Context: an optimization exercise on an open-source flow, tuned for small area, a short achievable clock period and few clock cycles per item. The choices shown serve that exercise and are no tape-out recipe. Only simulation tests tie the RTL to the original design; equivalence was not proved. The series may have gaps, and a smaller design here may also do less where the tests do not look. Power and IR drop assume default switching activity.

==> flow/design.v <==
`timescale 1ns/1ps
module CHIP(CLK, RESET, ENABLE, DATA_IN, DATA_OUT, READY);
input           CLK;
input           RESET;
input           ENABLE;
input   [7:0]   DATA_IN;
output  [7:0]   DATA_OUT;
output          READY;
reg     [7:0]   DATA_OUT;
reg             READY;
reg     [4:0]   ph;
reg             stp;         
reg             st6;         
reg     [63:0]  A;
reg     [7:0]   bb;          
reg     [3:0]   eblo;        
reg             prevb;       
reg     [53:0]  S;
reg     [53:0]  C;
reg     [7:0]   S_lo;
reg     [7:0]   C_lo;
reg             rcar;
reg             sticky;
reg     [7:0]   prev;
reg             p105;
reg     [10:0]  E;
reg             zf;
reg             nanf;
reg             sgn;
reg             fbnz;
reg             cy;
reg     [4:0]   ph_n;
always @(*) begin
    if (ph == 5'd0) ph_n = ENABLE ? 5'd1 : 5'd0;
    else if (ph == 5'd25) ph_n = 5'd0;
    else ph_n = ph + 5'd1;
end
always @(posedge CLK or posedge RESET) begin
    if (RESET) begin
        ph <= 5'd0;
        READY <= 1'b0;
    end else begin
        ph <= ph_n;
        READY <= (ph >= 5'd17) && (ph <= 5'd24);
    end
end
always @(posedge CLK) begin
    stp <= (ph_n >= 5'd9) && (ph_n <= 5'd15);
    st6 <= (ph_n == 5'd15);
end
always @(posedge CLK) begin
    if (ENABLE && ph[4:3] == 2'b00) A <= {DATA_IN, A[63:8]};
    bb <= DATA_IN;
    eblo <= bb[7:4];
    prevb <= stp & ~st6 & bb[7];
end
wire [7:0]  m   = stp ? (st6 ? {4'b0001, bb[3:0]} : bb) : 8'd0;
wire [8:0]  mx  = {m, prevb};
wire [54:0] am  = {1'b0, 1'b1, A[51:0], 1'b0};    
reg  [3:0]  one, two, neg;
integer k;
always @(*) begin
    for (k = 0; k < 4; k = k + 1) begin
        one[k] = mx[2*k+1] ^ mx[2*k];
        two[k] = (mx[2*k+2] & ~mx[2*k+1] & ~mx[2*k]) | (~mx[2*k+2] & mx[2*k+1] & mx[2*k]);
        neg[k] = mx[2*k+2] & ~(mx[2*k+1] & mx[2*k]);
    end
end
wire [3:0]  bias = {4{stp}} & ~neg;
wire [51:0] kc = 52'hAAAAAAAAAAAAB;
wire [53:0] x0 = (({54{one[0]}} & am[54:1]) | ({54{two[0]}} & am[53:0])) ^ {54{neg[0]}};
wire [53:0] x1 = (({54{one[1]}} & am[54:1]) | ({54{two[1]}} & am[53:0])) ^ {54{neg[1]}};
wire [53:0] x2 = (({54{one[2]}} & am[54:1]) | ({54{two[2]}} & am[53:0])) ^ {54{neg[2]}};
wire [53:0] x3 = ((({54{one[3]}} & am[54:1]) | ({54{two[3]}} & am[53:0])) ^ {54{neg[3]}})
                 | {2'b00, {52{st6}} & kc};
wire [61:0] Sn, Cn;
wire s1, c2, s3, c4, s5, c6, s7, c8, s9, c10, s11, c12, s13, c14, s15, c16, s17, c18, s19, c20, s21, c22, s23, c24, s25, c26, s27, c28, s29, c30, s31, c32, s33, c34, s35, c36, s37, c38, s39, c40, s41, c42, s43, c44, s45, c46, s47, c48, s49, c50, s51, c52, s53, c54, s55, c56, s57, c58, s59, c60, s61, c62, s63, c64, s65, c66, s67, c68, s69, c70, s71, c72, s73, c74, s75, c76, s77, c78, s79, c80, s81, c82, s83, c84, s85, c86, s87, c88, s89, c90, s91, c92, s93, c94, s95, c96, s97, c98, s99, c100, s101, c102, s103, c104, s105, c106, s107, c108, s109, c110, s111, c112, s113, c114, s115, c116, s117, c118, s119, c120, s121, c122, s123, c124, s125, c126, s127, c128, s129, c130, s131, c132, s133, c134, s135, c136, s137, c138, s139, c140, s141, c142, s143, c144, s145, c146, s147, c148, s149, c150, s151, c152, s153, c154, s155, c156, s157, c158, s159, c160, s161, c162, s163, c164, s165, c166, s167, c168, s169, c170, s171, c172, s173, c174, s175, c176, s177, c178, s179, c180, s181, c182, s183, c184, s185, c186, s187, c188, s189, c190, s191, c192, s193, c194, s195, c196, s197, c198, s199, c200, s201, c202, s203, c204, s205, c206, s207, c208, s209, c210, s211, c212, s213, c214, s215, c216, s217, c218, s219, c220, s221, c222, s223, c224, s225, c226, s227, c228, s229, c230, s231, c232, s233, c234, s235, c236, s237, c238, s239, c240, s241, c242, s243, c244, s245, c246, s247, c248, s249, c250, s251, c252, s253, c254, s255, c256, s257, c258, s259, c260, s261, c262, s263, c264, s265, c266, s267, c268, s269, c270, s271, c272, s273, c274, s275, c276, s277, c278, s279, c280, s281, c282, s283, c284, s285, c286, s287, c288, s289, c290, s291, c292, s293, c294, s295, c296, s297, c298, s299, c300, s301, c302, s303, c304, s305, c306, s307, c308, s309, c310, s311, c312, s313, c314, s315, c316, s317, c318, s319, c320, s321, c322, s323, c324, s325, c326, s327, c328, s329, c330, s331, c332, s333, c334, s335, c336, s337, c338, s339, c340, s341, c342, s343, c344, s345, c346, s347, c348, s349, c350, s351, c352, s353, c354, s355, c356, s357, c358, s359, c360, s361, c362, s363, c364, s365, c366, s367, c368, s369, c370, s371, c372, s373, c374, s375, c376, s377, c378, s379, c380, s381, c382, s383, c384, s385, c386, s387, c388, s389, c390, s391, c392, s393, c394, s395, c396, s397, c398, s399, c400, s401, c402, s403, c404, s405, c406, s407, c408, s409, c410, s411, c412, s413, c414, s415, c416, s417, c418, s419, c420, s421, c422, s423, c424, s425, c426;
assign s1 = S[0] ^ C[0] ^ neg[0];
assign c2 = (S[0] & C[0]) | (S[0] & neg[0]) | (C[0] & neg[0]);
assign s3 = S[1] ^ C[1] ^ x0[1];
assign c4 = (S[1] & C[1]) | (S[1] & x0[1]) | (C[1] & x0[1]);
assign s5 = S[2] ^ C[2] ^ neg[1];
assign c6 = (S[2] & C[2]) | (S[2] & neg[1]) | (C[2] & neg[1]);
assign s7 = x0[2] ^ x1[0] ^ s5;
assign c8 = (x0[2] & x1[0]) | (x0[2] & s5) | (x1[0] & s5);
assign s9 = S[3] ^ C[3] ^ x0[3];
assign c10 = (S[3] & C[3]) | (S[3] & x0[3]) | (C[3] & x0[3]);
assign s11 = x1[1] ^ c6 ^ s9;
assign c12 = (x1[1] & c6) | (x1[1] & s9) | (c6 & s9);
assign s13 = S[4] ^ C[4] ^ neg[2];
assign c14 = (S[4] & C[4]) | (S[4] & neg[2]) | (C[4] & neg[2]);
assign s15 = x0[4] ^ x1[2] ^ x2[0];
assign c16 = (x0[4] & x1[2]) | (x0[4] & x2[0]) | (x1[2] & x2[0]);
assign s17 = s13 ^ c10 ^ s15;
assign c18 = (s13 & c10) | (s13 & s15) | (c10 & s15);
assign s19 = S[5] ^ C[5] ^ x0[5];
assign c20 = (S[5] & C[5]) | (S[5] & x0[5]) | (C[5] & x0[5]);
assign s21 = x1[3] ^ x2[1] ^ c14;
assign c22 = (x1[3] & x2[1]) | (x1[3] & c14) | (x2[1] & c14);
assign s23 = c16 ^ s19 ^ s21;
assign c24 = (c16 & s19) | (c16 & s21) | (s19 & s21);
assign s25 = S[6] ^ C[6] ^ neg[3];
assign c26 = (S[6] & C[6]) | (S[6] & neg[3]) | (C[6] & neg[3]);
assign s27 = x0[6] ^ x1[4] ^ x2[2];
assign c28 = (x0[6] & x1[4]) | (x0[6] & x2[2]) | (x1[4] & x2[2]);
assign s29 = x3[0] ^ s25 ^ c20;
assign c30 = (x3[0] & s25) | (x3[0] & c20) | (s25 & c20);
assign s31 = s27 ^ c22 ^ s29;
assign c32 = (s27 & c22) | (s27 & s29) | (c22 & s29);
assign s33 = S[7] ^ C[7] ^ x0[7];
assign c34 = (S[7] & C[7]) | (S[7] & x0[7]) | (C[7] & x0[7]);
assign s35 = x1[5] ^ x2[3] ^ x3[1];
assign c36 = (x1[5] & x2[3]) | (x1[5] & x3[1]) | (x2[3] & x3[1]);
assign s37 = c26 ^ c28 ^ s33;
assign c38 = (c26 & c28) | (c26 & s33) | (c28 & s33);
assign s39 = s35 ^ c30 ^ s37;
assign c40 = (s35 & c30) | (s35 & s37) | (c30 & s37);
assign s41 = S[8] ^ C[8] ^ x0[8];
assign c42 = (S[8] & C[8]) | (S[8] & x0[8]) | (C[8] & x0[8]);
assign s43 = x1[6] ^ x2[4] ^ x3[2];
assign c44 = (x1[6] & x2[4]) | (x1[6] & x3[2]) | (x2[4] & x3[2]);
assign s45 = c34 ^ c36 ^ s41;
assign c46 = (c34 & c36) | (c34 & s41) | (c36 & s41);
assign s47 = s43 ^ c38 ^ s45;
assign c48 = (s43 & c38) | (s43 & s45) | (c38 & s45);
assign s49 = S[9] ^ C[9] ^ x0[9];
assign c50 = (S[9] & C[9]) | (S[9] & x0[9]) | (C[9] & x0[9]);
assign s51 = x1[7] ^ x2[5] ^ x3[3];
assign c52 = (x1[7] & x2[5]) | (x1[7] & x3[3]) | (x2[5] & x3[3]);
assign s53 = c42 ^ c44 ^ s49;
assign c54 = (c42 & c44) | (c42 & s49) | (c44 & s49);
assign s55 = s51 ^ c46 ^ s53;
assign c56 = (s51 & c46) | (s51 & s53) | (c46 & s53);
assign s57 = S[10] ^ C[10] ^ x0[10];
assign c58 = (S[10] & C[10]) | (S[10] & x0[10]) | (C[10] & x0[10]);
assign s59 = x1[8] ^ x2[6] ^ x3[4];
assign c60 = (x1[8] & x2[6]) | (x1[8] & x3[4]) | (x2[6] & x3[4]);
assign s61 = c50 ^ c52 ^ s57;
assign c62 = (c50 & c52) | (c50 & s57) | (c52 & s57);
assign s63 = s59 ^ c54 ^ s61;
assign c64 = (s59 & c54) | (s59 & s61) | (c54 & s61);
assign s65 = S[11] ^ C[11] ^ x0[11];
assign c66 = (S[11] & C[11]) | (S[11] & x0[11]) | (C[11] & x0[11]);
assign s67 = x1[9] ^ x2[7] ^ x3[5];
assign c68 = (x1[9] & x2[7]) | (x1[9] & x3[5]) | (x2[7] & x3[5]);
assign s69 = c58 ^ c60 ^ s65;
assign c70 = (c58 & c60) | (c58 & s65) | (c60 & s65);
assign s71 = s67 ^ c62 ^ s69;
assign c72 = (s67 & c62) | (s67 & s69) | (c62 & s69);
assign s73 = S[12] ^ C[12] ^ x0[12];
assign c74 = (S[12] & C[12]) | (S[12] & x0[12]) | (C[12] & x0[12]);
assign s75 = x1[10] ^ x2[8] ^ x3[6];
assign c76 = (x1[10] & x2[8]) | (x1[10] & x3[6]) | (x2[8] & x3[6]);
assign s77 = c66 ^ c68 ^ s73;
assign c78 = (c66 & c68) | (c66 & s73) | (c68 & s73);
assign s79 = s75 ^ c70 ^ s77;
assign c80 = (s75 & c70) | (s75 & s77) | (c70 & s77);
assign s81 = S[13] ^ C[13] ^ x0[13];
assign c82 = (S[13] & C[13]) | (S[13] & x0[13]) | (C[13] & x0[13]);
assign s83 = x1[11] ^ x2[9] ^ x3[7];
assign c84 = (x1[11] & x2[9]) | (x1[11] & x3[7]) | (x2[9] & x3[7]);
assign s85 = c74 ^ c76 ^ s81;
assign c86 = (c74 & c76) | (c74 & s81) | (c76 & s81);
assign s87 = s83 ^ c78 ^ s85;
assign c88 = (s83 & c78) | (s83 & s85) | (c78 & s85);
assign s89 = S[14] ^ C[14] ^ x0[14];
assign c90 = (S[14] & C[14]) | (S[14] & x0[14]) | (C[14] & x0[14]);
assign s91 = x1[12] ^ x2[10] ^ x3[8];
assign c92 = (x1[12] & x2[10]) | (x1[12] & x3[8]) | (x2[10] & x3[8]);
assign s93 = c82 ^ c84 ^ s89;
assign c94 = (c82 & c84) | (c82 & s89) | (c84 & s89);
assign s95 = s91 ^ c86 ^ s93;
assign c96 = (s91 & c86) | (s91 & s93) | (c86 & s93);
assign s97 = S[15] ^ C[15] ^ x0[15];
assign c98 = (S[15] & C[15]) | (S[15] & x0[15]) | (C[15] & x0[15]);
assign s99 = x1[13] ^ x2[11] ^ x3[9];
assign c100 = (x1[13] & x2[11]) | (x1[13] & x3[9]) | (x2[11] & x3[9]);
assign s101 = c90 ^ c92 ^ s97;
assign c102 = (c90 & c92) | (c90 & s97) | (c92 & s97);
assign s103 = s99 ^ c94 ^ s101;
assign c104 = (s99 & c94) | (s99 & s101) | (c94 & s101);
assign s105 = S[16] ^ C[16] ^ x0[16];
assign c106 = (S[16] & C[16]) | (S[16] & x0[16]) | (C[16] & x0[16]);
assign s107 = x1[14] ^ x2[12] ^ x3[10];
assign c108 = (x1[14] & x2[12]) | (x1[14] & x3[10]) | (x2[12] & x3[10]);
assign s109 = c98 ^ c100 ^ s105;
assign c110 = (c98 & c100) | (c98 & s105) | (c100 & s105);
assign s111 = s107 ^ c102 ^ s109;
assign c112 = (s107 & c102) | (s107 & s109) | (c102 & s109);
assign s113 = S[17] ^ C[17] ^ x0[17];
assign c114 = (S[17] & C[17]) | (S[17] & x0[17]) | (C[17] & x0[17]);
assign s115 = x1[15] ^ x2[13] ^ x3[11];
assign c116 = (x1[15] & x2[13]) | (x1[15] & x3[11]) | (x2[13] & x3[11]);
assign s117 = c106 ^ c108 ^ s113;
assign c118 = (c106 & c108) | (c106 & s113) | (c108 & s113);
assign s119 = s115 ^ c110 ^ s117;
assign c120 = (s115 & c110) | (s115 & s117) | (c110 & s117);
assign s121 = S[18] ^ C[18] ^ x0[18];
assign c122 = (S[18] & C[18]) | (S[18] & x0[18]) | (C[18] & x0[18]);
assign s123 = x1[16] ^ x2[14] ^ x3[12];
assign c124 = (x1[16] & x2[14]) | (x1[16] & x3[12]) | (x2[14] & x3[12]);
assign s125 = c114 ^ c116 ^ s121;
assign c126 = (c114 & c116) | (c114 & s121) | (c116 & s121);
assign s127 = s123 ^ c118 ^ s125;
assign c128 = (s123 & c118) | (s123 & s125) | (c118 & s125);
assign s129 = S[19] ^ C[19] ^ x0[19];
assign c130 = (S[19] & C[19]) | (S[19] & x0[19]) | (C[19] & x0[19]);
assign s131 = x1[17] ^ x2[15] ^ x3[13];
assign c132 = (x1[17] & x2[15]) | (x1[17] & x3[13]) | (x2[15] & x3[13]);
assign s133 = c122 ^ c124 ^ s129;
assign c134 = (c122 & c124) | (c122 & s129) | (c124 & s129);
assign s135 = s131 ^ c126 ^ s133;
assign c136 = (s131 & c126) | (s131 & s133) | (c126 & s133);
assign s137 = S[20] ^ C[20] ^ x0[20];
assign c138 = (S[20] & C[20]) | (S[20] & x0[20]) | (C[20] & x0[20]);
assign s139 = x1[18] ^ x2[16] ^ x3[14];
assign c140 = (x1[18] & x2[16]) | (x1[18] & x3[14]) | (x2[16] & x3[14]);
assign s141 = c130 ^ c132 ^ s137;
assign c142 = (c130 & c132) | (c130 & s137) | (c132 & s137);
assign s143 = s139 ^ c134 ^ s141;
assign c144 = (s139 & c134) | (s139 & s141) | (c134 & s141);
assign s145 = S[21] ^ C[21] ^ x0[21];
assign c146 = (S[21] & C[21]) | (S[21] & x0[21]) | (C[21] & x0[21]);
assign s147 = x1[19] ^ x2[17] ^ x3[15];
assign c148 = (x1[19] & x2[17]) | (x1[19] & x3[15]) | (x2[17] & x3[15]);
assign s149 = c138 ^ c140 ^ s145;
assign c150 = (c138 & c140) | (c138 & s145) | (c140 & s145);
assign s151 = s147 ^ c142 ^ s149;
assign c152 = (s147 & c142) | (s147 & s149) | (c142 & s149);
assign s153 = S[22] ^ C[22] ^ x0[22];
assign c154 = (S[22] & C[22]) | (S[22] & x0[22]) | (C[22] & x0[22]);
assign s155 = x1[20] ^ x2[18] ^ x3[16];
assign c156 = (x1[20] & x2[18]) | (x1[20] & x3[16]) | (x2[18] & x3[16]);
assign s157 = c146 ^ c148 ^ s153;
assign c158 = (c146 & c148) | (c146 & s153) | (c148 & s153);
assign s159 = s155 ^ c150 ^ s157;
assign c160 = (s155 & c150) | (s155 & s157) | (c150 & s157);
assign s161 = S[23] ^ C[23] ^ x0[23];
assign c162 = (S[23] & C[23]) | (S[23] & x0[23]) | (C[23] & x0[23]);
assign s163 = x1[21] ^ x2[19] ^ x3[17];
assign c164 = (x1[21] & x2[19]) | (x1[21] & x3[17]) | (x2[19] & x3[17]);
assign s165 = c154 ^ c156 ^ s161;
assign c166 = (c154 & c156) | (c154 & s161) | (c156 & s161);
assign s167 = s163 ^ c158 ^ s165;
assign c168 = (s163 & c158) | (s163 & s165) | (c158 & s165);
assign s169 = S[24] ^ C[24] ^ x0[24];
assign c170 = (S[24] & C[24]) | (S[24] & x0[24]) | (C[24] & x0[24]);
assign s171 = x1[22] ^ x2[20] ^ x3[18];
assign c172 = (x1[22] & x2[20]) | (x1[22] & x3[18]) | (x2[20] & x3[18]);
assign s173 = c162 ^ c164 ^ s169;
assign c174 = (c162 & c164) | (c162 & s169) | (c164 & s169);
assign s175 = s171 ^ c166 ^ s173;
assign c176 = (s171 & c166) | (s171 & s173) | (c166 & s173);
assign s177 = S[25] ^ C[25] ^ x0[25];
assign c178 = (S[25] & C[25]) | (S[25] & x0[25]) | (C[25] & x0[25]);
assign s179 = x1[23] ^ x2[21] ^ x3[19];
assign c180 = (x1[23] & x2[21]) | (x1[23] & x3[19]) | (x2[21] & x3[19]);
assign s181 = c170 ^ c172 ^ s177;
assign c182 = (c170 & c172) | (c170 & s177) | (c172 & s177);
assign s183 = s179 ^ c174 ^ s181;
assign c184 = (s179 & c174) | (s179 & s181) | (c174 & s181);
assign s185 = S[26] ^ C[26] ^ x0[26];
assign c186 = (S[26] & C[26]) | (S[26] & x0[26]) | (C[26] & x0[26]);
assign s187 = x1[24] ^ x2[22] ^ x3[20];
assign c188 = (x1[24] & x2[22]) | (x1[24] & x3[20]) | (x2[22] & x3[20]);
assign s189 = c178 ^ c180 ^ s185;
assign c190 = (c178 & c180) | (c178 & s185) | (c180 & s185);
assign s191 = s187 ^ c182 ^ s189;
assign c192 = (s187 & c182) | (s187 & s189) | (c182 & s189);
assign s193 = S[27] ^ C[27] ^ x0[27];
assign c194 = (S[27] & C[27]) | (S[27] & x0[27]) | (C[27] & x0[27]);
assign s195 = x1[25] ^ x2[23] ^ x3[21];
assign c196 = (x1[25] & x2[23]) | (x1[25] & x3[21]) | (x2[23] & x3[21]);
assign s197 = c186 ^ c188 ^ s193;
assign c198 = (c186 & c188) | (c186 & s193) | (c188 & s193);
assign s199 = s195 ^ c190 ^ s197;
assign c200 = (s195 & c190) | (s195 & s197) | (c190 & s197);
assign s201 = S[28] ^ C[28] ^ x0[28];
assign c202 = (S[28] & C[28]) | (S[28] & x0[28]) | (C[28] & x0[28]);
assign s203 = x1[26] ^ x2[24] ^ x3[22];
assign c204 = (x1[26] & x2[24]) | (x1[26] & x3[22]) | (x2[24] & x3[22]);
assign s205 = c194 ^ c196 ^ s201;
assign c206 = (c194 & c196) | (c194 & s201) | (c196 & s201);
assign s207 = s203 ^ c198 ^ s205;
assign c208 = (s203 & c198) | (s203 & s205) | (c198 & s205);
assign s209 = S[29] ^ C[29] ^ x0[29];
assign c210 = (S[29] & C[29]) | (S[29] & x0[29]) | (C[29] & x0[29]);
assign s211 = x1[27] ^ x2[25] ^ x3[23];
assign c212 = (x1[27] & x2[25]) | (x1[27] & x3[23]) | (x2[25] & x3[23]);
assign s213 = c202 ^ c204 ^ s209;
assign c214 = (c202 & c204) | (c202 & s209) | (c204 & s209);
assign s215 = s211 ^ c206 ^ s213;
assign c216 = (s211 & c206) | (s211 & s213) | (c206 & s213);
assign s217 = S[30] ^ C[30] ^ x0[30];
assign c218 = (S[30] & C[30]) | (S[30] & x0[30]) | (C[30] & x0[30]);
assign s219 = x1[28] ^ x2[26] ^ x3[24];
assign c220 = (x1[28] & x2[26]) | (x1[28] & x3[24]) | (x2[26] & x3[24]);
assign s221 = c210 ^ c212 ^ s217;
assign c222 = (c210 & c212) | (c210 & s217) | (c212 & s217);
assign s223 = s219 ^ c214 ^ s221;
assign c224 = (s219 & c214) | (s219 & s221) | (c214 & s221);
assign s225 = S[31] ^ C[31] ^ x0[31];
assign c226 = (S[31] & C[31]) | (S[31] & x0[31]) | (C[31] & x0[31]);
assign s227 = x1[29] ^ x2[27] ^ x3[25];
assign c228 = (x1[29] & x2[27]) | (x1[29] & x3[25]) | (x2[27] & x3[25]);
assign s229 = c218 ^ c220 ^ s225;
assign c230 = (c218 & c220) | (c218 & s225) | (c220 & s225);
assign s231 = s227 ^ c222 ^ s229;
assign c232 = (s227 & c222) | (s227 & s229) | (c222 & s229);
assign s233 = S[32] ^ C[32] ^ x0[32];
assign c234 = (S[32] & C[32]) | (S[32] & x0[32]) | (C[32] & x0[32]);
assign s235 = x1[30] ^ x2[28] ^ x3[26];
assign c236 = (x1[30] & x2[28]) | (x1[30] & x3[26]) | (x2[28] & x3[26]);
assign s237 = c226 ^ c228 ^ s233;
assign c238 = (c226 & c228) | (c226 & s233) | (c228 & s233);
assign s239 = s235 ^ c230 ^ s237;
assign c240 = (s235 & c230) | (s235 & s237) | (c230 & s237);
assign s241 = S[33] ^ C[33] ^ x0[33];
assign c242 = (S[33] & C[33]) | (S[33] & x0[33]) | (C[33] & x0[33]);
assign s243 = x1[31] ^ x2[29] ^ x3[27];
assign c244 = (x1[31] & x2[29]) | (x1[31] & x3[27]) | (x2[29] & x3[27]);
assign s245 = c234 ^ c236 ^ s241;
assign c246 = (c234 & c236) | (c234 & s241) | (c236 & s241);
assign s247 = s243 ^ c238 ^ s245;
assign c248 = (s243 & c238) | (s243 & s245) | (c238 & s245);
assign s249 = S[34] ^ C[34] ^ x0[34];
assign c250 = (S[34] & C[34]) | (S[34] & x0[34]) | (C[34] & x0[34]);
assign s251 = x1[32] ^ x2[30] ^ x3[28];
assign c252 = (x1[32] & x2[30]) | (x1[32] & x3[28]) | (x2[30] & x3[28]);
assign s253 = c242 ^ c244 ^ s249;
assign c254 = (c242 & c244) | (c242 & s249) | (c244 & s249);
assign s255 = s251 ^ c246 ^ s253;
assign c256 = (s251 & c246) | (s251 & s253) | (c246 & s253);
assign s257 = S[35] ^ C[35] ^ x0[35];
assign c258 = (S[35] & C[35]) | (S[35] & x0[35]) | (C[35] & x0[35]);
assign s259 = x1[33] ^ x2[31] ^ x3[29];
assign c260 = (x1[33] & x2[31]) | (x1[33] & x3[29]) | (x2[31] & x3[29]);
assign s261 = c250 ^ c252 ^ s257;
assign c262 = (c250 & c252) | (c250 & s257) | (c252 & s257);
assign s263 = s259 ^ c254 ^ s261;
assign c264 = (s259 & c254) | (s259 & s261) | (c254 & s261);
assign s265 = S[36] ^ C[36] ^ x0[36];
assign c266 = (S[36] & C[36]) | (S[36] & x0[36]) | (C[36] & x0[36]);
assign s267 = x1[34] ^ x2[32] ^ x3[30];
assign c268 = (x1[34] & x2[32]) | (x1[34] & x3[30]) | (x2[32] & x3[30]);
assign s269 = c258 ^ c260 ^ s265;
assign c270 = (c258 & c260) | (c258 & s265) | (c260 & s265);
assign s271 = s267 ^ c262 ^ s269;
assign c272 = (s267 & c262) | (s267 & s269) | (c262 & s269);
assign s273 = S[37] ^ C[37] ^ x0[37];
assign c274 = (S[37] & C[37]) | (S[37] & x0[37]) | (C[37] & x0[37]);
assign s275 = x1[35] ^ x2[33] ^ x3[31];
assign c276 = (x1[35] & x2[33]) | (x1[35] & x3[31]) | (x2[33] & x3[31]);
assign s277 = c266 ^ c268 ^ s273;
assign c278 = (c266 & c268) | (c266 & s273) | (c268 & s273);
assign s279 = s275 ^ c270 ^ s277;
assign c280 = (s275 & c270) | (s275 & s277) | (c270 & s277);
assign s281 = S[38] ^ C[38] ^ x0[38];
assign c282 = (S[38] & C[38]) | (S[38] & x0[38]) | (C[38] & x0[38]);
assign s283 = x1[36] ^ x2[34] ^ x3[32];
assign c284 = (x1[36] & x2[34]) | (x1[36] & x3[32]) | (x2[34] & x3[32]);
assign s285 = c274 ^ c276 ^ s281;
assign c286 = (c274 & c276) | (c274 & s281) | (c276 & s281);
assign s287 = s283 ^ c278 ^ s285;
assign c288 = (s283 & c278) | (s283 & s285) | (c278 & s285);
assign s289 = S[39] ^ C[39] ^ x0[39];
assign c290 = (S[39] & C[39]) | (S[39] & x0[39]) | (C[39] & x0[39]);
assign s291 = x1[37] ^ x2[35] ^ x3[33];
assign c292 = (x1[37] & x2[35]) | (x1[37] & x3[33]) | (x2[35] & x3[33]);
assign s293 = c282 ^ c284 ^ s289;
assign c294 = (c282 & c284) | (c282 & s289) | (c284 & s289);
assign s295 = s291 ^ c286 ^ s293;
assign c296 = (s291 & c286) | (s291 & s293) | (c286 & s293);
assign s297 = S[40] ^ C[40] ^ x0[40];
assign c298 = (S[40] & C[40]) | (S[40] & x0[40]) | (C[40] & x0[40]);
assign s299 = x1[38] ^ x2[36] ^ x3[34];
assign c300 = (x1[38] & x2[36]) | (x1[38] & x3[34]) | (x2[36] & x3[34]);
assign s301 = c290 ^ c292 ^ s297;
assign c302 = (c290 & c292) | (c290 & s297) | (c292 & s297);
assign s303 = s299 ^ c294 ^ s301;
assign c304 = (s299 & c294) | (s299 & s301) | (c294 & s301);
assign s305 = S[41] ^ C[41] ^ x0[41];
assign c306 = (S[41] & C[41]) | (S[41] & x0[41]) | (C[41] & x0[41]);
assign s307 = x1[39] ^ x2[37] ^ x3[35];
assign c308 = (x1[39] & x2[37]) | (x1[39] & x3[35]) | (x2[37] & x3[35]);
assign s309 = c298 ^ c300 ^ s305;
assign c310 = (c298 & c300) | (c298 & s305) | (c300 & s305);
assign s311 = s307 ^ c302 ^ s309;
assign c312 = (s307 & c302) | (s307 & s309) | (c302 & s309);
assign s313 = S[42] ^ C[42] ^ x0[42];
assign c314 = (S[42] & C[42]) | (S[42] & x0[42]) | (C[42] & x0[42]);
assign s315 = x1[40] ^ x2[38] ^ x3[36];
assign c316 = (x1[40] & x2[38]) | (x1[40] & x3[36]) | (x2[38] & x3[36]);
assign s317 = c306 ^ c308 ^ s313;
assign c318 = (c306 & c308) | (c306 & s313) | (c308 & s313);
assign s319 = s315 ^ c310 ^ s317;
assign c320 = (s315 & c310) | (s315 & s317) | (c310 & s317);
assign s321 = S[43] ^ C[43] ^ x0[43];
assign c322 = (S[43] & C[43]) | (S[43] & x0[43]) | (C[43] & x0[43]);
assign s323 = x1[41] ^ x2[39] ^ x3[37];
assign c324 = (x1[41] & x2[39]) | (x1[41] & x3[37]) | (x2[39] & x3[37]);
assign s325 = c314 ^ c316 ^ s321;
assign c326 = (c314 & c316) | (c314 & s321) | (c316 & s321);
assign s327 = s323 ^ c318 ^ s325;
assign c328 = (s323 & c318) | (s323 & s325) | (c318 & s325);
assign s329 = S[44] ^ C[44] ^ x0[44];
assign c330 = (S[44] & C[44]) | (S[44] & x0[44]) | (C[44] & x0[44]);
assign s331 = x1[42] ^ x2[40] ^ x3[38];
assign c332 = (x1[42] & x2[40]) | (x1[42] & x3[38]) | (x2[40] & x3[38]);
assign s333 = c322 ^ c324 ^ s329;
assign c334 = (c322 & c324) | (c322 & s329) | (c324 & s329);
assign s335 = s331 ^ c326 ^ s333;
assign c336 = (s331 & c326) | (s331 & s333) | (c326 & s333);
assign s337 = S[45] ^ C[45] ^ x0[45];
assign c338 = (S[45] & C[45]) | (S[45] & x0[45]) | (C[45] & x0[45]);
assign s339 = x1[43] ^ x2[41] ^ x3[39];
assign c340 = (x1[43] & x2[41]) | (x1[43] & x3[39]) | (x2[41] & x3[39]);
assign s341 = c330 ^ c332 ^ s337;
assign c342 = (c330 & c332) | (c330 & s337) | (c332 & s337);
assign s343 = s339 ^ c334 ^ s341;
assign c344 = (s339 & c334) | (s339 & s341) | (c334 & s341);
assign s345 = S[46] ^ C[46] ^ x0[46];
assign c346 = (S[46] & C[46]) | (S[46] & x0[46]) | (C[46] & x0[46]);
assign s347 = x1[44] ^ x2[42] ^ x3[40];
assign c348 = (x1[44] & x2[42]) | (x1[44] & x3[40]) | (x2[42] & x3[40]);
assign s349 = c338 ^ c340 ^ s345;
assign c350 = (c338 & c340) | (c338 & s345) | (c340 & s345);
assign s351 = s347 ^ c342 ^ s349;
assign c352 = (s347 & c342) | (s347 & s349) | (c342 & s349);
assign s353 = S[47] ^ C[47] ^ x0[47];
assign c354 = (S[47] & C[47]) | (S[47] & x0[47]) | (C[47] & x0[47]);
assign s355 = x1[45] ^ x2[43] ^ x3[41];
assign c356 = (x1[45] & x2[43]) | (x1[45] & x3[41]) | (x2[43] & x3[41]);
assign s357 = c346 ^ c348 ^ s353;
assign c358 = (c346 & c348) | (c346 & s353) | (c348 & s353);
assign s359 = s355 ^ c350 ^ s357;
assign c360 = (s355 & c350) | (s355 & s357) | (c350 & s357);
assign s361 = S[48] ^ C[48] ^ x0[48];
assign c362 = (S[48] & C[48]) | (S[48] & x0[48]) | (C[48] & x0[48]);
assign s363 = x1[46] ^ x2[44] ^ x3[42];
assign c364 = (x1[46] & x2[44]) | (x1[46] & x3[42]) | (x2[44] & x3[42]);
assign s365 = c354 ^ c356 ^ s361;
assign c366 = (c354 & c356) | (c354 & s361) | (c356 & s361);
assign s367 = s363 ^ c358 ^ s365;
assign c368 = (s363 & c358) | (s363 & s365) | (c358 & s365);
assign s369 = S[49] ^ C[49] ^ x0[49];
assign c370 = (S[49] & C[49]) | (S[49] & x0[49]) | (C[49] & x0[49]);
assign s371 = x1[47] ^ x2[45] ^ x3[43];
assign c372 = (x1[47] & x2[45]) | (x1[47] & x3[43]) | (x2[45] & x3[43]);
assign s373 = c362 ^ c364 ^ s369;
assign c374 = (c362 & c364) | (c362 & s369) | (c364 & s369);
assign s375 = s371 ^ c366 ^ s373;
assign c376 = (s371 & c366) | (s371 & s373) | (c366 & s373);
assign s377 = S[50] ^ C[50] ^ x0[50];
assign c378 = (S[50] & C[50]) | (S[50] & x0[50]) | (C[50] & x0[50]);
assign s379 = x1[48] ^ x2[46] ^ x3[44];
assign c380 = (x1[48] & x2[46]) | (x1[48] & x3[44]) | (x2[46] & x3[44]);
assign s381 = c370 ^ c372 ^ s377;
assign c382 = (c370 & c372) | (c370 & s377) | (c372 & s377);
assign s383 = s379 ^ c374 ^ s381;
assign c384 = (s379 & c374) | (s379 & s381) | (c374 & s381);
assign s385 = S[51] ^ C[51] ^ x0[51];
assign c386 = (S[51] & C[51]) | (S[51] & x0[51]) | (C[51] & x0[51]);
assign s387 = x1[49] ^ x2[47] ^ x3[45];
assign c388 = (x1[49] & x2[47]) | (x1[49] & x3[45]) | (x2[47] & x3[45]);
assign s389 = c378 ^ c380 ^ s385;
assign c390 = (c378 & c380) | (c378 & s385) | (c380 & s385);
assign s391 = s387 ^ c382 ^ s389;
assign c392 = (s387 & c382) | (s387 & s389) | (c382 & s389);
assign s393 = S[52] ^ C[52] ^ x0[52];
assign c394 = (S[52] & C[52]) | (S[52] & x0[52]) | (C[52] & x0[52]);
assign s395 = x1[50] ^ x2[48] ^ x3[46];
assign c396 = (x1[50] & x2[48]) | (x1[50] & x3[46]) | (x2[48] & x3[46]);
assign s397 = c386 ^ c388 ^ s393;
assign c398 = (c386 & c388) | (c386 & s393) | (c388 & s393);
assign s399 = s395 ^ c390 ^ s397;
assign c400 = (s395 & c390) | (s395 & s397) | (c390 & s397);
assign s401 = S[53] ^ C[53] ^ x0[53];
assign c402 = (S[53] & C[53]) | (S[53] & x0[53]) | (C[53] & x0[53]);
assign s403 = x1[51] ^ x2[49] ^ x3[47];
assign c404 = (x1[51] & x2[49]) | (x1[51] & x3[47]) | (x2[49] & x3[47]);
assign s405 = c394 ^ c396 ^ s401;
assign c406 = (c394 & c396) | (c394 & s401) | (c396 & s401);
assign s407 = s403 ^ c398 ^ s405;
assign c408 = (s403 & c398) | (s403 & s405) | (c398 & s405);
assign s409 = bias[0] ^ x1[52] ^ x2[50];
assign c410 = (bias[0] & x1[52]) | (bias[0] & x2[50]) | (x1[52] & x2[50]);
assign s411 = x3[48] ^ c402 ^ c404;
assign c412 = (x3[48] & c402) | (x3[48] & c404) | (c402 & c404);
assign s413 = s409 ^ c406 ^ s411;
assign c414 = (s409 & c406) | (s409 & s411) | (c406 & s411);
assign s415 = x1[53] ^ x2[51] ^ x3[49];
assign c416 = (x1[53] & x2[51]) | (x1[53] & x3[49]) | (x2[51] & x3[49]);
assign s417 = c410 ^ s415 ^ c412;
assign c418 = (c410 & s415) | (c410 & c412) | (s415 & c412);
assign s419 = bias[1] ^ x2[52] ^ x3[50];
assign c420 = (bias[1] & x2[52]) | (bias[1] & x3[50]) | (x2[52] & x3[50]);
assign s421 = c416 ^ s419 ^ c418;
assign c422 = (c416 & s419) | (c416 & c418) | (s419 & c418);
assign s423 = x2[53] ^ x3[51] ^ c420;
assign c424 = (x2[53] & x3[51]) | (x2[53] & c420) | (x3[51] & c420);
assign s425 = bias[2] ^ x3[52] ^ c424;
assign c426 = (bias[2] & x3[52]) | (bias[2] & c424) | (x3[52] & c424);
assign Sn = {1'b0, bias[3], x3[53], s425, c422, s421, c414, c408, c400, c392, c384, c376, c368, c360, c352, c344, c336, c328, c320, c312, c304, c296, c288, c280, c272, c264, c256, c248, c240, c232, c224, c216, c208, c200, c192, c184, c176, c168, c160, c152, c144, c136, c128, c120, c112, c104, c96, c88, c80, c72, c64, c56, c48, c40, c32, c24, c18, c12, c8, c4, c2, x0[0]};
assign Cn = {1'b0, 1'b0, c426, 1'b0, s423, 1'b0, s417, s413, s407, s399, s391, s383, s375, s367, s359, s351, s343, s335, s327, s319, s311, s303, s295, s287, s279, s271, s263, s255, s247, s239, s231, s223, s215, s207, s199, s191, s183, s175, s167, s159, s151, s143, s135, s127, s119, s111, s103, s95, s87, s79, s71, s63, s55, s47, s39, s31, s23, s17, s11, s7, s3, s1};
always @(posedge CLK) begin
    S <= Sn[61:8];
    C <= Cn[61:8];
    S_lo <= Sn[7:0];
    C_lo <= Cn[7:0];
end
wire        rcin = rcar & (ph != 5'd10);
wire [8:0]  rsum = {1'b0, S_lo} + {1'b0, C_lo} + {8'd0, rcin};
wire [7:0]  res  = rsum[7:0];
wire        rco  = rsum[8];
always @(posedge CLK) begin
    rcar <= rco;
    prev <= res;
    if (ph >= 5'd10 && ph <= 5'd15)
        sticky <= ((ph == 5'd10) ? 1'b0 : sticky) | (|res);
end
wire [50:0] hsum = {S[49:0], rco} + {C[49:0], rco};
wire        fa0 = ~|A[51:0];
wire        aE  = &A[62:52];
wire        aZ  = ~|A[62:52] & fa0;
wire [10:0] eb  = {bb[6:0], eblo};
wire        bE  = &eb;
wire        bZ  = ~|eb & ~fbnz;
wire        sa  = A[63];
wire        sb  = bb[7];
wire        s_n = aE ? (fa0 ? sa : ((bE & fbnz) ? sb : sa ^ sb))
                : bE ? (fbnz ? sb : (fa0 ? 1'b1 : sa ^ sb))
                : sa ^ sb;
always @(posedge CLK) begin
    if (stp)
        fbnz <= ((ph == 5'd9) ? 1'b0 : fbnz) | (|(st6 ? {4'd0, bb[3:0]} : bb));
    if (ph == 5'd16) begin
        p105 <= hsum[50];
        zf   <= aE | bE | aZ | bZ;
        nanf <= (aE & fa0) | (bE & ~fbnz);
        sgn  <= s_n;
        E    <= (aE | bE) ? 11'h7ff : (aZ | bZ) ? 11'd0 : A[62:52] + eb + 11'd1025;
    end else if (ph == 5'd17) begin
        E    <= E + {10'd0, p105 & ~zf};
    end
end
wire        ru1 = prev[4] & (prev[3] | prev[2] | prev[1] | prev[0] | sticky | prev[5]);
wire        ru0 = prev[3] & (prev[2] | prev[1] | prev[0] | sticky | prev[4]);
wire        ru  = p105 ? ru1 : ru0;
wire [7:0]  win = p105 ? {res[4:0], prev[7:5]} : {res[3:0], prev[7:4]};
wire        cin = (ph == 5'd17) ? ru : cy;
wire [7:0]  inc = win + {7'd0, cin};
always @(posedge CLK) begin
    cy <= cin & (&win);
    if (ph == 5'd24)
        DATA_OUT <= {sgn, E[10:4]};
    else if (ph == 5'd23)
        DATA_OUT <= {E[3:0], zf ? {nanf, 3'b000} : inc[3:0]};
    else
        DATA_OUT <= zf ? 8'd0 : inc;
end
endmodule
==> flow/run.sh <==
#!/bin/bash
# synth_recipe.tcl (not shown) runs the flow's synth.tcl, then flattens the netlist and writes it again
# the make line also repeats each setting of config.mk as NAME=value (left out here)
make -C /OpenROAD-flow-scripts/flow DESIGN_CONFIG=/design/flow/config.mk WORK_HOME=/design/flow/orfs CLKGATE_MAP_FILE= SYNTH_SCRIPT=/design/flow/synth_recipe.tcl finish
==> flow/config.mk <==
export PLATFORM = sky130hd
export DESIGN_NAME = CHIP
export DESIGN_NICKNAME = CHIP
export VERILOG_FILES = /design/flow/design.v
export SDC_FILE = /design/flow/constraint.sdc
export NUM_CORES = 4
export LEC_CHECK = 0
export CAP_MARGIN = 20
export CORE_MARGIN = 2
export CORE_UTILIZATION = 40
export SLEW_MARGIN = 20
==> flow/constraint.sdc <==
create_clock -name core_clock -period 8.0 [get_ports {CLK}]
set_input_delay 1.6000 -clock core_clock [delete_from_list [all_inputs] [get_ports {CLK}]]
set_output_delay 1.6000 -clock core_clock [all_outputs]
set_load 0.01 [all_outputs]
run_1/registers.png
Bar = 50 um. Other sequential cells in the stronger gray, the rest of the logic in the fainter gray.
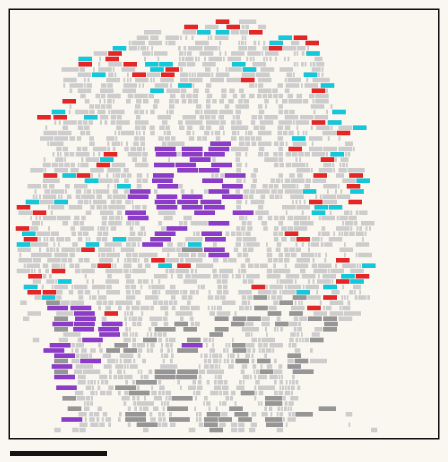
cyan -> C  # sequential cells 50
purple -> A  # sequential cells 64
red -> S  # sequential cells 53

run_1/port_nets.png
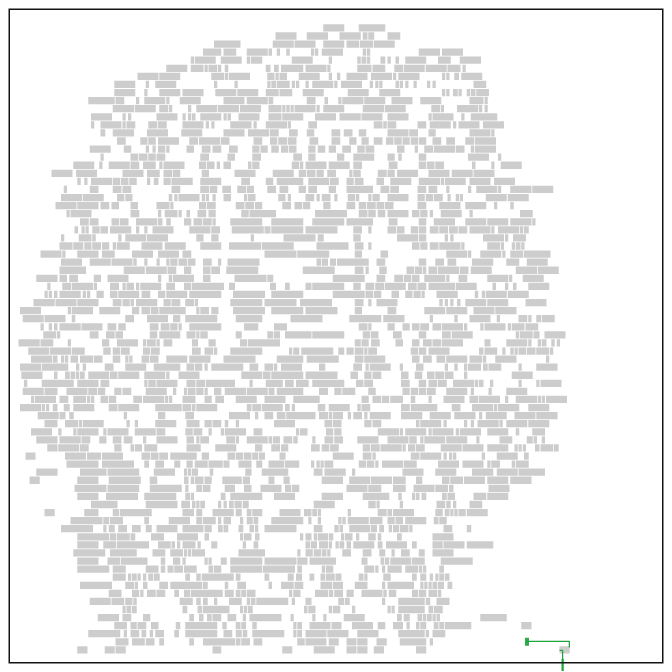
green -> RESET  # bits 1, direction input, end cells 1, buffers 1, wire 21.0 um
port bufs: 19
total I/O pin count: 20

==> impl_metrics.yaml, run 1 <==
run_status:
  status: "timing/DRC/antenna clean"
layout:
  layout_commonest_cell: "inv_1"
  nets: 2054
  insertedDiodeCount: 0
route:
  viasPerCell: 5.38
  vias: 12708
  finalWirelength_um: 46000
  drt.antenna.violating_nets: 0
  routedWlPerCell_um: 19.4
  met1_length_um: 20700
  top_layer: "met4"
synth:
  async_flop_share_pct: 2.51
  synth_cell_type_count: 68
  synth-xor-area-share_pct: 11.4
  syn_area_per_cell_sq_um: 10.2
  synth_compound_area_share_pct: 13.1
  synth_edf_count: 81
  yosys_most_used_dff: "dfxtp_1"
  syn_area_sq_um: 18600
min_path:
  whs_endpoint: "eblo[3]"
sta:
  worstMarginPinSlew_ns: 1.09
  max_freq_mhz: 243
  rsz0062_at_grt: "no"
  finalSetupTns_ns: 0
  fin_crit_ns: 4.12
  hold_viol: 0
floorplanning:
  start_util_pct: 40.8
  die_y_um: 220
  dieArea_sq_um: 48200
  num_rows: 78
setup_path:
  critical_path.max_stage_delay_ns: 0.74
  worst_r2r_path_depth: 10
  crit_path_end_kind: "register"
  r2r_end: "C[42]"
  rr_startpoint: "stp"
global_route:
  track_usage_pct: 19.7
  gr-total-overflow: 0
  grt_max_degree: 65
clocking:
  cts_tree: "done"
  cts_resized: 0
  cts_setup_buffers: 0
  cts.htree.levels: 1
  clk_pin_slew_worst_paths_ns: 0.06
place:
  gp_congestion: 0.827
Testbench counts for the RTL of run 1, summed over its fixed seeds: cycles 9,984, items 384.
run_1/zoom.png
Window x 42 to 67, y 152 to 177 um. Cells in gray, sequential cells in the stronger gray; small squares are vias.
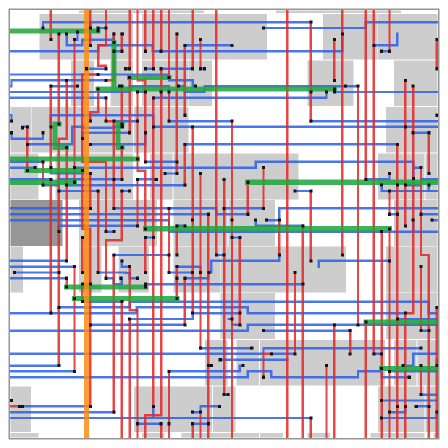
green -> met3
blue -> met1
orange -> met4
red -> met2
sequential cells in the window = 0
most frequent = a22oi_1 (10), xnor2_1 (9), inv_1 (8)
cells with their middle in the window = 37

run_1/cell_classes.png
Bar = 50 um.
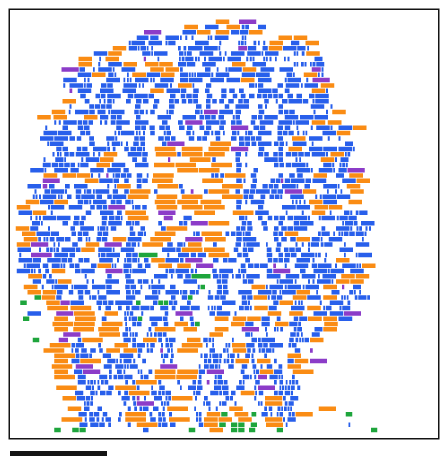
purple -> clock drivers and dummy loads  # cells 54
green -> other buffers and delay cells  # cells 29
orange -> flip-flops  # cells 239
blue -> all other logic  # cells 1442
core region area: 45600 sq um
post-route cell area: 20100 sq um

==> run 1: layer usage <==
layer	vias up	global-route usage, %
met1	6346	28.2
li1	5852	-
met4	0	5.86
met5	-	0
met2	437	31.6
met3	73	1.95
==> run 1: sequential cells by signal (all words and copies together) (netlist names), 4 cells and up <==
name      count
ph            5
A            64
S            53
bb            8
C            50
DATA_OUT      8
S_lo          8
eblo          4
C_lo          8
prev          8
E            11
==> run 1: cell type report <==
cell class | instances | area (sq um) | share of cell area (%)
well taps | 600 | 751 | 3.73
clock buffers | 44 | 927 | 4.60
inverters | 288 | 1080 | 5.37
repair buffers | 29 | 305 | 1.52
flip-flops and latches | 239 | 5630 | 27.9
clock inverters | 10 | 92.6 | 0.460
multi-input cells | 1154 | 11400 | 56.4
==> run 1: synthesized netlist by cell type, types with 5 or more instances <==
cell type  number  area, sq um
buf_2          32          160
o211ai_1        6         45.0
inv_1         282         1060
nand2b_1        6         37.5
and2_1         14         87.6
nand2_1        67          251
edfxtp_1       81         2430
nor2b_1        13         81.3
nand3_1        22          110
nor3_1         13         65.1
o31ai_1         5         37.5
o21ai_1         5         25.0
and3_1          5         31.3
nor4_1         20          125
a22oi_1       205         1540
a21oi_1        53          265
nand4_1        11         68.8
nor2_1         60          225
buf_1           7         26.3
o21a_1          7         52.6
o21ai_0        30          150
xnor2_1       226         1980
ha_1           91         1140
dfrtp_1         6          150
xor2_1         15          131
fa_1          211         4220
dfxtp_1       152         3040
clkbuf_1      100          375
==> run 1: metrics by stage <==
stage / area [sq um] / std cells / hold slack, ns / setup slack [ns] / util [%]
2_1_floorplan: 18600 / 1821 / 0.395 / 4.62 / -
3_3_place_gp: 19100 / 2308 / 0.449 / 3.54 / 41.8
3_5_place_dp: 19100 / 2309 / 0.435 / 3.40 / 41.9
4_1_cts: 20100 / 2363 / 0.450 / 3.38 / 44.1
5_1_grt: 20100 / 2364 / 0.484 / 3.64 / 44.2
6_report: 20100 / 2364 / 0.454 / 3.88 / 44.2
==> run 1: power by group <==
| group | internal, mW | switching, mW | total, mW |
|---|---|---|---|
| sequential | 1.90 | 0.469 | 2.37 |
| clock | 0.833 | 0.552 | 1.39 |
| combinational | 2.45 | 3.47 | 5.93 |
run_1/final_routing.png
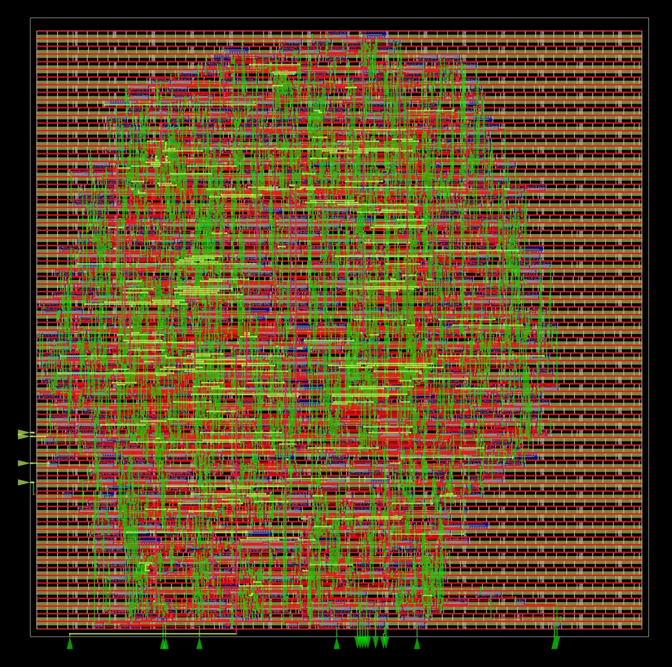

## Run 2: files that changed since run 1, shown whole
removed: flow/run.sh
==> flow/design.v <==
`timescale 1ns/1ps
module CHIP(CLK, RESET, ENABLE, DATA_IN, DATA_OUT, READY);
input           CLK;
input           RESET;
input           ENABLE;
input   [7:0]   DATA_IN;
output  [7:0]   DATA_OUT;
output          READY;
reg     [7:0]   DATA_OUT;
reg             READY;
reg     [4:0]   ph;
reg             stp;         
reg             st6;         
reg     [3:0]   one, two, neg;   
reg     [3:0]   onb, twb, ngb;   
reg             lo8;         
reg             enc;         
reg             e8;          
reg             e14;         
reg             st0;         
reg             r10;         
reg             stk;         
reg             x16;         
reg             x17;         
reg             o23;         
reg             o24;         
reg     [63:0]  A;
reg     [7:0]   bb;          
reg     [3:0]   eblo;        
reg     [53:0]  S;
reg     [53:0]  C;
reg     [7:0]   S_lo;
reg     [7:0]   C_lo;
reg             rcar;
reg             sticky;
reg     [7:0]   prev;
reg             p105;
reg             p105n;       
reg             zf;
reg             ex;
reg             nanf;
reg             sgn;
reg             fbnz;
reg             fa0;         
reg             aE;          
reg             aZe;         
reg             cy;
reg     [4:0]   ph_n;
always @(*) begin
    if (ph == 5'd0) ph_n = ENABLE ? 5'd1 : 5'd0;
    else if (ph == 5'd25) ph_n = 5'd0;
    else ph_n = ph + 5'd1;
end
always @(posedge CLK or posedge RESET) begin
    if (RESET) ph <= 5'd0;
    else ph <= ph_n;
end
always @(posedge CLK)
    READY <= ~RESET & (ph >= 5'd17) & (ph <= 5'd24);
always @(posedge CLK) begin
    stp <= (ph_n >= 5'd9) && (ph_n <= 5'd15);
    st6 <= (ph_n == 5'd15);
    lo8 <= (ph_n < 5'd8);
    enc <= (ph_n >= 5'd8) && (ph_n <= 5'd14);
    e8  <= (ph_n == 5'd8);
    e14 <= (ph_n == 5'd14);
    st0 <= (ph_n == 5'd9);
    r10 <= (ph_n == 5'd10);
    stk <= (ph_n >= 5'd10) && (ph_n <= 5'd15);
    x16 <= (ph_n == 5'd16);
    x17 <= (ph_n == 5'd17);
    o23 <= (ph_n == 5'd23);
    o24 <= (ph_n == 5'd24);
end
always @(posedge CLK) begin
    if (ENABLE && lo8) A <= {DATA_IN, A[63:8]};
    else if (x16) A[62:52] <= A[62:52] + eb;
    else if (x17) A[62:52] <= ex ? 11'h7ff : zf ? 11'd0 : A[62:52] + {1'b1, 8'd0, p105, ~p105};
    bb <= DATA_IN;
    eblo <= bb[7:4];
end
wire [7:0]  m_n  = enc ? (e14 ? {4'b0001, DATA_IN[3:0]} : DATA_IN) : 8'd0;
wire [8:0]  mx   = {m_n, enc & ~e8 & bb[7]};
wire [54:0] am   = {1'b0, 1'b1, A[51:0], 1'b0};    
reg  [3:0]  one_n, two_n, neg_n;
integer k;
always @(*) begin
    for (k = 0; k < 4; k = k + 1) begin
        one_n[k] = mx[2*k+1] ^ mx[2*k];
        two_n[k] = (mx[2*k+2] & ~mx[2*k+1] & ~mx[2*k]) | (~mx[2*k+2] & mx[2*k+1] & mx[2*k]);
        neg_n[k] = mx[2*k+2] & ~(mx[2*k+1] & mx[2*k]);
    end
end
always @(posedge CLK) begin
    one <= one_n;
    two <= two_n;
    neg <= neg_n;
    onb <= ~one_n;
    twb <= ~two_n;
    ngb <= ~neg_n;
end
wire [3:0]  bias = {4{stp}} & ngb;
wire [51:0] kc = 52'hAAAAAAAAAAAAB;
function [53:0] brow;
    input o, t, n, ob, tb, nb;
    input [54:0] a;
    begin
        brow[26:0]  = (({27{o}} & a[27:1]) | ({27{t}} & a[26:0])) ^ {27{n}};
        brow[53:27] = (({27{~ob}} & a[54:28]) | ({27{~tb}} & a[53:27])) ^ {27{~nb}};
    end
endfunction
wire [53:0] x0 = brow(one[0], two[0], neg[0], onb[0], twb[0], ngb[0], am);
wire [53:0] x1 = brow(one[1], two[1], neg[1], onb[1], twb[1], ngb[1], am);
wire [53:0] x2 = brow(one[2], two[2], neg[2], onb[2], twb[2], ngb[2], am);
wire [53:0] x3 = brow(one[3], two[3], neg[3], onb[3], twb[3], ngb[3], am)
                 | {2'b00, {52{st6}} & kc};
wire [61:0] Sn, Cn;
wire s1, c2, s3, c4, s5, c6, s7, c8, s9, c10, s11, c12, s13, c14, s15, c16, s17, c18, s19, c20, s21, c22, s23, c24, s25, c26, s27, c28, s29, c30, s31, c32, s33, c34, s35, c36, s37, c38, s39, c40, s41, c42, s43, c44, s45, c46, s47, c48, s49, c50, s51, c52, s53, c54, s55, c56, s57, c58, s59, c60, s61, c62, s63, c64, s65, c66, s67, c68, s69, c70, s71, c72, s73, c74, s75, c76, s77, c78, s79, c80, s81, c82, s83, c84, s85, c86, s87, c88, s89, c90, s91, c92, s93, c94, s95, c96, s97, c98, s99, c100, s101, c102, s103, c104, s105, c106, s107, c108, s109, c110, s111, c112, s113, c114, s115, c116, s117, c118, s119, c120, s121, c122, s123, c124, s125, c126, s127, c128, s129, c130, s131, c132, s133, c134, s135, c136, s137, c138, s139, c140, s141, c142, s143, c144, s145, c146, s147, c148, s149, c150, s151, c152, s153, c154, s155, c156, s157, c158, s159, c160, s161, c162, s163, c164, s165, c166, s167, c168, s169, c170, s171, c172, s173, c174, s175, c176, s177, c178, s179, c180, s181, c182, s183, c184, s185, c186, s187, c188, s189, c190, s191, c192, s193, c194, s195, c196, s197, c198, s199, c200, s201, c202, s203, c204, s205, c206, s207, c208, s209, c210, s211, c212, s213, c214, s215, c216, s217, c218, s219, c220, s221, c222, s223, c224, s225, c226, s227, c228, s229, c230, s231, c232, s233, c234, s235, c236, s237, c238, s239, c240, s241, c242, s243, c244, s245, c246, s247, c248, s249, c250, s251, c252, s253, c254, s255, c256, s257, c258, s259, c260, s261, c262, s263, c264, s265, c266, s267, c268, s269, c270, s271, c272, s273, c274, s275, c276, s277, c278, s279, c280, s281, c282, s283, c284, s285, c286, s287, c288, s289, c290, s291, c292, s293, c294, s295, c296, s297, c298, s299, c300, s301, c302, s303, c304, s305, c306, s307, c308, s309, c310, s311, c312, s313, c314, s315, c316, s317, c318, s319, c320, s321, c322, s323, c324, s325, c326, s327, c328, s329, c330, s331, c332, s333, c334, s335, c336, s337, c338, s339, c340, s341, c342, s343, c344, s345, c346, s347, c348, s349, c350, s351, c352, s353, c354, s355, c356, s357, c358, s359, c360, s361, c362, s363, c364, s365, c366, s367, c368, s369, c370, s371, c372, s373, c374, s375, c376, s377, c378, s379, c380, s381, c382, s383, c384, s385, c386, s387, c388, s389, c390, s391, c392, s393, c394, s395, c396, s397, c398, s399, c400, s401, c402, s403, c404, s405, c406, s407, c408, s409, c410, s411, c412, s413, c414, s415, c416, s417, c418, s419, c420, s421, c422, s423, c424, s425, c426;
fa u2 (.a(S[0]), .b(C[0]), .c(neg[0]), .s(s1), .co(c2));
fa u4 (.a(S[1]), .b(C[1]), .c(x0[1]), .s(s3), .co(c4));
fa u6 (.a(S[2]), .b(C[2]), .c(neg[1]), .s(s5), .co(c6));
fa u8 (.a(x0[2]), .b(x1[0]), .c(s5), .s(s7), .co(c8));
fa u10 (.a(S[3]), .b(C[3]), .c(x0[3]), .s(s9), .co(c10));
fa u12 (.a(x1[1]), .b(c6), .c(s9), .s(s11), .co(c12));
fa u14 (.a(S[4]), .b(C[4]), .c(neg[2]), .s(s13), .co(c14));
fa u16 (.a(x0[4]), .b(x1[2]), .c(x2[0]), .s(s15), .co(c16));
fa u18 (.a(s13), .b(c10), .c(s15), .s(s17), .co(c18));
fa u20 (.a(S[5]), .b(C[5]), .c(x0[5]), .s(s19), .co(c20));
fa u22 (.a(x1[3]), .b(x2[1]), .c(c14), .s(s21), .co(c22));
fa u24 (.a(c16), .b(s19), .c(s21), .s(s23), .co(c24));
fa u26 (.a(S[6]), .b(C[6]), .c(neg[3]), .s(s25), .co(c26));
fa u28 (.a(x0[6]), .b(x1[4]), .c(x2[2]), .s(s27), .co(c28));
fa u30 (.a(x3[0]), .b(s25), .c(c20), .s(s29), .co(c30));
fa u32 (.a(s27), .b(c22), .c(s29), .s(s31), .co(c32));
fa u34 (.a(S[7]), .b(C[7]), .c(x0[7]), .s(s33), .co(c34));
fa u36 (.a(x1[5]), .b(x2[3]), .c(x3[1]), .s(s35), .co(c36));
fa u38 (.a(c26), .b(c28), .c(s33), .s(s37), .co(c38));
fa u40 (.a(s35), .b(c30), .c(s37), .s(s39), .co(c40));
fa u42 (.a(S[8]), .b(C[8]), .c(x0[8]), .s(s41), .co(c42));
fa u44 (.a(x1[6]), .b(x2[4]), .c(x3[2]), .s(s43), .co(c44));
fa u46 (.a(c34), .b(c36), .c(s41), .s(s45), .co(c46));
fa u48 (.a(s43), .b(c38), .c(s45), .s(s47), .co(c48));
fa u50 (.a(S[9]), .b(C[9]), .c(x0[9]), .s(s49), .co(c50));
fa u52 (.a(x1[7]), .b(x2[5]), .c(x3[3]), .s(s51), .co(c52));
fa u54 (.a(c42), .b(c44), .c(s49), .s(s53), .co(c54));
fa u56 (.a(s51), .b(c46), .c(s53), .s(s55), .co(c56));
fa u58 (.a(S[10]), .b(C[10]), .c(x0[10]), .s(s57), .co(c58));
fa u60 (.a(x1[8]), .b(x2[6]), .c(x3[4]), .s(s59), .co(c60));
fa u62 (.a(c50), .b(c52), .c(s57), .s(s61), .co(c62));
fa u64 (.a(s59), .b(c54), .c(s61), .s(s63), .co(c64));
fa u66 (.a(S[11]), .b(C[11]), .c(x0[11]), .s(s65), .co(c66));
fa u68 (.a(x1[9]), .b(x2[7]), .c(x3[5]), .s(s67), .co(c68));
fa u70 (.a(c58), .b(c60), .c(s65), .s(s69), .co(c70));
fa u72 (.a(s67), .b(c62), .c(s69), .s(s71), .co(c72));
fa u74 (.a(S[12]), .b(C[12]), .c(x0[12]), .s(s73), .co(c74));
fa u76 (.a(x1[10]), .b(x2[8]), .c(x3[6]), .s(s75), .co(c76));
fa u78 (.a(c66), .b(c68), .c(s73), .s(s77), .co(c78));
fa u80 (.a(s75), .b(c70), .c(s77), .s(s79), .co(c80));
fa u82 (.a(S[13]), .b(C[13]), .c(x0[13]), .s(s81), .co(c82));
fa u84 (.a(x1[11]), .b(x2[9]), .c(x3[7]), .s(s83), .co(c84));
fa u86 (.a(c74), .b(c76), .c(s81), .s(s85), .co(c86));
fa u88 (.a(s83), .b(c78), .c(s85), .s(s87), .co(c88));
fa u90 (.a(S[14]), .b(C[14]), .c(x0[14]), .s(s89), .co(c90));
fa u92 (.a(x1[12]), .b(x2[10]), .c(x3[8]), .s(s91), .co(c92));
fa u94 (.a(c82), .b(c84), .c(s89), .s(s93), .co(c94));
fa u96 (.a(s91), .b(c86), .c(s93), .s(s95), .co(c96));
fa u98 (.a(S[15]), .b(C[15]), .c(x0[15]), .s(s97), .co(c98));
fa u100 (.a(x1[13]), .b(x2[11]), .c(x3[9]), .s(s99), .co(c100));
fa u102 (.a(c90), .b(c92), .c(s97), .s(s101), .co(c102));
fa u104 (.a(s99), .b(c94), .c(s101), .s(s103), .co(c104));
fa u106 (.a(S[16]), .b(C[16]), .c(x0[16]), .s(s105), .co(c106));
fa u108 (.a(x1[14]), .b(x2[12]), .c(x3[10]), .s(s107), .co(c108));
fa u110 (.a(c98), .b(c100), .c(s105), .s(s109), .co(c110));
fa u112 (.a(s107), .b(c102), .c(s109), .s(s111), .co(c112));
fa u114 (.a(S[17]), .b(C[17]), .c(x0[17]), .s(s113), .co(c114));
fa u116 (.a(x1[15]), .b(x2[13]), .c(x3[11]), .s(s115), .co(c116));
fa u118 (.a(c106), .b(c108), .c(s113), .s(s117), .co(c118));
fa u120 (.a(s115), .b(c110), .c(s117), .s(s119), .co(c120));
fa u122 (.a(S[18]), .b(C[18]), .c(x0[18]), .s(s121), .co(c122));
fa u124 (.a(x1[16]), .b(x2[14]), .c(x3[12]), .s(s123), .co(c124));
fa u126 (.a(c114), .b(c116), .c(s121), .s(s125), .co(c126));
fa u128 (.a(s123), .b(c118), .c(s125), .s(s127), .co(c128));
fa u130 (.a(S[19]), .b(C[19]), .c(x0[19]), .s(s129), .co(c130));
fa u132 (.a(x1[17]), .b(x2[15]), .c(x3[13]), .s(s131), .co(c132));
fa u134 (.a(c122), .b(c124), .c(s129), .s(s133), .co(c134));
fa u136 (.a(s131), .b(c126), .c(s133), .s(s135), .co(c136));
fa u138 (.a(S[20]), .b(C[20]), .c(x0[20]), .s(s137), .co(c138));
fa u140 (.a(x1[18]), .b(x2[16]), .c(x3[14]), .s(s139), .co(c140));
fa u142 (.a(c130), .b(c132), .c(s137), .s(s141), .co(c142));
fa u144 (.a(s139), .b(c134), .c(s141), .s(s143), .co(c144));
fa u146 (.a(S[21]), .b(C[21]), .c(x0[21]), .s(s145), .co(c146));
fa u148 (.a(x1[19]), .b(x2[17]), .c(x3[15]), .s(s147), .co(c148));
fa u150 (.a(c138), .b(c140), .c(s145), .s(s149), .co(c150));
fa u152 (.a(s147), .b(c142), .c(s149), .s(s151), .co(c152));
fa u154 (.a(S[22]), .b(C[22]), .c(x0[22]), .s(s153), .co(c154));
fa u156 (.a(x1[20]), .b(x2[18]), .c(x3[16]), .s(s155), .co(c156));
fa u158 (.a(c146), .b(c148), .c(s153), .s(s157), .co(c158));
fa u160 (.a(s155), .b(c150), .c(s157), .s(s159), .co(c160));
fa u162 (.a(S[23]), .b(C[23]), .c(x0[23]), .s(s161), .co(c162));
fa u164 (.a(x1[21]), .b(x2[19]), .c(x3[17]), .s(s163), .co(c164));
fa u166 (.a(c154), .b(c156), .c(s161), .s(s165), .co(c166));
fa u168 (.a(s163), .b(c158), .c(s165), .s(s167), .co(c168));
fa u170 (.a(S[24]), .b(C[24]), .c(x0[24]), .s(s169), .co(c170));
fa u172 (.a(x1[22]), .b(x2[20]), .c(x3[18]), .s(s171), .co(c172));
fa u174 (.a(c162), .b(c164), .c(s169), .s(s173), .co(c174));
fa u176 (.a(s171), .b(c166), .c(s173), .s(s175), .co(c176));
fa u178 (.a(S[25]), .b(C[25]), .c(x0[25]), .s(s177), .co(c178));
fa u180 (.a(x1[23]), .b(x2[21]), .c(x3[19]), .s(s179), .co(c180));
fa u182 (.a(c170), .b(c172), .c(s177), .s(s181), .co(c182));
fa u184 (.a(s179), .b(c174), .c(s181), .s(s183), .co(c184));
fa u186 (.a(S[26]), .b(C[26]), .c(x0[26]), .s(s185), .co(c186));
fa u188 (.a(x1[24]), .b(x2[22]), .c(x3[20]), .s(s187), .co(c188));
fa u190 (.a(c178), .b(c180), .c(s185), .s(s189), .co(c190));
fa u192 (.a(s187), .b(c182), .c(s189), .s(s191), .co(c192));
fa u194 (.a(S[27]), .b(C[27]), .c(x0[27]), .s(s193), .co(c194));
fa u196 (.a(x1[25]), .b(x2[23]), .c(x3[21]), .s(s195), .co(c196));
fa u198 (.a(c186), .b(c188), .c(s193), .s(s197), .co(c198));
fa u200 (.a(s195), .b(c190), .c(s197), .s(s199), .co(c200));
fa u202 (.a(S[28]), .b(C[28]), .c(x0[28]), .s(s201), .co(c202));
fa u204 (.a(x1[26]), .b(x2[24]), .c(x3[22]), .s(s203), .co(c204));
fa u206 (.a(c194), .b(c196), .c(s201), .s(s205), .co(c206));
fa u208 (.a(s203), .b(c198), .c(s205), .s(s207), .co(c208));
fa u210 (.a(S[29]), .b(C[29]), .c(x0[29]), .s(s209), .co(c210));
fa u212 (.a(x1[27]), .b(x2[25]), .c(x3[23]), .s(s211), .co(c212));
fa u214 (.a(c202), .b(c204), .c(s209), .s(s213), .co(c214));
fa u216 (.a(s211), .b(c206), .c(s213), .s(s215), .co(c216));
fa u218 (.a(S[30]), .b(C[30]), .c(x0[30]), .s(s217), .co(c218));
fa u220 (.a(x1[28]), .b(x2[26]), .c(x3[24]), .s(s219), .co(c220));
fa u222 (.a(c210), .b(c212), .c(s217), .s(s221), .co(c222));
fa u224 (.a(s219), .b(c214), .c(s221), .s(s223), .co(c224));
fa u226 (.a(S[31]), .b(C[31]), .c(x0[31]), .s(s225), .co(c226));
fa u228 (.a(x1[29]), .b(x2[27]), .c(x3[25]), .s(s227), .co(c228));
fa u230 (.a(c218), .b(c220), .c(s225), .s(s229), .co(c230));
fa u232 (.a(s227), .b(c222), .c(s229), .s(s231), .co(c232));
fa u234 (.a(S[32]), .b(C[32]), .c(x0[32]), .s(s233), .co(c234));
fa u236 (.a(x1[30]), .b(x2[28]), .c(x3[26]), .s(s235), .co(c236));
fa u238 (.a(c226), .b(c228), .c(s233), .s(s237), .co(c238));
fa u240 (.a(s235), .b(c230), .c(s237), .s(s239), .co(c240));
fa u242 (.a(S[33]), .b(C[33]), .c(x0[33]), .s(s241), .co(c242));
fa u244 (.a(x1[31]), .b(x2[29]), .c(x3[27]), .s(s243), .co(c244));
fa u246 (.a(c234), .b(c236), .c(s241), .s(s245), .co(c246));
fa u248 (.a(s243), .b(c238), .c(s245), .s(s247), .co(c248));
fa u250 (.a(S[34]), .b(C[34]), .c(x0[34]), .s(s249), .co(c250));
fa u252 (.a(x1[32]), .b(x2[30]), .c(x3[28]), .s(s251), .co(c252));
fa u254 (.a(c242), .b(c244), .c(s249), .s(s253), .co(c254));
fa u256 (.a(s251), .b(c246), .c(s253), .s(s255), .co(c256));
fa u258 (.a(S[35]), .b(C[35]), .c(x0[35]), .s(s257), .co(c258));
fa u260 (.a(x1[33]), .b(x2[31]), .c(x3[29]), .s(s259), .co(c260));
fa u262 (.a(c250), .b(c252), .c(s257), .s(s261), .co(c262));
fa u264 (.a(s259), .b(c254), .c(s261), .s(s263), .co(c264));
fa u266 (.a(S[36]), .b(C[36]), .c(x0[36]), .s(s265), .co(c266));
fa u268 (.a(x1[34]), .b(x2[32]), .c(x3[30]), .s(s267), .co(c268));
fa u270 (.a(c258), .b(c260), .c(s265), .s(s269), .co(c270));
fa u272 (.a(s267), .b(c262), .c(s269), .s(s271), .co(c272));
fa u274 (.a(S[37]), .b(C[37]), .c(x0[37]), .s(s273), .co(c274));
fa u276 (.a(x1[35]), .b(x2[33]), .c(x3[31]), .s(s275), .co(c276));
fa u278 (.a(c266), .b(c268), .c(s273), .s(s277), .co(c278));
fa u280 (.a(s275), .b(c270), .c(s277), .s(s279), .co(c280));
fa u282 (.a(S[38]), .b(C[38]), .c(x0[38]), .s(s281), .co(c282));
fa u284 (.a(x1[36]), .b(x2[34]), .c(x3[32]), .s(s283), .co(c284));
fa u286 (.a(c274), .b(c276), .c(s281), .s(s285), .co(c286));
fa u288 (.a(s283), .b(c278), .c(s285), .s(s287), .co(c288));
fa u290 (.a(S[39]), .b(C[39]), .c(x0[39]), .s(s289), .co(c290));
fa u292 (.a(x1[37]), .b(x2[35]), .c(x3[33]), .s(s291), .co(c292));
fa u294 (.a(c282), .b(c284), .c(s289), .s(s293), .co(c294));
fa u296 (.a(s291), .b(c286), .c(s293), .s(s295), .co(c296));
fa u298 (.a(S[40]), .b(C[40]), .c(x0[40]), .s(s297), .co(c298));
fa u300 (.a(x1[38]), .b(x2[36]), .c(x3[34]), .s(s299), .co(c300));
fa u302 (.a(c290), .b(c292), .c(s297), .s(s301), .co(c302));
fa u304 (.a(s299), .b(c294), .c(s301), .s(s303), .co(c304));
fa u306 (.a(S[41]), .b(C[41]), .c(x0[41]), .s(s305), .co(c306));
fa u308 (.a(x1[39]), .b(x2[37]), .c(x3[35]), .s(s307), .co(c308));
fa u310 (.a(c298), .b(c300), .c(s305), .s(s309), .co(c310));
fa u312 (.a(s307), .b(c302), .c(s309), .s(s311), .co(c312));
fa u314 (.a(S[42]), .b(C[42]), .c(x0[42]), .s(s313), .co(c314));
fa u316 (.a(x1[40]), .b(x2[38]), .c(x3[36]), .s(s315), .co(c316));
fa u318 (.a(c306), .b(c308), .c(s313), .s(s317), .co(c318));
fa u320 (.a(s315), .b(c310), .c(s317), .s(s319), .co(c320));
fa u322 (.a(S[43]), .b(C[43]), .c(x0[43]), .s(s321), .co(c322));
fa u324 (.a(x1[41]), .b(x2[39]), .c(x3[37]), .s(s323), .co(c324));
fa u326 (.a(c314), .b(c316), .c(s321), .s(s325), .co(c326));
fa u328 (.a(s323), .b(c318), .c(s325), .s(s327), .co(c328));
fa u330 (.a(S[44]), .b(C[44]), .c(x0[44]), .s(s329), .co(c330));
fa u332 (.a(x1[42]), .b(x2[40]), .c(x3[38]), .s(s331), .co(c332));
fa u334 (.a(c322), .b(c324), .c(s329), .s(s333), .co(c334));
fa u336 (.a(s331), .b(c326), .c(s333), .s(s335), .co(c336));
fa u338 (.a(S[45]), .b(C[45]), .c(x0[45]), .s(s337), .co(c338));
fa u340 (.a(x1[43]), .b(x2[41]), .c(x3[39]), .s(s339), .co(c340));
fa u342 (.a(c330), .b(c332), .c(s337), .s(s341), .co(c342));
fa u344 (.a(s339), .b(c334), .c(s341), .s(s343), .co(c344));
fa u346 (.a(S[46]), .b(C[46]), .c(x0[46]), .s(s345), .co(c346));
fa u348 (.a(x1[44]), .b(x2[42]), .c(x3[40]), .s(s347), .co(c348));
fa u350 (.a(c338), .b(c340), .c(s345), .s(s349), .co(c350));
fa u352 (.a(s347), .b(c342), .c(s349), .s(s351), .co(c352));
fa u354 (.a(S[47]), .b(C[47]), .c(x0[47]), .s(s353), .co(c354));
fa u356 (.a(x1[45]), .b(x2[43]), .c(x3[41]), .s(s355), .co(c356));
fa u358 (.a(c346), .b(c348), .c(s353), .s(s357), .co(c358));
fa u360 (.a(s355), .b(c350), .c(s357), .s(s359), .co(c360));
fa u362 (.a(S[48]), .b(C[48]), .c(x0[48]), .s(s361), .co(c362));
fa u364 (.a(x1[46]), .b(x2[44]), .c(x3[42]), .s(s363), .co(c364));
fa u366 (.a(c354), .b(c356), .c(s361), .s(s365), .co(c366));
fa u368 (.a(s363), .b(c358), .c(s365), .s(s367), .co(c368));
fa u370 (.a(S[49]), .b(C[49]), .c(x0[49]), .s(s369), .co(c370));
fa u372 (.a(x1[47]), .b(x2[45]), .c(x3[43]), .s(s371), .co(c372));
fa u374 (.a(c362), .b(c364), .c(s369), .s(s373), .co(c374));
fa u376 (.a(s371), .b(c366), .c(s373), .s(s375), .co(c376));
fa u378 (.a(S[50]), .b(C[50]), .c(x0[50]), .s(s377), .co(c378));
fa u380 (.a(x1[48]), .b(x2[46]), .c(x3[44]), .s(s379), .co(c380));
fa u382 (.a(c370), .b(c372), .c(s377), .s(s381), .co(c382));
fa u384 (.a(s379), .b(c374), .c(s381), .s(s383), .co(c384));
fa u386 (.a(S[51]), .b(C[51]), .c(x0[51]), .s(s385), .co(c386));
fa u388 (.a(x1[49]), .b(x2[47]), .c(x3[45]), .s(s387), .co(c388));
fa u390 (.a(c378), .b(c380), .c(s385), .s(s389), .co(c390));
fa u392 (.a(s387), .b(c382), .c(s389), .s(s391), .co(c392));
fa u394 (.a(S[52]), .b(C[52]), .c(x0[52]), .s(s393), .co(c394));
fa u396 (.a(x1[50]), .b(x2[48]), .c(x3[46]), .s(s395), .co(c396));
fa u398 (.a(c386), .b(c388), .c(s393), .s(s397), .co(c398));
fa u400 (.a(s395), .b(c390), .c(s397), .s(s399), .co(c400));
fa u402 (.a(S[53]), .b(C[53]), .c(x0[53]), .s(s401), .co(c402));
fa u404 (.a(x1[51]), .b(x2[49]), .c(x3[47]), .s(s403), .co(c404));
fa u406 (.a(c394), .b(c396), .c(s401), .s(s405), .co(c406));
fa u408 (.a(s403), .b(c398), .c(s405), .s(s407), .co(c408));
fa u410 (.a(bias[0]), .b(x1[52]), .c(x2[50]), .s(s409), .co(c410));
fa u412 (.a(x3[48]), .b(c402), .c(c404), .s(s411), .co(c412));
fa u414 (.a(s409), .b(c406), .c(s411), .s(s413), .co(c414));
fa u416 (.a(x1[53]), .b(x2[51]), .c(x3[49]), .s(s415), .co(c416));
fa u418 (.a(c410), .b(s415), .c(c412), .s(s417), .co(c418));
fa u420 (.a(bias[1]), .b(x2[52]), .c(x3[50]), .s(s419), .co(c420));
fa u422 (.a(c416), .b(s419), .c(c418), .s(s421), .co(c422));
fa u424 (.a(x2[53]), .b(x3[51]), .c(c420), .s(s423), .co(c424));
fa u426 (.a(bias[2]), .b(x3[52]), .c(c424), .s(s425), .co(c426));
assign Sn = {1'b0, bias[3], x3[53], s425, c422, s421, c414, c408, c400, c392, c384, c376, c368, c360, c352, c344, c336, c328, c320, c312, c304, c296, c288, c280, c272, c264, c256, c248, c240, c232, c224, c216, c208, c200, c192, c184, c176, c168, c160, c152, c144, c136, c128, c120, c112, c104, c96, c88, c80, c72, c64, c56, c48, c40, c32, c24, c18, c12, c8, c4, c2, x0[0]};
assign Cn = {1'b0, 1'b0, c426, 1'b0, s423, 1'b0, s417, s413, s407, s399, s391, s383, s375, s367, s359, s351, s343, s335, s327, s319, s311, s303, s295, s287, s279, s271, s263, s255, s247, s239, s231, s223, s215, s207, s199, s191, s183, s175, s167, s159, s151, s143, s135, s127, s119, s111, s103, s95, s87, s79, s71, s63, s55, s47, s39, s31, s23, s17, s11, s7, s3, s1};
always @(posedge CLK) begin
    S <= Sn[61:8];
    C <= Cn[61:8];
    S_lo <= Sn[7:0];
    C_lo <= Cn[7:0];
end
wire        rcin = rcar & ~r10;
wire [9:0]  rsum = {1'b0, S_lo, rcin} + {1'b0, C_lo, rcin};
wire [7:0]  res  = rsum[8:1];
wire        rco  = rsum[9];
always @(posedge CLK) begin
    rcar <= rco;
    prev <= res;
    if (stk)
        sticky <= (~r10 & sticky) | (|((S_lo ^ C_lo) ^ {S_lo[6:0] | C_lo[6:0], rcin}));
end
reg  [48:0] tg, tp;
integer l, q;
always @(*) begin
    tg = S[48:0] & C[48:0];
    tp = S[48:0] | C[48:0];
    for (l = 1; l < 64; l = l * 2)
        for (q = 0; q < 49; q = q + 1)
            if ((q % (2 * l)) == 0 && q + l < 49) begin
                tg[q] = tg[q + l] | (tp[q + l] & tg[q]);
                tp[q] = tp[q + l] & tp[q];
            end
end
wire        c49  = tg[0] | (tp[0] & rco);
wire        hs49 = S[49] ^ C[49] ^ c49;
wire        aZ  = aZe & fa0;
wire [10:0] eb  = {bb[6:0], eblo};
wire        bE  = &eb;
wire        bZ  = ~|eb & ~fbnz;
wire        sa  = A[63];
wire        sb  = bb[7];
wire        s_n = aE ? (fa0 ? sa : ((bE & fbnz) ? sb : sa ^ sb))
                : bE ? (fbnz ? sb : (fa0 ? 1'b1 : sa ^ sb))
                : sa ^ sb;
always @(posedge CLK) begin
    fa0 <= ~|A[51:0];
    aE  <= &A[62:52];
    aZe <= ~|A[62:52];
    if (stp)
        fbnz <= (~st0 & fbnz) | (|(st6 ? {4'd0, bb[3:0]} : bb));
    if (x16) begin
        zf   <= aE | bE | aZ | bZ;
        nanf <= (aE & fa0) | (bE & ~fbnz);
        sgn  <= s_n;
        p105 <= hs49;
        p105n <= ~hs49;
        ex   <= aE | bE;
    end
end
wire        ru1 = prev[4] & (prev[3] | prev[2] | prev[1] | prev[0] | sticky | prev[5]);
wire        ru0 = prev[3] & (prev[2] | prev[1] | prev[0] | sticky | prev[4]);
wire        ru  = p105 ? ru1 : ru0;
wire [7:0]  win = p105n ? {res[3:0], prev[7:4]} : {res[4:0], prev[7:5]};
wire        cin = x17 ? ru : cy;
function [7:0] incr;
    input [7:0] w;
    input c;
    integer k;
    begin
        for (k = 0; k < 8; k = k + 1)
            incr[k] = w[k] ^ (c & ((w | ~({8{1'b1}} >> (8 - k))) == 8'hff));
    end
endfunction
wire [7:0]  inc = incr(win, cin);
always @(posedge CLK) begin
    cy <= cin & (&win);
    if (o24)
        DATA_OUT <= {sgn, A[62:56]};
    else if (o23)
        DATA_OUT <= {A[55:52], zf ? {nanf, 3'b000} : inc[3:0]};
    else
        DATA_OUT <= zf ? 8'd0 : inc;
end
endmodule
module fa(a, b, c, s, co);
input a, b, c;
output s, co;
assign s = a ^ b ^ c;
assign co = (a & b) | (a & c) | (b & c);
endmodule
==> flow/flow/run.sh <==
#!/bin/bash
# Layout flow: the standard flow (standard.sh), unchanged for synthesis and
# floorplan/power grid, with these settings for the steps after synthesis:
#  - the delay cells (clkdlybuf4s*, dlygate4sd*, dlymetal6s*) join the platform's
#    don't-use list, so that port, fanout and repair buffers are plain buffers;
#  - timing repair may change a cell's footprint (MATCH_CELL_FOOTPRINT=0);
#  - timing repair aims 0.4 ns beyond the clock period (SETUP_SLACK_MARGIN=5.4)
#    using sizing, pin swaps and cloning only;
#  - clock tree synthesis uses clkbuf_8 buffers, clusters up to 16 sinks within
#    50 um per leaf buffer and inserts no dummy loads (CTS_ARGS).
# Each step's output goes to a log file in the folder the flow runs in; ORFS keeps
# its own logs under orfs/logs.
set -euo pipefail
cd "$(dirname "$0")/.."
PLATFORM_DONT_USE="sky130_fd_sc_hd__probe_p_8 sky130_fd_sc_hd__probec_p_8 sky130_fd_sc_hd__lpflow_bleeder_1 sky130_fd_sc_hd__lpflow_clkbufkapwr_1 sky130_fd_sc_hd__lpflow_clkbufkapwr_16 sky130_fd_sc_hd__lpflow_clkbufkapwr_2 sky130_fd_sc_hd__lpflow_clkbufkapwr_4 sky130_fd_sc_hd__lpflow_clkbufkapwr_8 sky130_fd_sc_hd__lpflow_clkinvkapwr_1 sky130_fd_sc_hd__lpflow_clkinvkapwr_16 sky130_fd_sc_hd__lpflow_clkinvkapwr_2 sky130_fd_sc_hd__lpflow_clkinvkapwr_4 sky130_fd_sc_hd__lpflow_clkinvkapwr_8 sky130_fd_sc_hd__lpflow_decapkapwr_12 sky130_fd_sc_hd__lpflow_decapkapwr_3 sky130_fd_sc_hd__lpflow_decapkapwr_4 sky130_fd_sc_hd__lpflow_decapkapwr_6 sky130_fd_sc_hd__lpflow_decapkapwr_8 sky130_fd_sc_hd__lpflow_inputiso0n_1 sky130_fd_sc_hd__lpflow_inputiso0p_1 sky130_fd_sc_hd__lpflow_inputiso1n_1 sky130_fd_sc_hd__lpflow_inputiso1p_1 sky130_fd_sc_hd__lpflow_inputisolatch_1 sky130_fd_sc_hd__lpflow_isobufsrc_1 sky130_fd_sc_hd__lpflow_isobufsrc_16 sky130_fd_sc_hd__lpflow_isobufsrc_2 sky130_fd_sc_hd__lpflow_isobufsrc_4 sky130_fd_sc_hd__lpflow_isobufsrc_8 sky130_fd_sc_hd__lpflow_isobufsrckapwr_16 sky130_fd_sc_hd__lpflow_lsbuf_lh_hl_isowell_tap_1 sky130_fd_sc_hd__lpflow_lsbuf_lh_hl_isowell_tap_2 sky130_fd_sc_hd__lpflow_lsbuf_lh_hl_isowell_tap_4 sky130_fd_sc_hd__lpflow_lsbuf_lh_isowell_4 sky130_fd_sc_hd__lpflow_lsbuf_lh_isowell_tap_1 sky130_fd_sc_hd__lpflow_lsbuf_lh_isowell_tap_2 sky130_fd_sc_hd__lpflow_lsbuf_lh_isowell_tap_4"
DELAY_CELLS="sky130_fd_sc_hd__clkdlybuf4s15_1 sky130_fd_sc_hd__clkdlybuf4s15_2 sky130_fd_sc_hd__clkdlybuf4s18_1 sky130_fd_sc_hd__clkdlybuf4s18_2 sky130_fd_sc_hd__clkdlybuf4s25_1 sky130_fd_sc_hd__clkdlybuf4s25_2 sky130_fd_sc_hd__clkdlybuf4s50_1 sky130_fd_sc_hd__clkdlybuf4s50_2 sky130_fd_sc_hd__dlygate4sd1_1 sky130_fd_sc_hd__dlygate4sd2_1 sky130_fd_sc_hd__dlygate4sd3_1 sky130_fd_sc_hd__dlymetal6s2s_1 sky130_fd_sc_hd__dlymetal6s4s_1 sky130_fd_sc_hd__dlymetal6s6s_1"
bash standard.sh synth > synth.log 2>&1
bash standard.sh "DONT_USE_CELLS=$PLATFORM_DONT_USE $DELAY_CELLS" MATCH_CELL_FOOTPRINT=0 \
    SETUP_SLACK_MARGIN=5.4 SETUP_MOVE_SEQUENCE=sizeup,swap,clone \
    "CTS_ARGS=-sink_clustering_enable -repair_clock_nets -dont_use_dummy_load -sink_clustering_size 16 -sink_clustering_max_diameter 50 -buf_list sky130_fd_sc_hd__clkbuf_8" \
    finish > layout.log 2>&1
==> flow/standard.sh <==
#!/bin/bash
# synth_recipe.tcl (not shown) runs the flow's synth.tcl, then flattens the netlist and writes it again
# the make line also repeats each setting of config.mk as NAME=value (left out here)
make -C /OpenROAD-flow-scripts/flow DESIGN_CONFIG=/design/flow/config.mk WORK_HOME=/design/flow/orfs CLKGATE_MAP_FILE= SYNTH_SCRIPT=/design/flow/synth_recipe.tcl "${@:-finish}"
==> flow/config.mk <==
export PLATFORM = sky130hd
export DESIGN_NAME = CHIP
export DESIGN_NICKNAME = CHIP
export VERILOG_FILES = /design/flow/design.v
export SDC_FILE = /design/flow/constraint.sdc
export NUM_CORES = 4
export LEC_CHECK = 0
export CAP_MARGIN = 20
export CORE_MARGIN = 2
export CORE_UTILIZATION = 65
export SETUP_SLACK_MARGIN = 5
export SLEW_MARGIN = 20
export SYNTH_HIERARCHICAL = 1
export SYNTH_MINIMUM_KEEP_SIZE = 0
run_2/final_routing.png
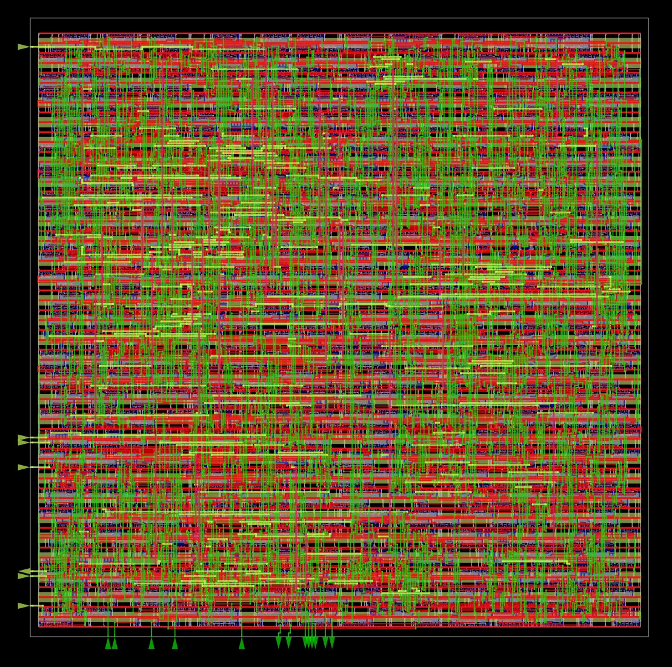
DR WL/cell: 23.3 um
met2 routed WL: 21400 um

run_2/port_nets.png
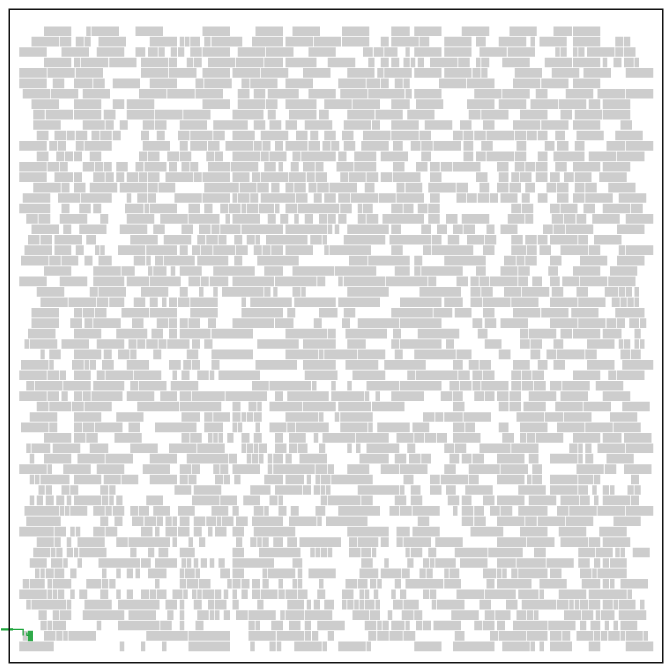
green -> RESET  # bits 1, direction input, end cells 1, buffers 1, wire 5.80 um

run_2/registers.png
Bar = 50 um. Other sequential cells in the stronger gray, the rest of the logic in the fainter gray.
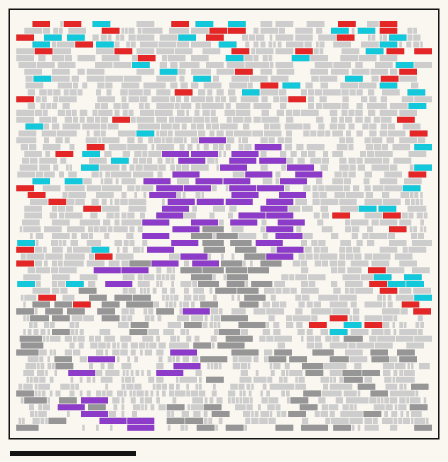
purple -> A  # sequential cells 64
cyan -> C  # sequential cells 50
red -> S  # sequential cells 53, where spread over the die
not colored = 100
fraction of area in registers: 31.7%
register area: 6190 sq um
Seq power: 3.03 mW
final core occ: 72.3%

==> run 2 against run 1 <==
Effect of this change:
- clock-buffer cell count shrank 10
- die area shrank 40%
- core utilization rose by 28 points
- critical endpoint is now p105
- sequential share of layout area is 3.8 points higher
- global-route usage grew 12 points
- via count shrank 1.5%
- register-to-register slack improved by 1.4 ns
- sequential cell count increased by 28
- still clean on timing, DRC and antenna
==> impl_metrics.yaml, run 2 <==
run_status:
  status: "timing/DRC/antenna clean"
global_route:
  gr-total-overflow: 0
  antenna_found_initial: 1
  grt_max_degree: 53
  grt_pass1_wl_um: 69900
  track_usage_pct: 31.5
  first_global_vias: 12424
place:
  gp_congestion: 0.892
  port_buffers: 19
sta:
  fin_crit_ns: 2.76
  hold_viol: 0
  max_slew_margin_pct: 39.6
  rsz0062_at_grt: "yes"
  min_period_over_period_pct: 34.5
  worstMarginPinSlew_ns: 0.905
  finalSetupTns_ns: 0
  max_freq_mhz: 363
  setup_viol_count_final: 0
setup_path:
  path_class: "reg2reg"
  cp-start-kind: "register"
  crit_path_end_kind: "register"
  r2r_end: "p105"
  worst_r2r_path_depth: 9
  rr_startpoint: "S_lo[2]"
  worstPathRequired_ns: 8.27
clocking:
  cts_setup_buffers: 0
  cts_buffers: 34
  cts_tree: "done"
  cts_resized: 171
  clk_pin_slew_worst_paths_ns: 0.08
  clock_sinks: 267
  cts_root_buf: "clkbuf_8"
  clockBufferDepth: 3
  cts.htree.levels: 2
layout:
  insertedDiodeCount: 0
  mostFrequentLayoutCells: "xnor2_1, fa_1, dfxtp_1, a22oi_1, o22ai_1"
  layout_commonest_cell: "xnor2_1"
  reg_top3: "A (64), S (53), C (50)"
  nets: 1858
  largest_register: "A"
  largest_register_ffs: 64
power:
  p_per_area_nw_per_um2: 495
  total_power_mw: 9.67
  leakagePower_nw: 7.48
route:
  finalWirelength_um: 45100
  viasPerCell: 6.47
  dr.pass1.iters: 7
  drt.antenna.violating_nets: 0
  vias: 12521
synth:
  ys_top_cells_by_area: "fa_1, dfxtp_1, edfxtp_1, xnor2_1, a22oi_1"
  async_flop_share_pct: 1.87
  synth_edf_count: 72
  synth_compound_area_share_pct: 14.6
  synth_top_area_cell: "fa_1"
  netlist.area_leader.share_pct: 24.1
  syn_area_sq_um: 17900
  synth-xor-area-share_pct: 12.6
  yosys_most_used_dff: "dfxtp_1"
  synth_cell_type_count: 67
  yosysMostFrequentCell: "fa_1"
  synth_common_cells: "fa_1, xnor2_1, dfxtp_1"
  syn_area_per_cell_sq_um: 11.0
job:
  drv_cap: 0
min_path:
  hold_class: "reg2reg"
floorplanning:
  num_rows: 60
  io_pins: 20
  start_util_pct: 66.3
  die_y_um: 170
  dieArea_sq_um: 28900
  die_w_um: 170
  core_area_sq_um: 27000
Testbench counts for the RTL of run 2, summed over its fixed seeds: cycles 9,984, items 384.
run 2: cell types whose count changed in the layout (fill, tap and decap cells not counted), sizes merged, moves of 25 or more:
cell / change
inv: -213
o22ai: +115
a22oi: -89
ha: -56
dfxtp: +38
xor2: +30
nand2b: +25
run 2: worst max-delay path, stage by stage (launching register included):
cell and delay, ns:
dfxtp_2 0.35, ha_4 0.17, or3_4 0.38, o221a_4 0.25, a41o_1 0.22, nor4_4 0.22, o41ai_4 0.15, a31oi_4 0.34
o2111ai_4 0.20, xor2_1 0.19
run 2: area by class of cell:
class                      count  area, sq um
fill                        1928         7490
clock buffer                  34          468
sequential                   267         6190
tap                          341          427
multi-input combinational   1182        11800
inverter                      74          305
timing repair buffer          36          350
timing repair inverter         1         8.76
run 2: how the worst min path moves through the flow:
stage,slack (ns),cells past startpoint,startpoint,to
after floorplan,0.37,0,bb[7],eblo[3]
after global placement,0.41,0,bb[5],eblo[1]
after detailed placement,0.41,0,bb[4],eblo[0]
after CTS,0.42,0,bb[7],eblo[3]
after global routing,0.43,0,bb[7],eblo[3]
final,0.43,0,bb[7],eblo[3]
run 2: report_power, final:
group,total [mW],internal [mW],switching [mW]
logic,5.78,2.74,3.04
registers,3.03,2.09,0.941
clock network,0.852,0.378,0.474
total,9.67,5.21,4.46
run 2: per-module statistics from Yosys (local to each module, per instance):
module  cells  area, sq um  flip-flops and latches  copies in the design
CHIP     1421        13700                     267                     1
fa          1         20.0                       0                   213
run 2: stage by stage:
| stage | setup slack (ns) | instances | area [sq um] | utilization [%] | hold slack, ns |
|---|---|---|---|---|---|
| floorplan | 5.40 | 1638 | 18000 | - | 0.370 |
| global placement | 4.23 | 1894 | 18100 | 66.8 | 0.413 |
| detailed placement | 4.07 | 1896 | 18100 | 66.9 | 0.412 |
| CTS | 5.22 | 1933 | 19000 | 70.5 | 0.417 |
| global route | 5.18 | 1935 | 19500 | 72.3 | 0.431 |
| finish | 5.24 | 1935 | 19500 | 72.3 | 0.430 |
run 2: per-layer routing:
layer / track usage [%] / share of wire, % / vias up
li1: - / - / 5599
met5: 0 / 0 / -
met4: 8.32 / 2.6 / 0
met2: 50.8 / 47 / 491
met3: 4.33 / 6.5 / 85
met1: 45.4 / 43 / 6346
run_2/zoom.png
Window x 30 to 55, y 115 to 140 um. Cells in gray, sequential cells in the stronger gray; small squares are vias.
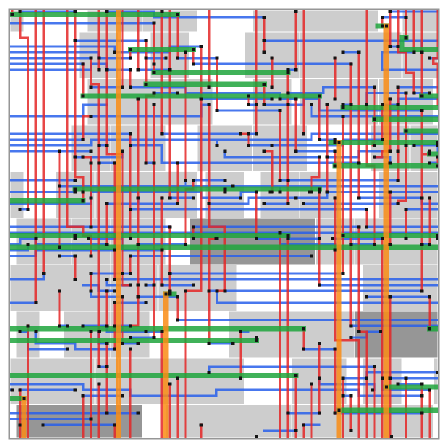

--- run 3: outline of the changes from run 2 ---
flow/design.v: 418 -> 416 lines; modules unchanged: 1
  CHIP: edited, 411 -> 403 lines
  ha: new, 6 lines
==> module ha as of run 3 <==
module ha(a, b, s, co);
input a, b;
output s, co;
assign s = a ^ b;
assign co = a & b;
endmodule
--- a/flow/flow/run.sh
+++ b/flow/flow/run.sh
@@ -7,6 +7,6 @@
 #  - timing repair aims 0.4 ns beyond the clock period (SETUP_SLACK_MARGIN=5.4)
 #    using sizing, pin swaps and cloning only;
-#  - clock tree synthesis uses clkbuf_8 buffers, clusters up to 16 sinks within
-#    50 um per leaf buffer and inserts no dummy loads (CTS_ARGS).
+#  - clock tree synthesis clusters up to 24 sinks within 60 um per leaf buffer
+#    and inserts no dummy loads (CTS_ARGS).
 # Each step's output goes to a log file in the folder the flow runs in; ORFS keeps
 # its own logs under orfs/logs.
@@ -18,4 +18,4 @@
 bash standard.sh "DONT_USE_CELLS=$PLATFORM_DONT_USE $DELAY_CELLS" MATCH_CELL_FOOTPRINT=0 \
     SETUP_SLACK_MARGIN=5.4 SETUP_MOVE_SEQUENCE=sizeup,swap,clone \
-    "CTS_ARGS=-sink_clustering_enable -repair_clock_nets -dont_use_dummy_load -sink_clustering_size 16 -sink_clustering_max_diameter 50 -buf_list sky130_fd_sc_hd__clkbuf_8" \
+    "CTS_ARGS=-sink_clustering_enable -repair_clock_nets -dont_use_dummy_load -sink_clustering_size 24 -sink_clustering_max_diameter 60" \
     finish > layout.log 2>&1
run_3/zoom.png
Window x 30 to 55, y 115 to 140 um. Cells in gray, sequential cells in the stronger gray; small squares are vias.
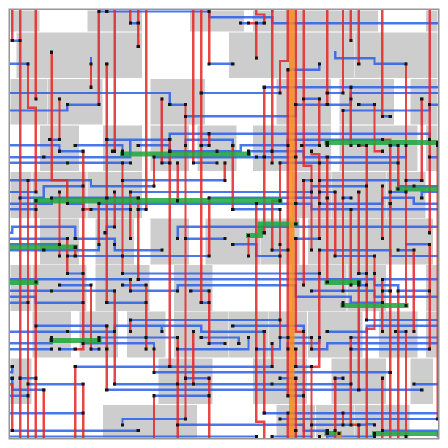
red -> met2
blue -> met1
green -> met3
orange -> met4
most frequent = o22ai_1 (20), xnor2_1 (14)
sequential cells in the window = 0
cells with their middle in the window = 48

run_3/cell_classes.png
Bar = 50 um.
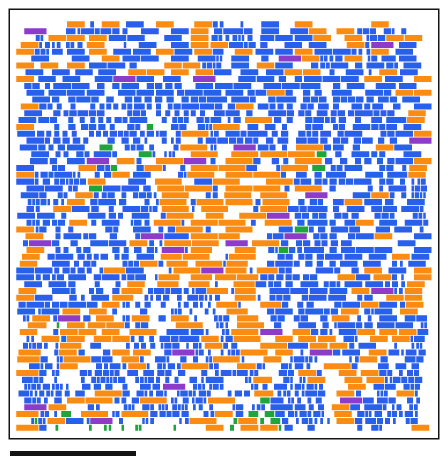
green -> other buffers and delay cells  # cells 28
blue -> all other logic  # cells 1281
purple -> cells driving clock nets  # cells 26
orange -> flip-flops  # cells 269
core region area: 27000 sq um
row count: 60
post-route cell area: 19500 sq um

==> run 3 against run 2 <==
Effect of this change:
- clock skew increased by 0.0059 ns
- setup slack improved by 0.13 ns
- clock power is 23% higher
- highest routed layer unchanged
- still clean
==> impl_metrics.yaml, run 3 <==
sta:
  hold_viol: 0
  fin_crit_ns: 2.63
  hold_slack_ns: 0.424
  finalSetupTns_ns: 0
  max_slew_margin_pct: 43.2
  setup_viol_count_final: 0
  min_period_over_period_pct: 32.9
  max_freq_mhz: 380
min_path:
  whs_endpoint: "eblo[0]"
  min-delay-start: "bb[4]"
  hold_class: "reg2reg"
  whs_path_depth: 0
setup_path:
  worst_r2r_path_depth: 5
  rr_startpoint: "onb[0]"
  crit_path_end_kind: "register"
  worstPathRequired_ns: 8.43
  r2r_end: "C[25]"
layout:
  utilization_pct: 72.0
  insertedDiodeCount: 0
  nets: 1869
  layout_commonest_cell: "fa_1"
  largest_register: "A"
  largest_register_ffs: 64
  mostFrequentLayoutCells: "fa_1, xnor2_1, dfxtp_1, o22ai_1, a22oi_1"
route:
  viasPerCell: 6.41
  dr.pass1.iters: 5
power:
  leakagePower_nw: 7.49
  p_per_area_nw_per_um2: 492
  total_power_mw: 9.57
floorplanning:
  start_util_pct: 66.5
  die_w_um: 170
  io_pins: 20
  die_y_um: 170
clocking:
  cts_setup_buffers: 0
  clockBufferDepth: 3
  cts.htree.levels: 1
  cts_tree: "done"
  clock_sinks: 269
  cts_buffers: 26
global_route:
  track_usage_pct: 31.2
  grt_max_degree: 64
  grt_pass1_wl_um: 70100
  first_global_vias: 12869
synth:
  synth_common_cells: "fa_1, xnor2_1, dfxtp_1"
  synth_top_area_cell: "fa_1"
  yosys_most_used_dff: "dfxtp_1"
  synth_edf_count: 70
  ys_top_cells_by_area: "fa_1, dfxtp_1, edfxtp_1, xnor2_1, a22oi_1"
run_status:
  status: "timing/DRC/antenna clean"
place:
  dpl-instance-area_sq_um: 18100
  gp_congestion: 0.868
  pre_cts_ws_ns: 4.35
  dp.cells: 1918
Testbench counts for the RTL of run 3, summed over its fixed seeds: cycles 9,984, items 384.
run_3/final_routing.png
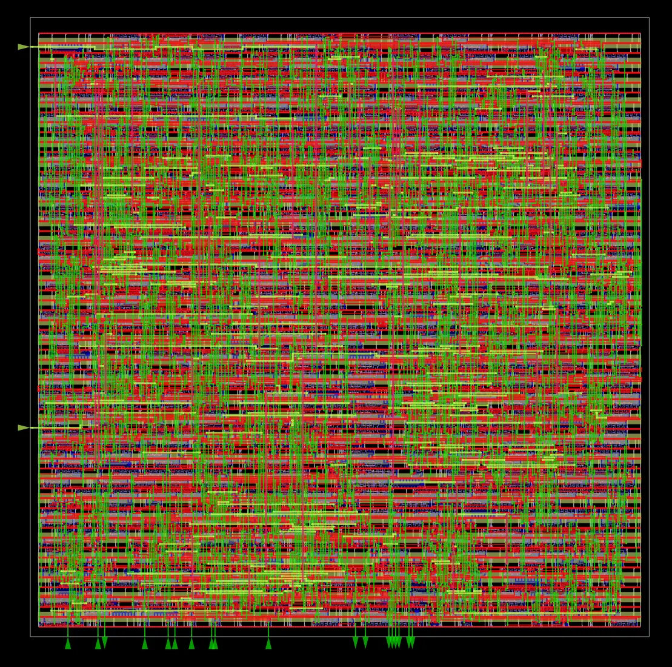
Post-Route M1 WL: 19000 um
drt total wl: 43900 um
DR WL/cell: 22.6 um
met2 routed WL: 20800 um

-- run 3: changes by cell type after synthesis, moves of 6 or more --
cell and change:
nor2_1 +15, a211oi_1 +6, o21ai_0 +6, a21oi_1 +6, xnor2_1 -8, a22oi_1 -6
-- run 3: worst max-delay path, cell delays in order, from the launching register on --
cell,delay (ns)
dfxtp_4,0.61
o22ai_1,0.17
xnor2_1,0.27
fa_1,0.50
fa_1,0.52
fa_1,0.41
-- run 3: modules after synthesis (local to each module, per instance) --
module	area (sq um)	cells inside	copies in the design	flops+latches
fa	20.0	1	211	0
ha	12.5	1	2	0
CHIP	13700	1446	1	269
-- run 3: layer usage --
| layer | up-vias | track usage (%) | share of wire, % |
|---|---|---|---|
| li1 | 5643 | - | - |
| met2 | 448 | 50.7 | 47 |
| met3 | 83 | 4.44 | 6.7 |
| met1 | 6285 | 44.6 | 43 |
| met5 | - | 0 | 0 |
| met4 | 0 | 7.73 | 2.7 |
-- run 3: repair_timing --
action                                  CTS  global route
cloned                                    1             0
resized for setup                       132           115
hold buffers                              0             0
endpoints found under the setup margin  127            83
pin swaps                                 9            45
-- run 3: report_power, final --
| part | leakage (nW) | internal [mW] | switching [mW] |
|---|---|---|---|
| Combinational | 4.82 | 2.62 | 2.92 |
| Sequential | 2.35 | 2.08 | 0.897 |
| Clock | 0.320 | 0.566 | 0.487 |
-- run 3: worst max path at each step --
stage	startpoint	end	slack [ns]	cells past startpoint
after global placement	ngb[0]	C[39]	4.28	5
after floorplan	ENABLE	o24	5.38	5
final	onb[0]	C[25]	5.37	5
after global routing	A[24]	C[24]	5.29	6
after detailed placement	neg[1]	C[13]	4.35	5
after CTS	onb[0]	C[19]	5.37	5
-- run 3: kinds of logic (layout without fill, tap and decap cells) --
family                   after synthesis  after routing  synth area share, %
adder cells (fa/ha/maj)              257            257                 26.8
multiplexers                           3              4                0.188
XOR/XNOR                             254            254                 12.4
flip-flops                           269            269                 34.0
other                                  1              3               0.0209
AND/OR/NAND/NOR                      297            297                 8.33
AO/OA/AOI/OAI                        391            391                 14.4
buffers and inverters                187            129                 3.93
-- run 3: cell type report --
cell class / instances / area (sq um) / area share, %
Timing Repair Buffer: 28 / 225 / 1.16
Multi-Input combinational cell: 1206 / 11700 / 59.9
Tap cell: 341 / 427 / 2.19
Sequential cell: 269 / 6210 / 31.9
Clock buffer: 26 / 651 / 3.34
Inverter: 75 / 299 / 1.54
run_3/registers.png
Bar = 50 um. Other sequential cells in the stronger gray, the rest of the logic in the fainter gray.
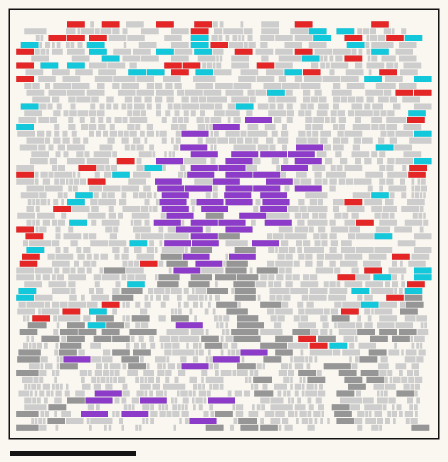

==> run 4, diff against run 3 <==
--- a/flow/flow/run.sh
+++ b/flow/flow/run.sh
@@ -7,3 +7,3 @@
 #  - timing repair aims 0.4 ns beyond the clock period (SETUP_SLACK_MARGIN=5.4)
-#    using sizing, pin swaps and cloning only;
+#    using sizing, pin swaps, buffering and cloning;
 #  - clock tree synthesis clusters up to 24 sinks within 60 um per leaf buffer
@@ -18,3 +18,3 @@
 bash standard.sh "DONT_USE_CELLS=$PLATFORM_DONT_USE $DELAY_CELLS" MATCH_CELL_FOOTPRINT=0 \
-    SETUP_SLACK_MARGIN=5.4 SETUP_MOVE_SEQUENCE=sizeup,swap,clone \
+    SETUP_SLACK_MARGIN=5.4 SETUP_MOVE_SEQUENCE=sizeup,swap,buffer,clone \
     "CTS_ARGS=-sink_clustering_enable -repair_clock_nets -dont_use_dummy_load -sink_clustering_size 24 -sink_clustering_max_diameter 60" \
run_4/registers.png
Bar = 50 um. Other sequential cells in the stronger gray, the rest of the logic in the fainter gray.
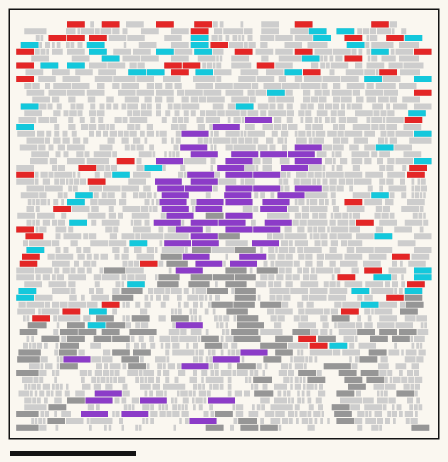
cyan -> C  # sequential cells 52
purple -> A  # sequential cells 64
red -> S  # sequential cells 53, where spread over the die
not colored = 100

run_4/cell_classes.png
Bar = 50 um.
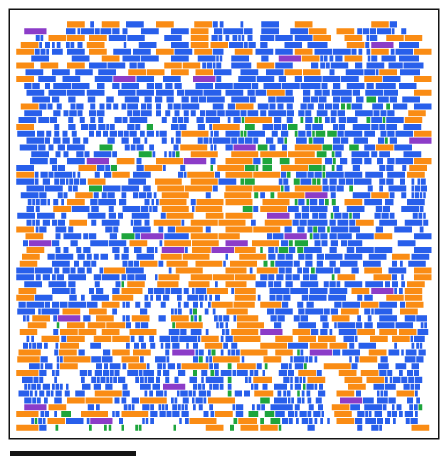
green -> other buffers and delay cells  # cells 110
orange -> flip-flops  # cells 269
blue -> all other logic  # cells 1280
purple -> cells driving clock nets  # cells 26
final core occ: 73.5%
fraction of area in registers: 31.3%
post-route cell area: 19900 sq um

==> run 4 against run 3 <==
Effect of this change:
- fmax decreased by 0.85%
- wire length increased by 1.8%
- cell area increased by 2.1%
- global-route usage about the same
- synthesized area unchanged
==> impl_metrics.yaml, run 4 <==
run_status:
  status: "timing/DRC/antenna clean"
layout:
  insertedDiodeCount: 0
  reg_top3: "A (64), S (53), C (52)"
  largest_register_ffs: 64
  layout_commonest_cell: "fa_1"
  fill_cells: 1935
  largest_register: "A"
  nets: 1950
power:
  intPower_mw: 5.34
  p_per_area_nw_per_um2: 487
  p_seq_share_pct: 29.9
  clkPwrFrac_pct: 10.9
sta:
  fin_crit_ns: 2.65
  rsz0062_at_grt: "yes"
  worstMarginPinSlew_ns: 0.856
  max_freq_mhz: 377
  setup_slack_ns: 5.35
  setup_viol_count_final: 0
  min_period_over_period_pct: 33.1
  finalSetupTns_ns: 0
setup_path:
  cp-start-kind: "register"
  worstPathRequired_ns: 8.40
clocking:
  cts_setup_buffers: 25
  cts.htree.levels: 1
  cts_root_buf: "clkbuf_16"
  cts_resized: 114
  cts_buffers: 26
synth:
  synth_edf_count: 70
  syn_area_sq_um: 18000
  yosys_most_used_dff: "dfxtp_1"
  yosysMostFrequentCell: "fa_1"
  synth_top_area_cell: "fa_1"
  async_flop_share_pct: 1.86
place:
  pre_cts_ws_ns: 4.35
floorplanning:
  start_util_pct: 66.5
  die_w_um: 170
  dieArea_sq_um: 29000
  io_pins: 20
route:
  viasPerCell: 6.34
global_route:
  grt_pass1_wl_um: 70000
  gr-total-overflow: 0
  grt_max_degree: 64
run_4/final_routing.png
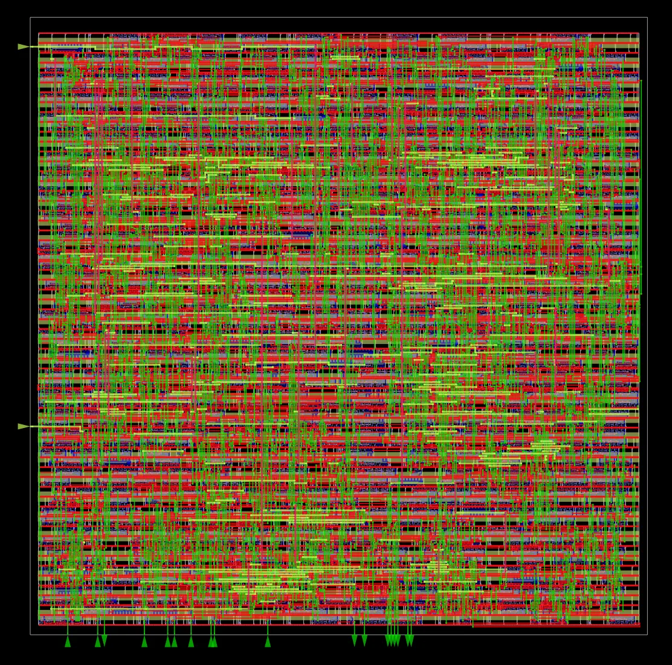
met2 routed WL: 21300 um
Vias: 12835

[run 4: cell counts after synthesis]
Identical to the previous run, type by type.
[run 4: cell families (layout without fill, tap and decap cells)]
| logic type | count (synthesis) | after routing | synth area share [%] |
|---|---|---|---|
| buffers and inverters | 187 | 211 | 3.93 |
| and+or+nand+nor | 297 | 297 | 8.33 |
| muxes | 3 | 3 | 0.188 |
| AOI/OAI and AO/OA | 391 | 391 | 14.4 |
| other | 1 | 3 | 0.0209 |
| DFF | 269 | 269 | 34.0 |
| adders and majority gates | 257 | 257 | 26.8 |
| xor gates and xnor gates | 254 | 254 | 12.4 |
[run 4: cell type report]
type / instances / area, sq um / area share, %
tap: 341 / 427 / 2.15
multi-input combinational: 1205 / 11600 / 58.4
timing repair buffer: 110 / 694 / 3.49
inverter: 75 / 294 / 1.48
sequential: 269 / 6210 / 31.3
clock buffer: 26 / 651 / 3.27
[run 4: worst max-delay path, cell delays in order, from the launching register on]
cell and delay (ns):
dfxtp_4 0.63, o22ai_2 0.16, xnor2_1 0.23, fa_1 0.48, fa_1 0.52, fa_1 0.45
[run 4: stage by stage]
stage	util (%)	power, mW	hold WS (ns)	std cells	area, sq um
detailed placement	67.1	8.29	0.406	1918	18100
CTS	70.6	9.45	0.424	1969	19100
global route	73.5	10.6	0.428	2026	19900
global placement	67.0	8.01	0.404	1917	18100
finish	73.5	9.68	0.417	2026	19900
floorplan	-	6.64	0.370	1661	18100
[run 4: per-layer routing]
metal / part of all wire [%] / global-route usage (%) / routed length, um / vias up
met5: 0 / 0 / 0 / -
met4: 2.6 / 7.95 / 1150 / 0
met3: 6.9 / 4.56 / 3080 / 78
met2: 48 / 50.6 / 21300 / 521
met1: 43 / 44.6 / 19100 / 6425
li1: - / - / - / 5811
[run 4: worst paths after layout]
kind,endpoint,depth (start not counted),startpoint,slack [ns]
max,C[39],5,onb[0],5.35
min,eblo[0],0,bb[4],0.42
max reg2reg,C[39],5,onb[0],5.35
min reg2reg,eblo[0],0,bb[4],0.42
max in group asynchronous,ph[1],2,RESET,6.88
min in group asynchronous,ph[0],2,RESET,0.90
[run 4: power by group through the flow]
stage | Combinational, mW | Sequential, mW | Clock (mW)
floorplan | 4.24 | 2.39 | 0
global placement | 5.12 | 2.89 | 0
detailed placement | 5.39 | 2.91 | 0
CTS | 5.51 | 2.88 | 1.06
global route | 6.48 | 2.96 | 1.12
finish | 5.73 | 2.89 | 1.05
run_4/zoom.png
Window x 30 to 55, y 115 to 140 um. Cells in gray, sequential cells in the stronger gray; small squares are vias.
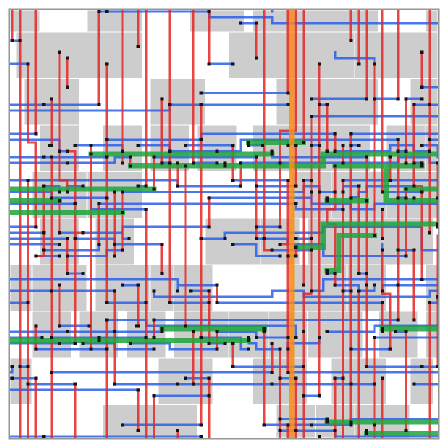

==> run 5, diff against run 4 <==
--- a/flow/flow/run.sh
+++ b/flow/flow/run.sh
@@ -7,4 +7,4 @@
 #  - timing repair aims 0.4 ns beyond the clock period (SETUP_SLACK_MARGIN=5.4)
-#    using sizing, pin swaps, buffering and cloning;
-#  - clock tree synthesis clusters up to 24 sinks within 60 um per leaf buffer
+#    using sizing, pin swaps and cloning only;
+#  - clock tree synthesis clusters up to 28 sinks within 70 um per leaf buffer
 #    and inserts no dummy loads (CTS_ARGS).
@@ -18,4 +18,4 @@
 bash standard.sh "DONT_USE_CELLS=$PLATFORM_DONT_USE $DELAY_CELLS" MATCH_CELL_FOOTPRINT=0 \
-    SETUP_SLACK_MARGIN=5.4 SETUP_MOVE_SEQUENCE=sizeup,swap,buffer,clone \
-    "CTS_ARGS=-sink_clustering_enable -repair_clock_nets -dont_use_dummy_load -sink_clustering_size 24 -sink_clustering_max_diameter 60" \
+    SETUP_SLACK_MARGIN=5.4 SETUP_MOVE_SEQUENCE=sizeup,swap,clone \
+    "CTS_ARGS=-sink_clustering_enable -repair_clock_nets -dont_use_dummy_load -sink_clustering_size 28 -sink_clustering_max_diameter 70" \
     finish > layout.log 2>&1
run_5/zoom.png
Window x 30 to 55, y 115 to 140 um. Cells in gray, sequential cells in the stronger gray; small squares are vias.
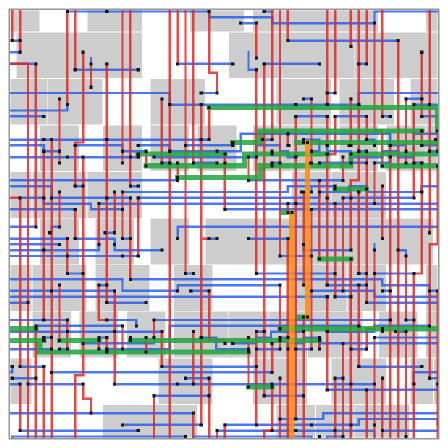
green -> met3
red -> met2
orange -> met4
blue -> met1
cells with their middle in the window = 47
most frequent = o22ai_1 (20), xnor2_1 (13)
sequential cells in the window = 0

run_5/port_nets.png
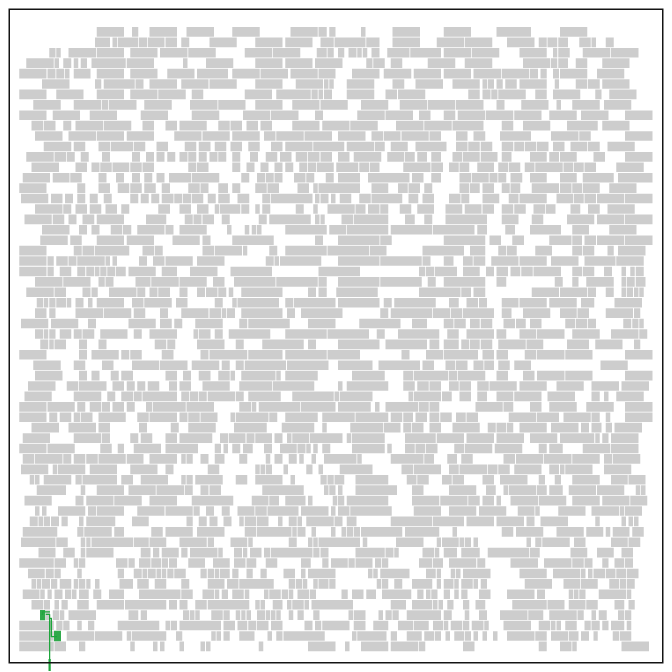
green -> RESET  # bits 1, direction input, end cells 2, buffers 1, wire 22.2 um

run_5/final_routing.png
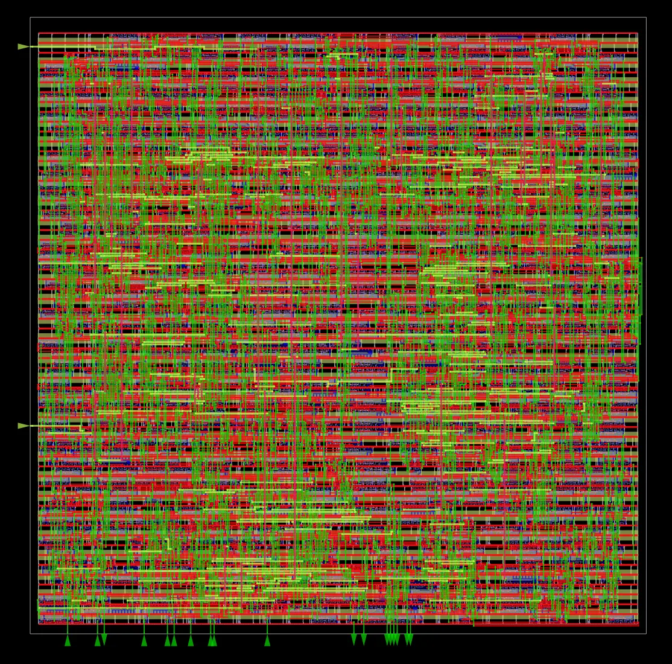
Top Metal Used: met4
total track usage: 31.1%

==> run 5 against run 4 <==
Effect of this change:
- cell count down 4.2%
- sequential power is 3% higher
- via count fell by 2.6%
- highest routed layer unchanged
- combinational power shrank 3%
- critical endpoint is now C[4]
- synthesized area stayed put
- hold slack better by 0.0088 ns
- die area is the same
==> impl_metrics.yaml, run 5 <==
sta:
  rsz0062_at_grt: "yes"
  worstMarginPinSlew_ns: 0.879
  setup_viol_count_final: 0
  hold_viol: 0
  max_freq_mhz: 376
  finalSetupTns_ns: 0
  min_period_over_period_pct: 33.3
clocking:
  cts_setup_buffers: 0
  cts_buffers: 21
  cts.htree.levels: 1
  holdBufCountCts: 0
  cts_tree: "done"
  clock_sinks: 269
global_route:
  grt_max_degree: 64
  first_global_vias: 12801
  grt_pass1_wl_um: 69800
  gr-total-overflow: 0
power:
  power.switching_mw: 4.29
  combPwrFrac_pct: 58.7
  intPower_mw: 5.16
  p_seq_share_pct: 31.5
  p_per_area_nw_per_um2: 490
  p_sw_share_pct: 45.4
  total_power_mw: 9.45
route:
  viasPerCell: 6.44
  finalWirelength_um: 44000
  vias: 12497
  drt.antenna.violating_nets: 0
  routedWlPerCell_um: 22.7
  dr.pass1.iters: 6
setup_path:
  crit_path_end_kind: "register"
  crit_path_start: "A[12]"
  crit_chain: "a22oi_1 -> xnor2_1 -> fa_1 -> fa_1 -> fa_1"
  critical-path-top-delay-family: "adder cells"
  path_class: "reg2reg"
  crit_buf_inv: 0
  critical_path.max_stage_delay_ns: 0.70
  worstPathRequired_ns: 8.40
  cp_common_cell: "fa_1"
  critPathCapture: "C[4]"
  worst_r2r_path_depth: 5
  r2r_end: "C[4]"
layout:
  reg_top3: "A (64), S (53), C (52)"
  largest_register: "A"
  insertedDiodeCount: 0
  largest_register_ffs: 64
  mostFrequentLayoutCells: "fa_1, xnor2_1, dfxtp_1, o22ai_1, a22oi_1"
floorplanning:
  io_pins: 20
  start_util_pct: 66.5
  die_y_um: 170
  num_rows: 60
  core_area_sq_um: 27000
  dieArea_sq_um: 29000
synth:
  syn_area_sq_um: 18000
  ys_top_cells_by_area: "fa_1, dfxtp_1, edfxtp_1, xnor2_1, a22oi_1"
  synth_top_area_cell: "fa_1"
  syn_area_per_cell_sq_um: 10.8
  netlist.area_leader.share_pct: 23.8
  synth_simple_gate_area_share_pct: 8.33
  synth-xor-area-share_pct: 12.4
  yosys-mux-area-fraction_pct: 0.188
  synth_common_cells: "fa_1, xnor2_1, dfxtp_1"
  yosys_most_used_dff: "dfxtp_1"
  synth-adder-area-share_pct: 26.8
  synth_edf_count: 70
place:
  gp_congestion: 0.868
  port_buffers: 19
min_path:
  hold_class: "reg2reg"
run_status:
  status: "timing/DRC/antenna clean"
job:
  drv_cap: 0
==> run 5: changes by cell type in the layout (fill, tap and decap cells not counted), moves of 6 or more <==
cell,previous run,this run
buf_1,46,11
buf_2,31,1
inv_4,2,8
buf_6,21,9
==> run 5: logic make-up (layout without fill, tap and decap cells) <==
logic type | count (synthesis) | count (layout)
compound gates | 391 | 391
xor+xnor | 254 | 254
fa+ha+maj | 257 | 257
buf+inv | 187 | 124
flops | 269 | 269
mux | 3 | 4
other cells | 1 | 3
simple gates | 297 | 298
==> run 5: power groups by stage <==
stage | Sequential [mW] | Combinational, mW | Clock, mW
after floorplan | 2.39 | 4.24 | 0
after global placement | 2.89 | 5.12 | 0
after detailed placement | 2.91 | 5.39 | 0
after CTS | 2.92 | 5.47 | 0.938
after global routing | 3.06 | 6.28 | 0.983
final | 2.98 | 5.55 | 0.927
==> run 5: per-layer routing <==
metal	vias up	track usage [%]	routed length, um
met3	73	2.65	2760
met2	493	50.5	20900
li1	5629	-	-
met4	0	8.06	1130
met5	-	0	0
met1	6302	45.6	19200
==> run 5: worst min-delay path by stage <==
stage | startpoint | end | slack, ns | depth (start not counted)
final | bb[4] | eblo[0] | 0.43 | 0
after global routing | bb[4] | eblo[0] | 0.44 | 0
after CTS | bb[4] | eblo[0] | 0.42 | 0
after detailed placement | bb[7] | eblo[3] | 0.41 | 0
after global placement | bb[6] | eblo[2] | 0.40 | 0
after floorplan | bb[7] | eblo[3] | 0.37 | 0
==> run 5: area by class of cell <==
type / count / area (sq um) / share of cell area, %
tap: 341 / 427 / 2.21
multi-input combinational: 1207 / 11600 / 60.2
timing repair buffer: 28 / 208 / 1.08
clock buffer: 21 / 526 / 2.72
inverter: 75 / 309 / 1.60
sequential: 269 / 6210 / 32.2
==> run 5: per-stage QoR <==
step / util (%) / cell area [sq um] / std cells / setup WS [ns] / hold WS, ns
2_1_floorplan: - / 18100 / 1661 / 5.38 / 0.370
3_3_place_gp: 67.0 / 18100 / 1917 / 4.28 / 0.404
3_5_place_dp: 67.1 / 18100 / 1918 / 4.35 / 0.406
4_1_cts: 69.9 / 18900 / 1940 / 5.31 / 0.424
5_1_grt: 71.4 / 19300 / 1941 / 5.30 / 0.436
6_report: 71.4 / 19300 / 1941 / 5.34 / 0.425
==> run 5: repair_timing <==
item                       CTS  global route
cloned                       1             1
resized for setup          126           112
setup endpoints to repair  124            91
pin swaps                    9            39
hold endpoints to repair     0             0

separate check: timing with driven ports:
In the flow no input, the clock included, has a driving cell. The finished layouts below were timed again as built, in two steps.
Step 1 (the two cells are an assumption about what drives the block):
set clk [get_ports {CLK}]
set_driving_cell -lib_cell sky130_fd_sc_hd__clkbuf_16 $clk
set_driving_cell -lib_cell sky130_fd_sc_hd__buf_2 [delete_from_list [all_inputs] $clk]
Step 2 also shifts input and output timing later by t, the mid clock arrival at the registers, as if the neighbouring blocks saw the same clock.
Three values: no drivers, after step 1, after step 2; two values: the first two.
run | t (ns) | setup slack, ns | worst setup path at the end | worst register clock-pin slew, ns | pins driven straight from the clock port
run 1 | 0.625 | 3.883 / 3.883 / 3.883 | register to register | 0.07 / 0.07 | 1
run 2 | 0.571 | 5.242 / 5.242 / 4.999 | input to register | 0.10 / 0.10 | 1
run 3 | 0.583 | 5.371 / 5.364 / 4.935 | input to register | 0.09 / 0.09 | 1
run 4 | 0.581 | 5.349 / 5.349 / 4.937 | input to register | 0.09 / 0.09 | 1
run 5 | 0.571 | 5.338 / 5.338 / 4.933 | input to register | 0.10 / 0.10 | 1
After both steps setup and hold are still met in every run listed. For run 3, which loses most, drivers alone change the setup slack by -0.007 ns; drivers and shift together by -0.436 ns.
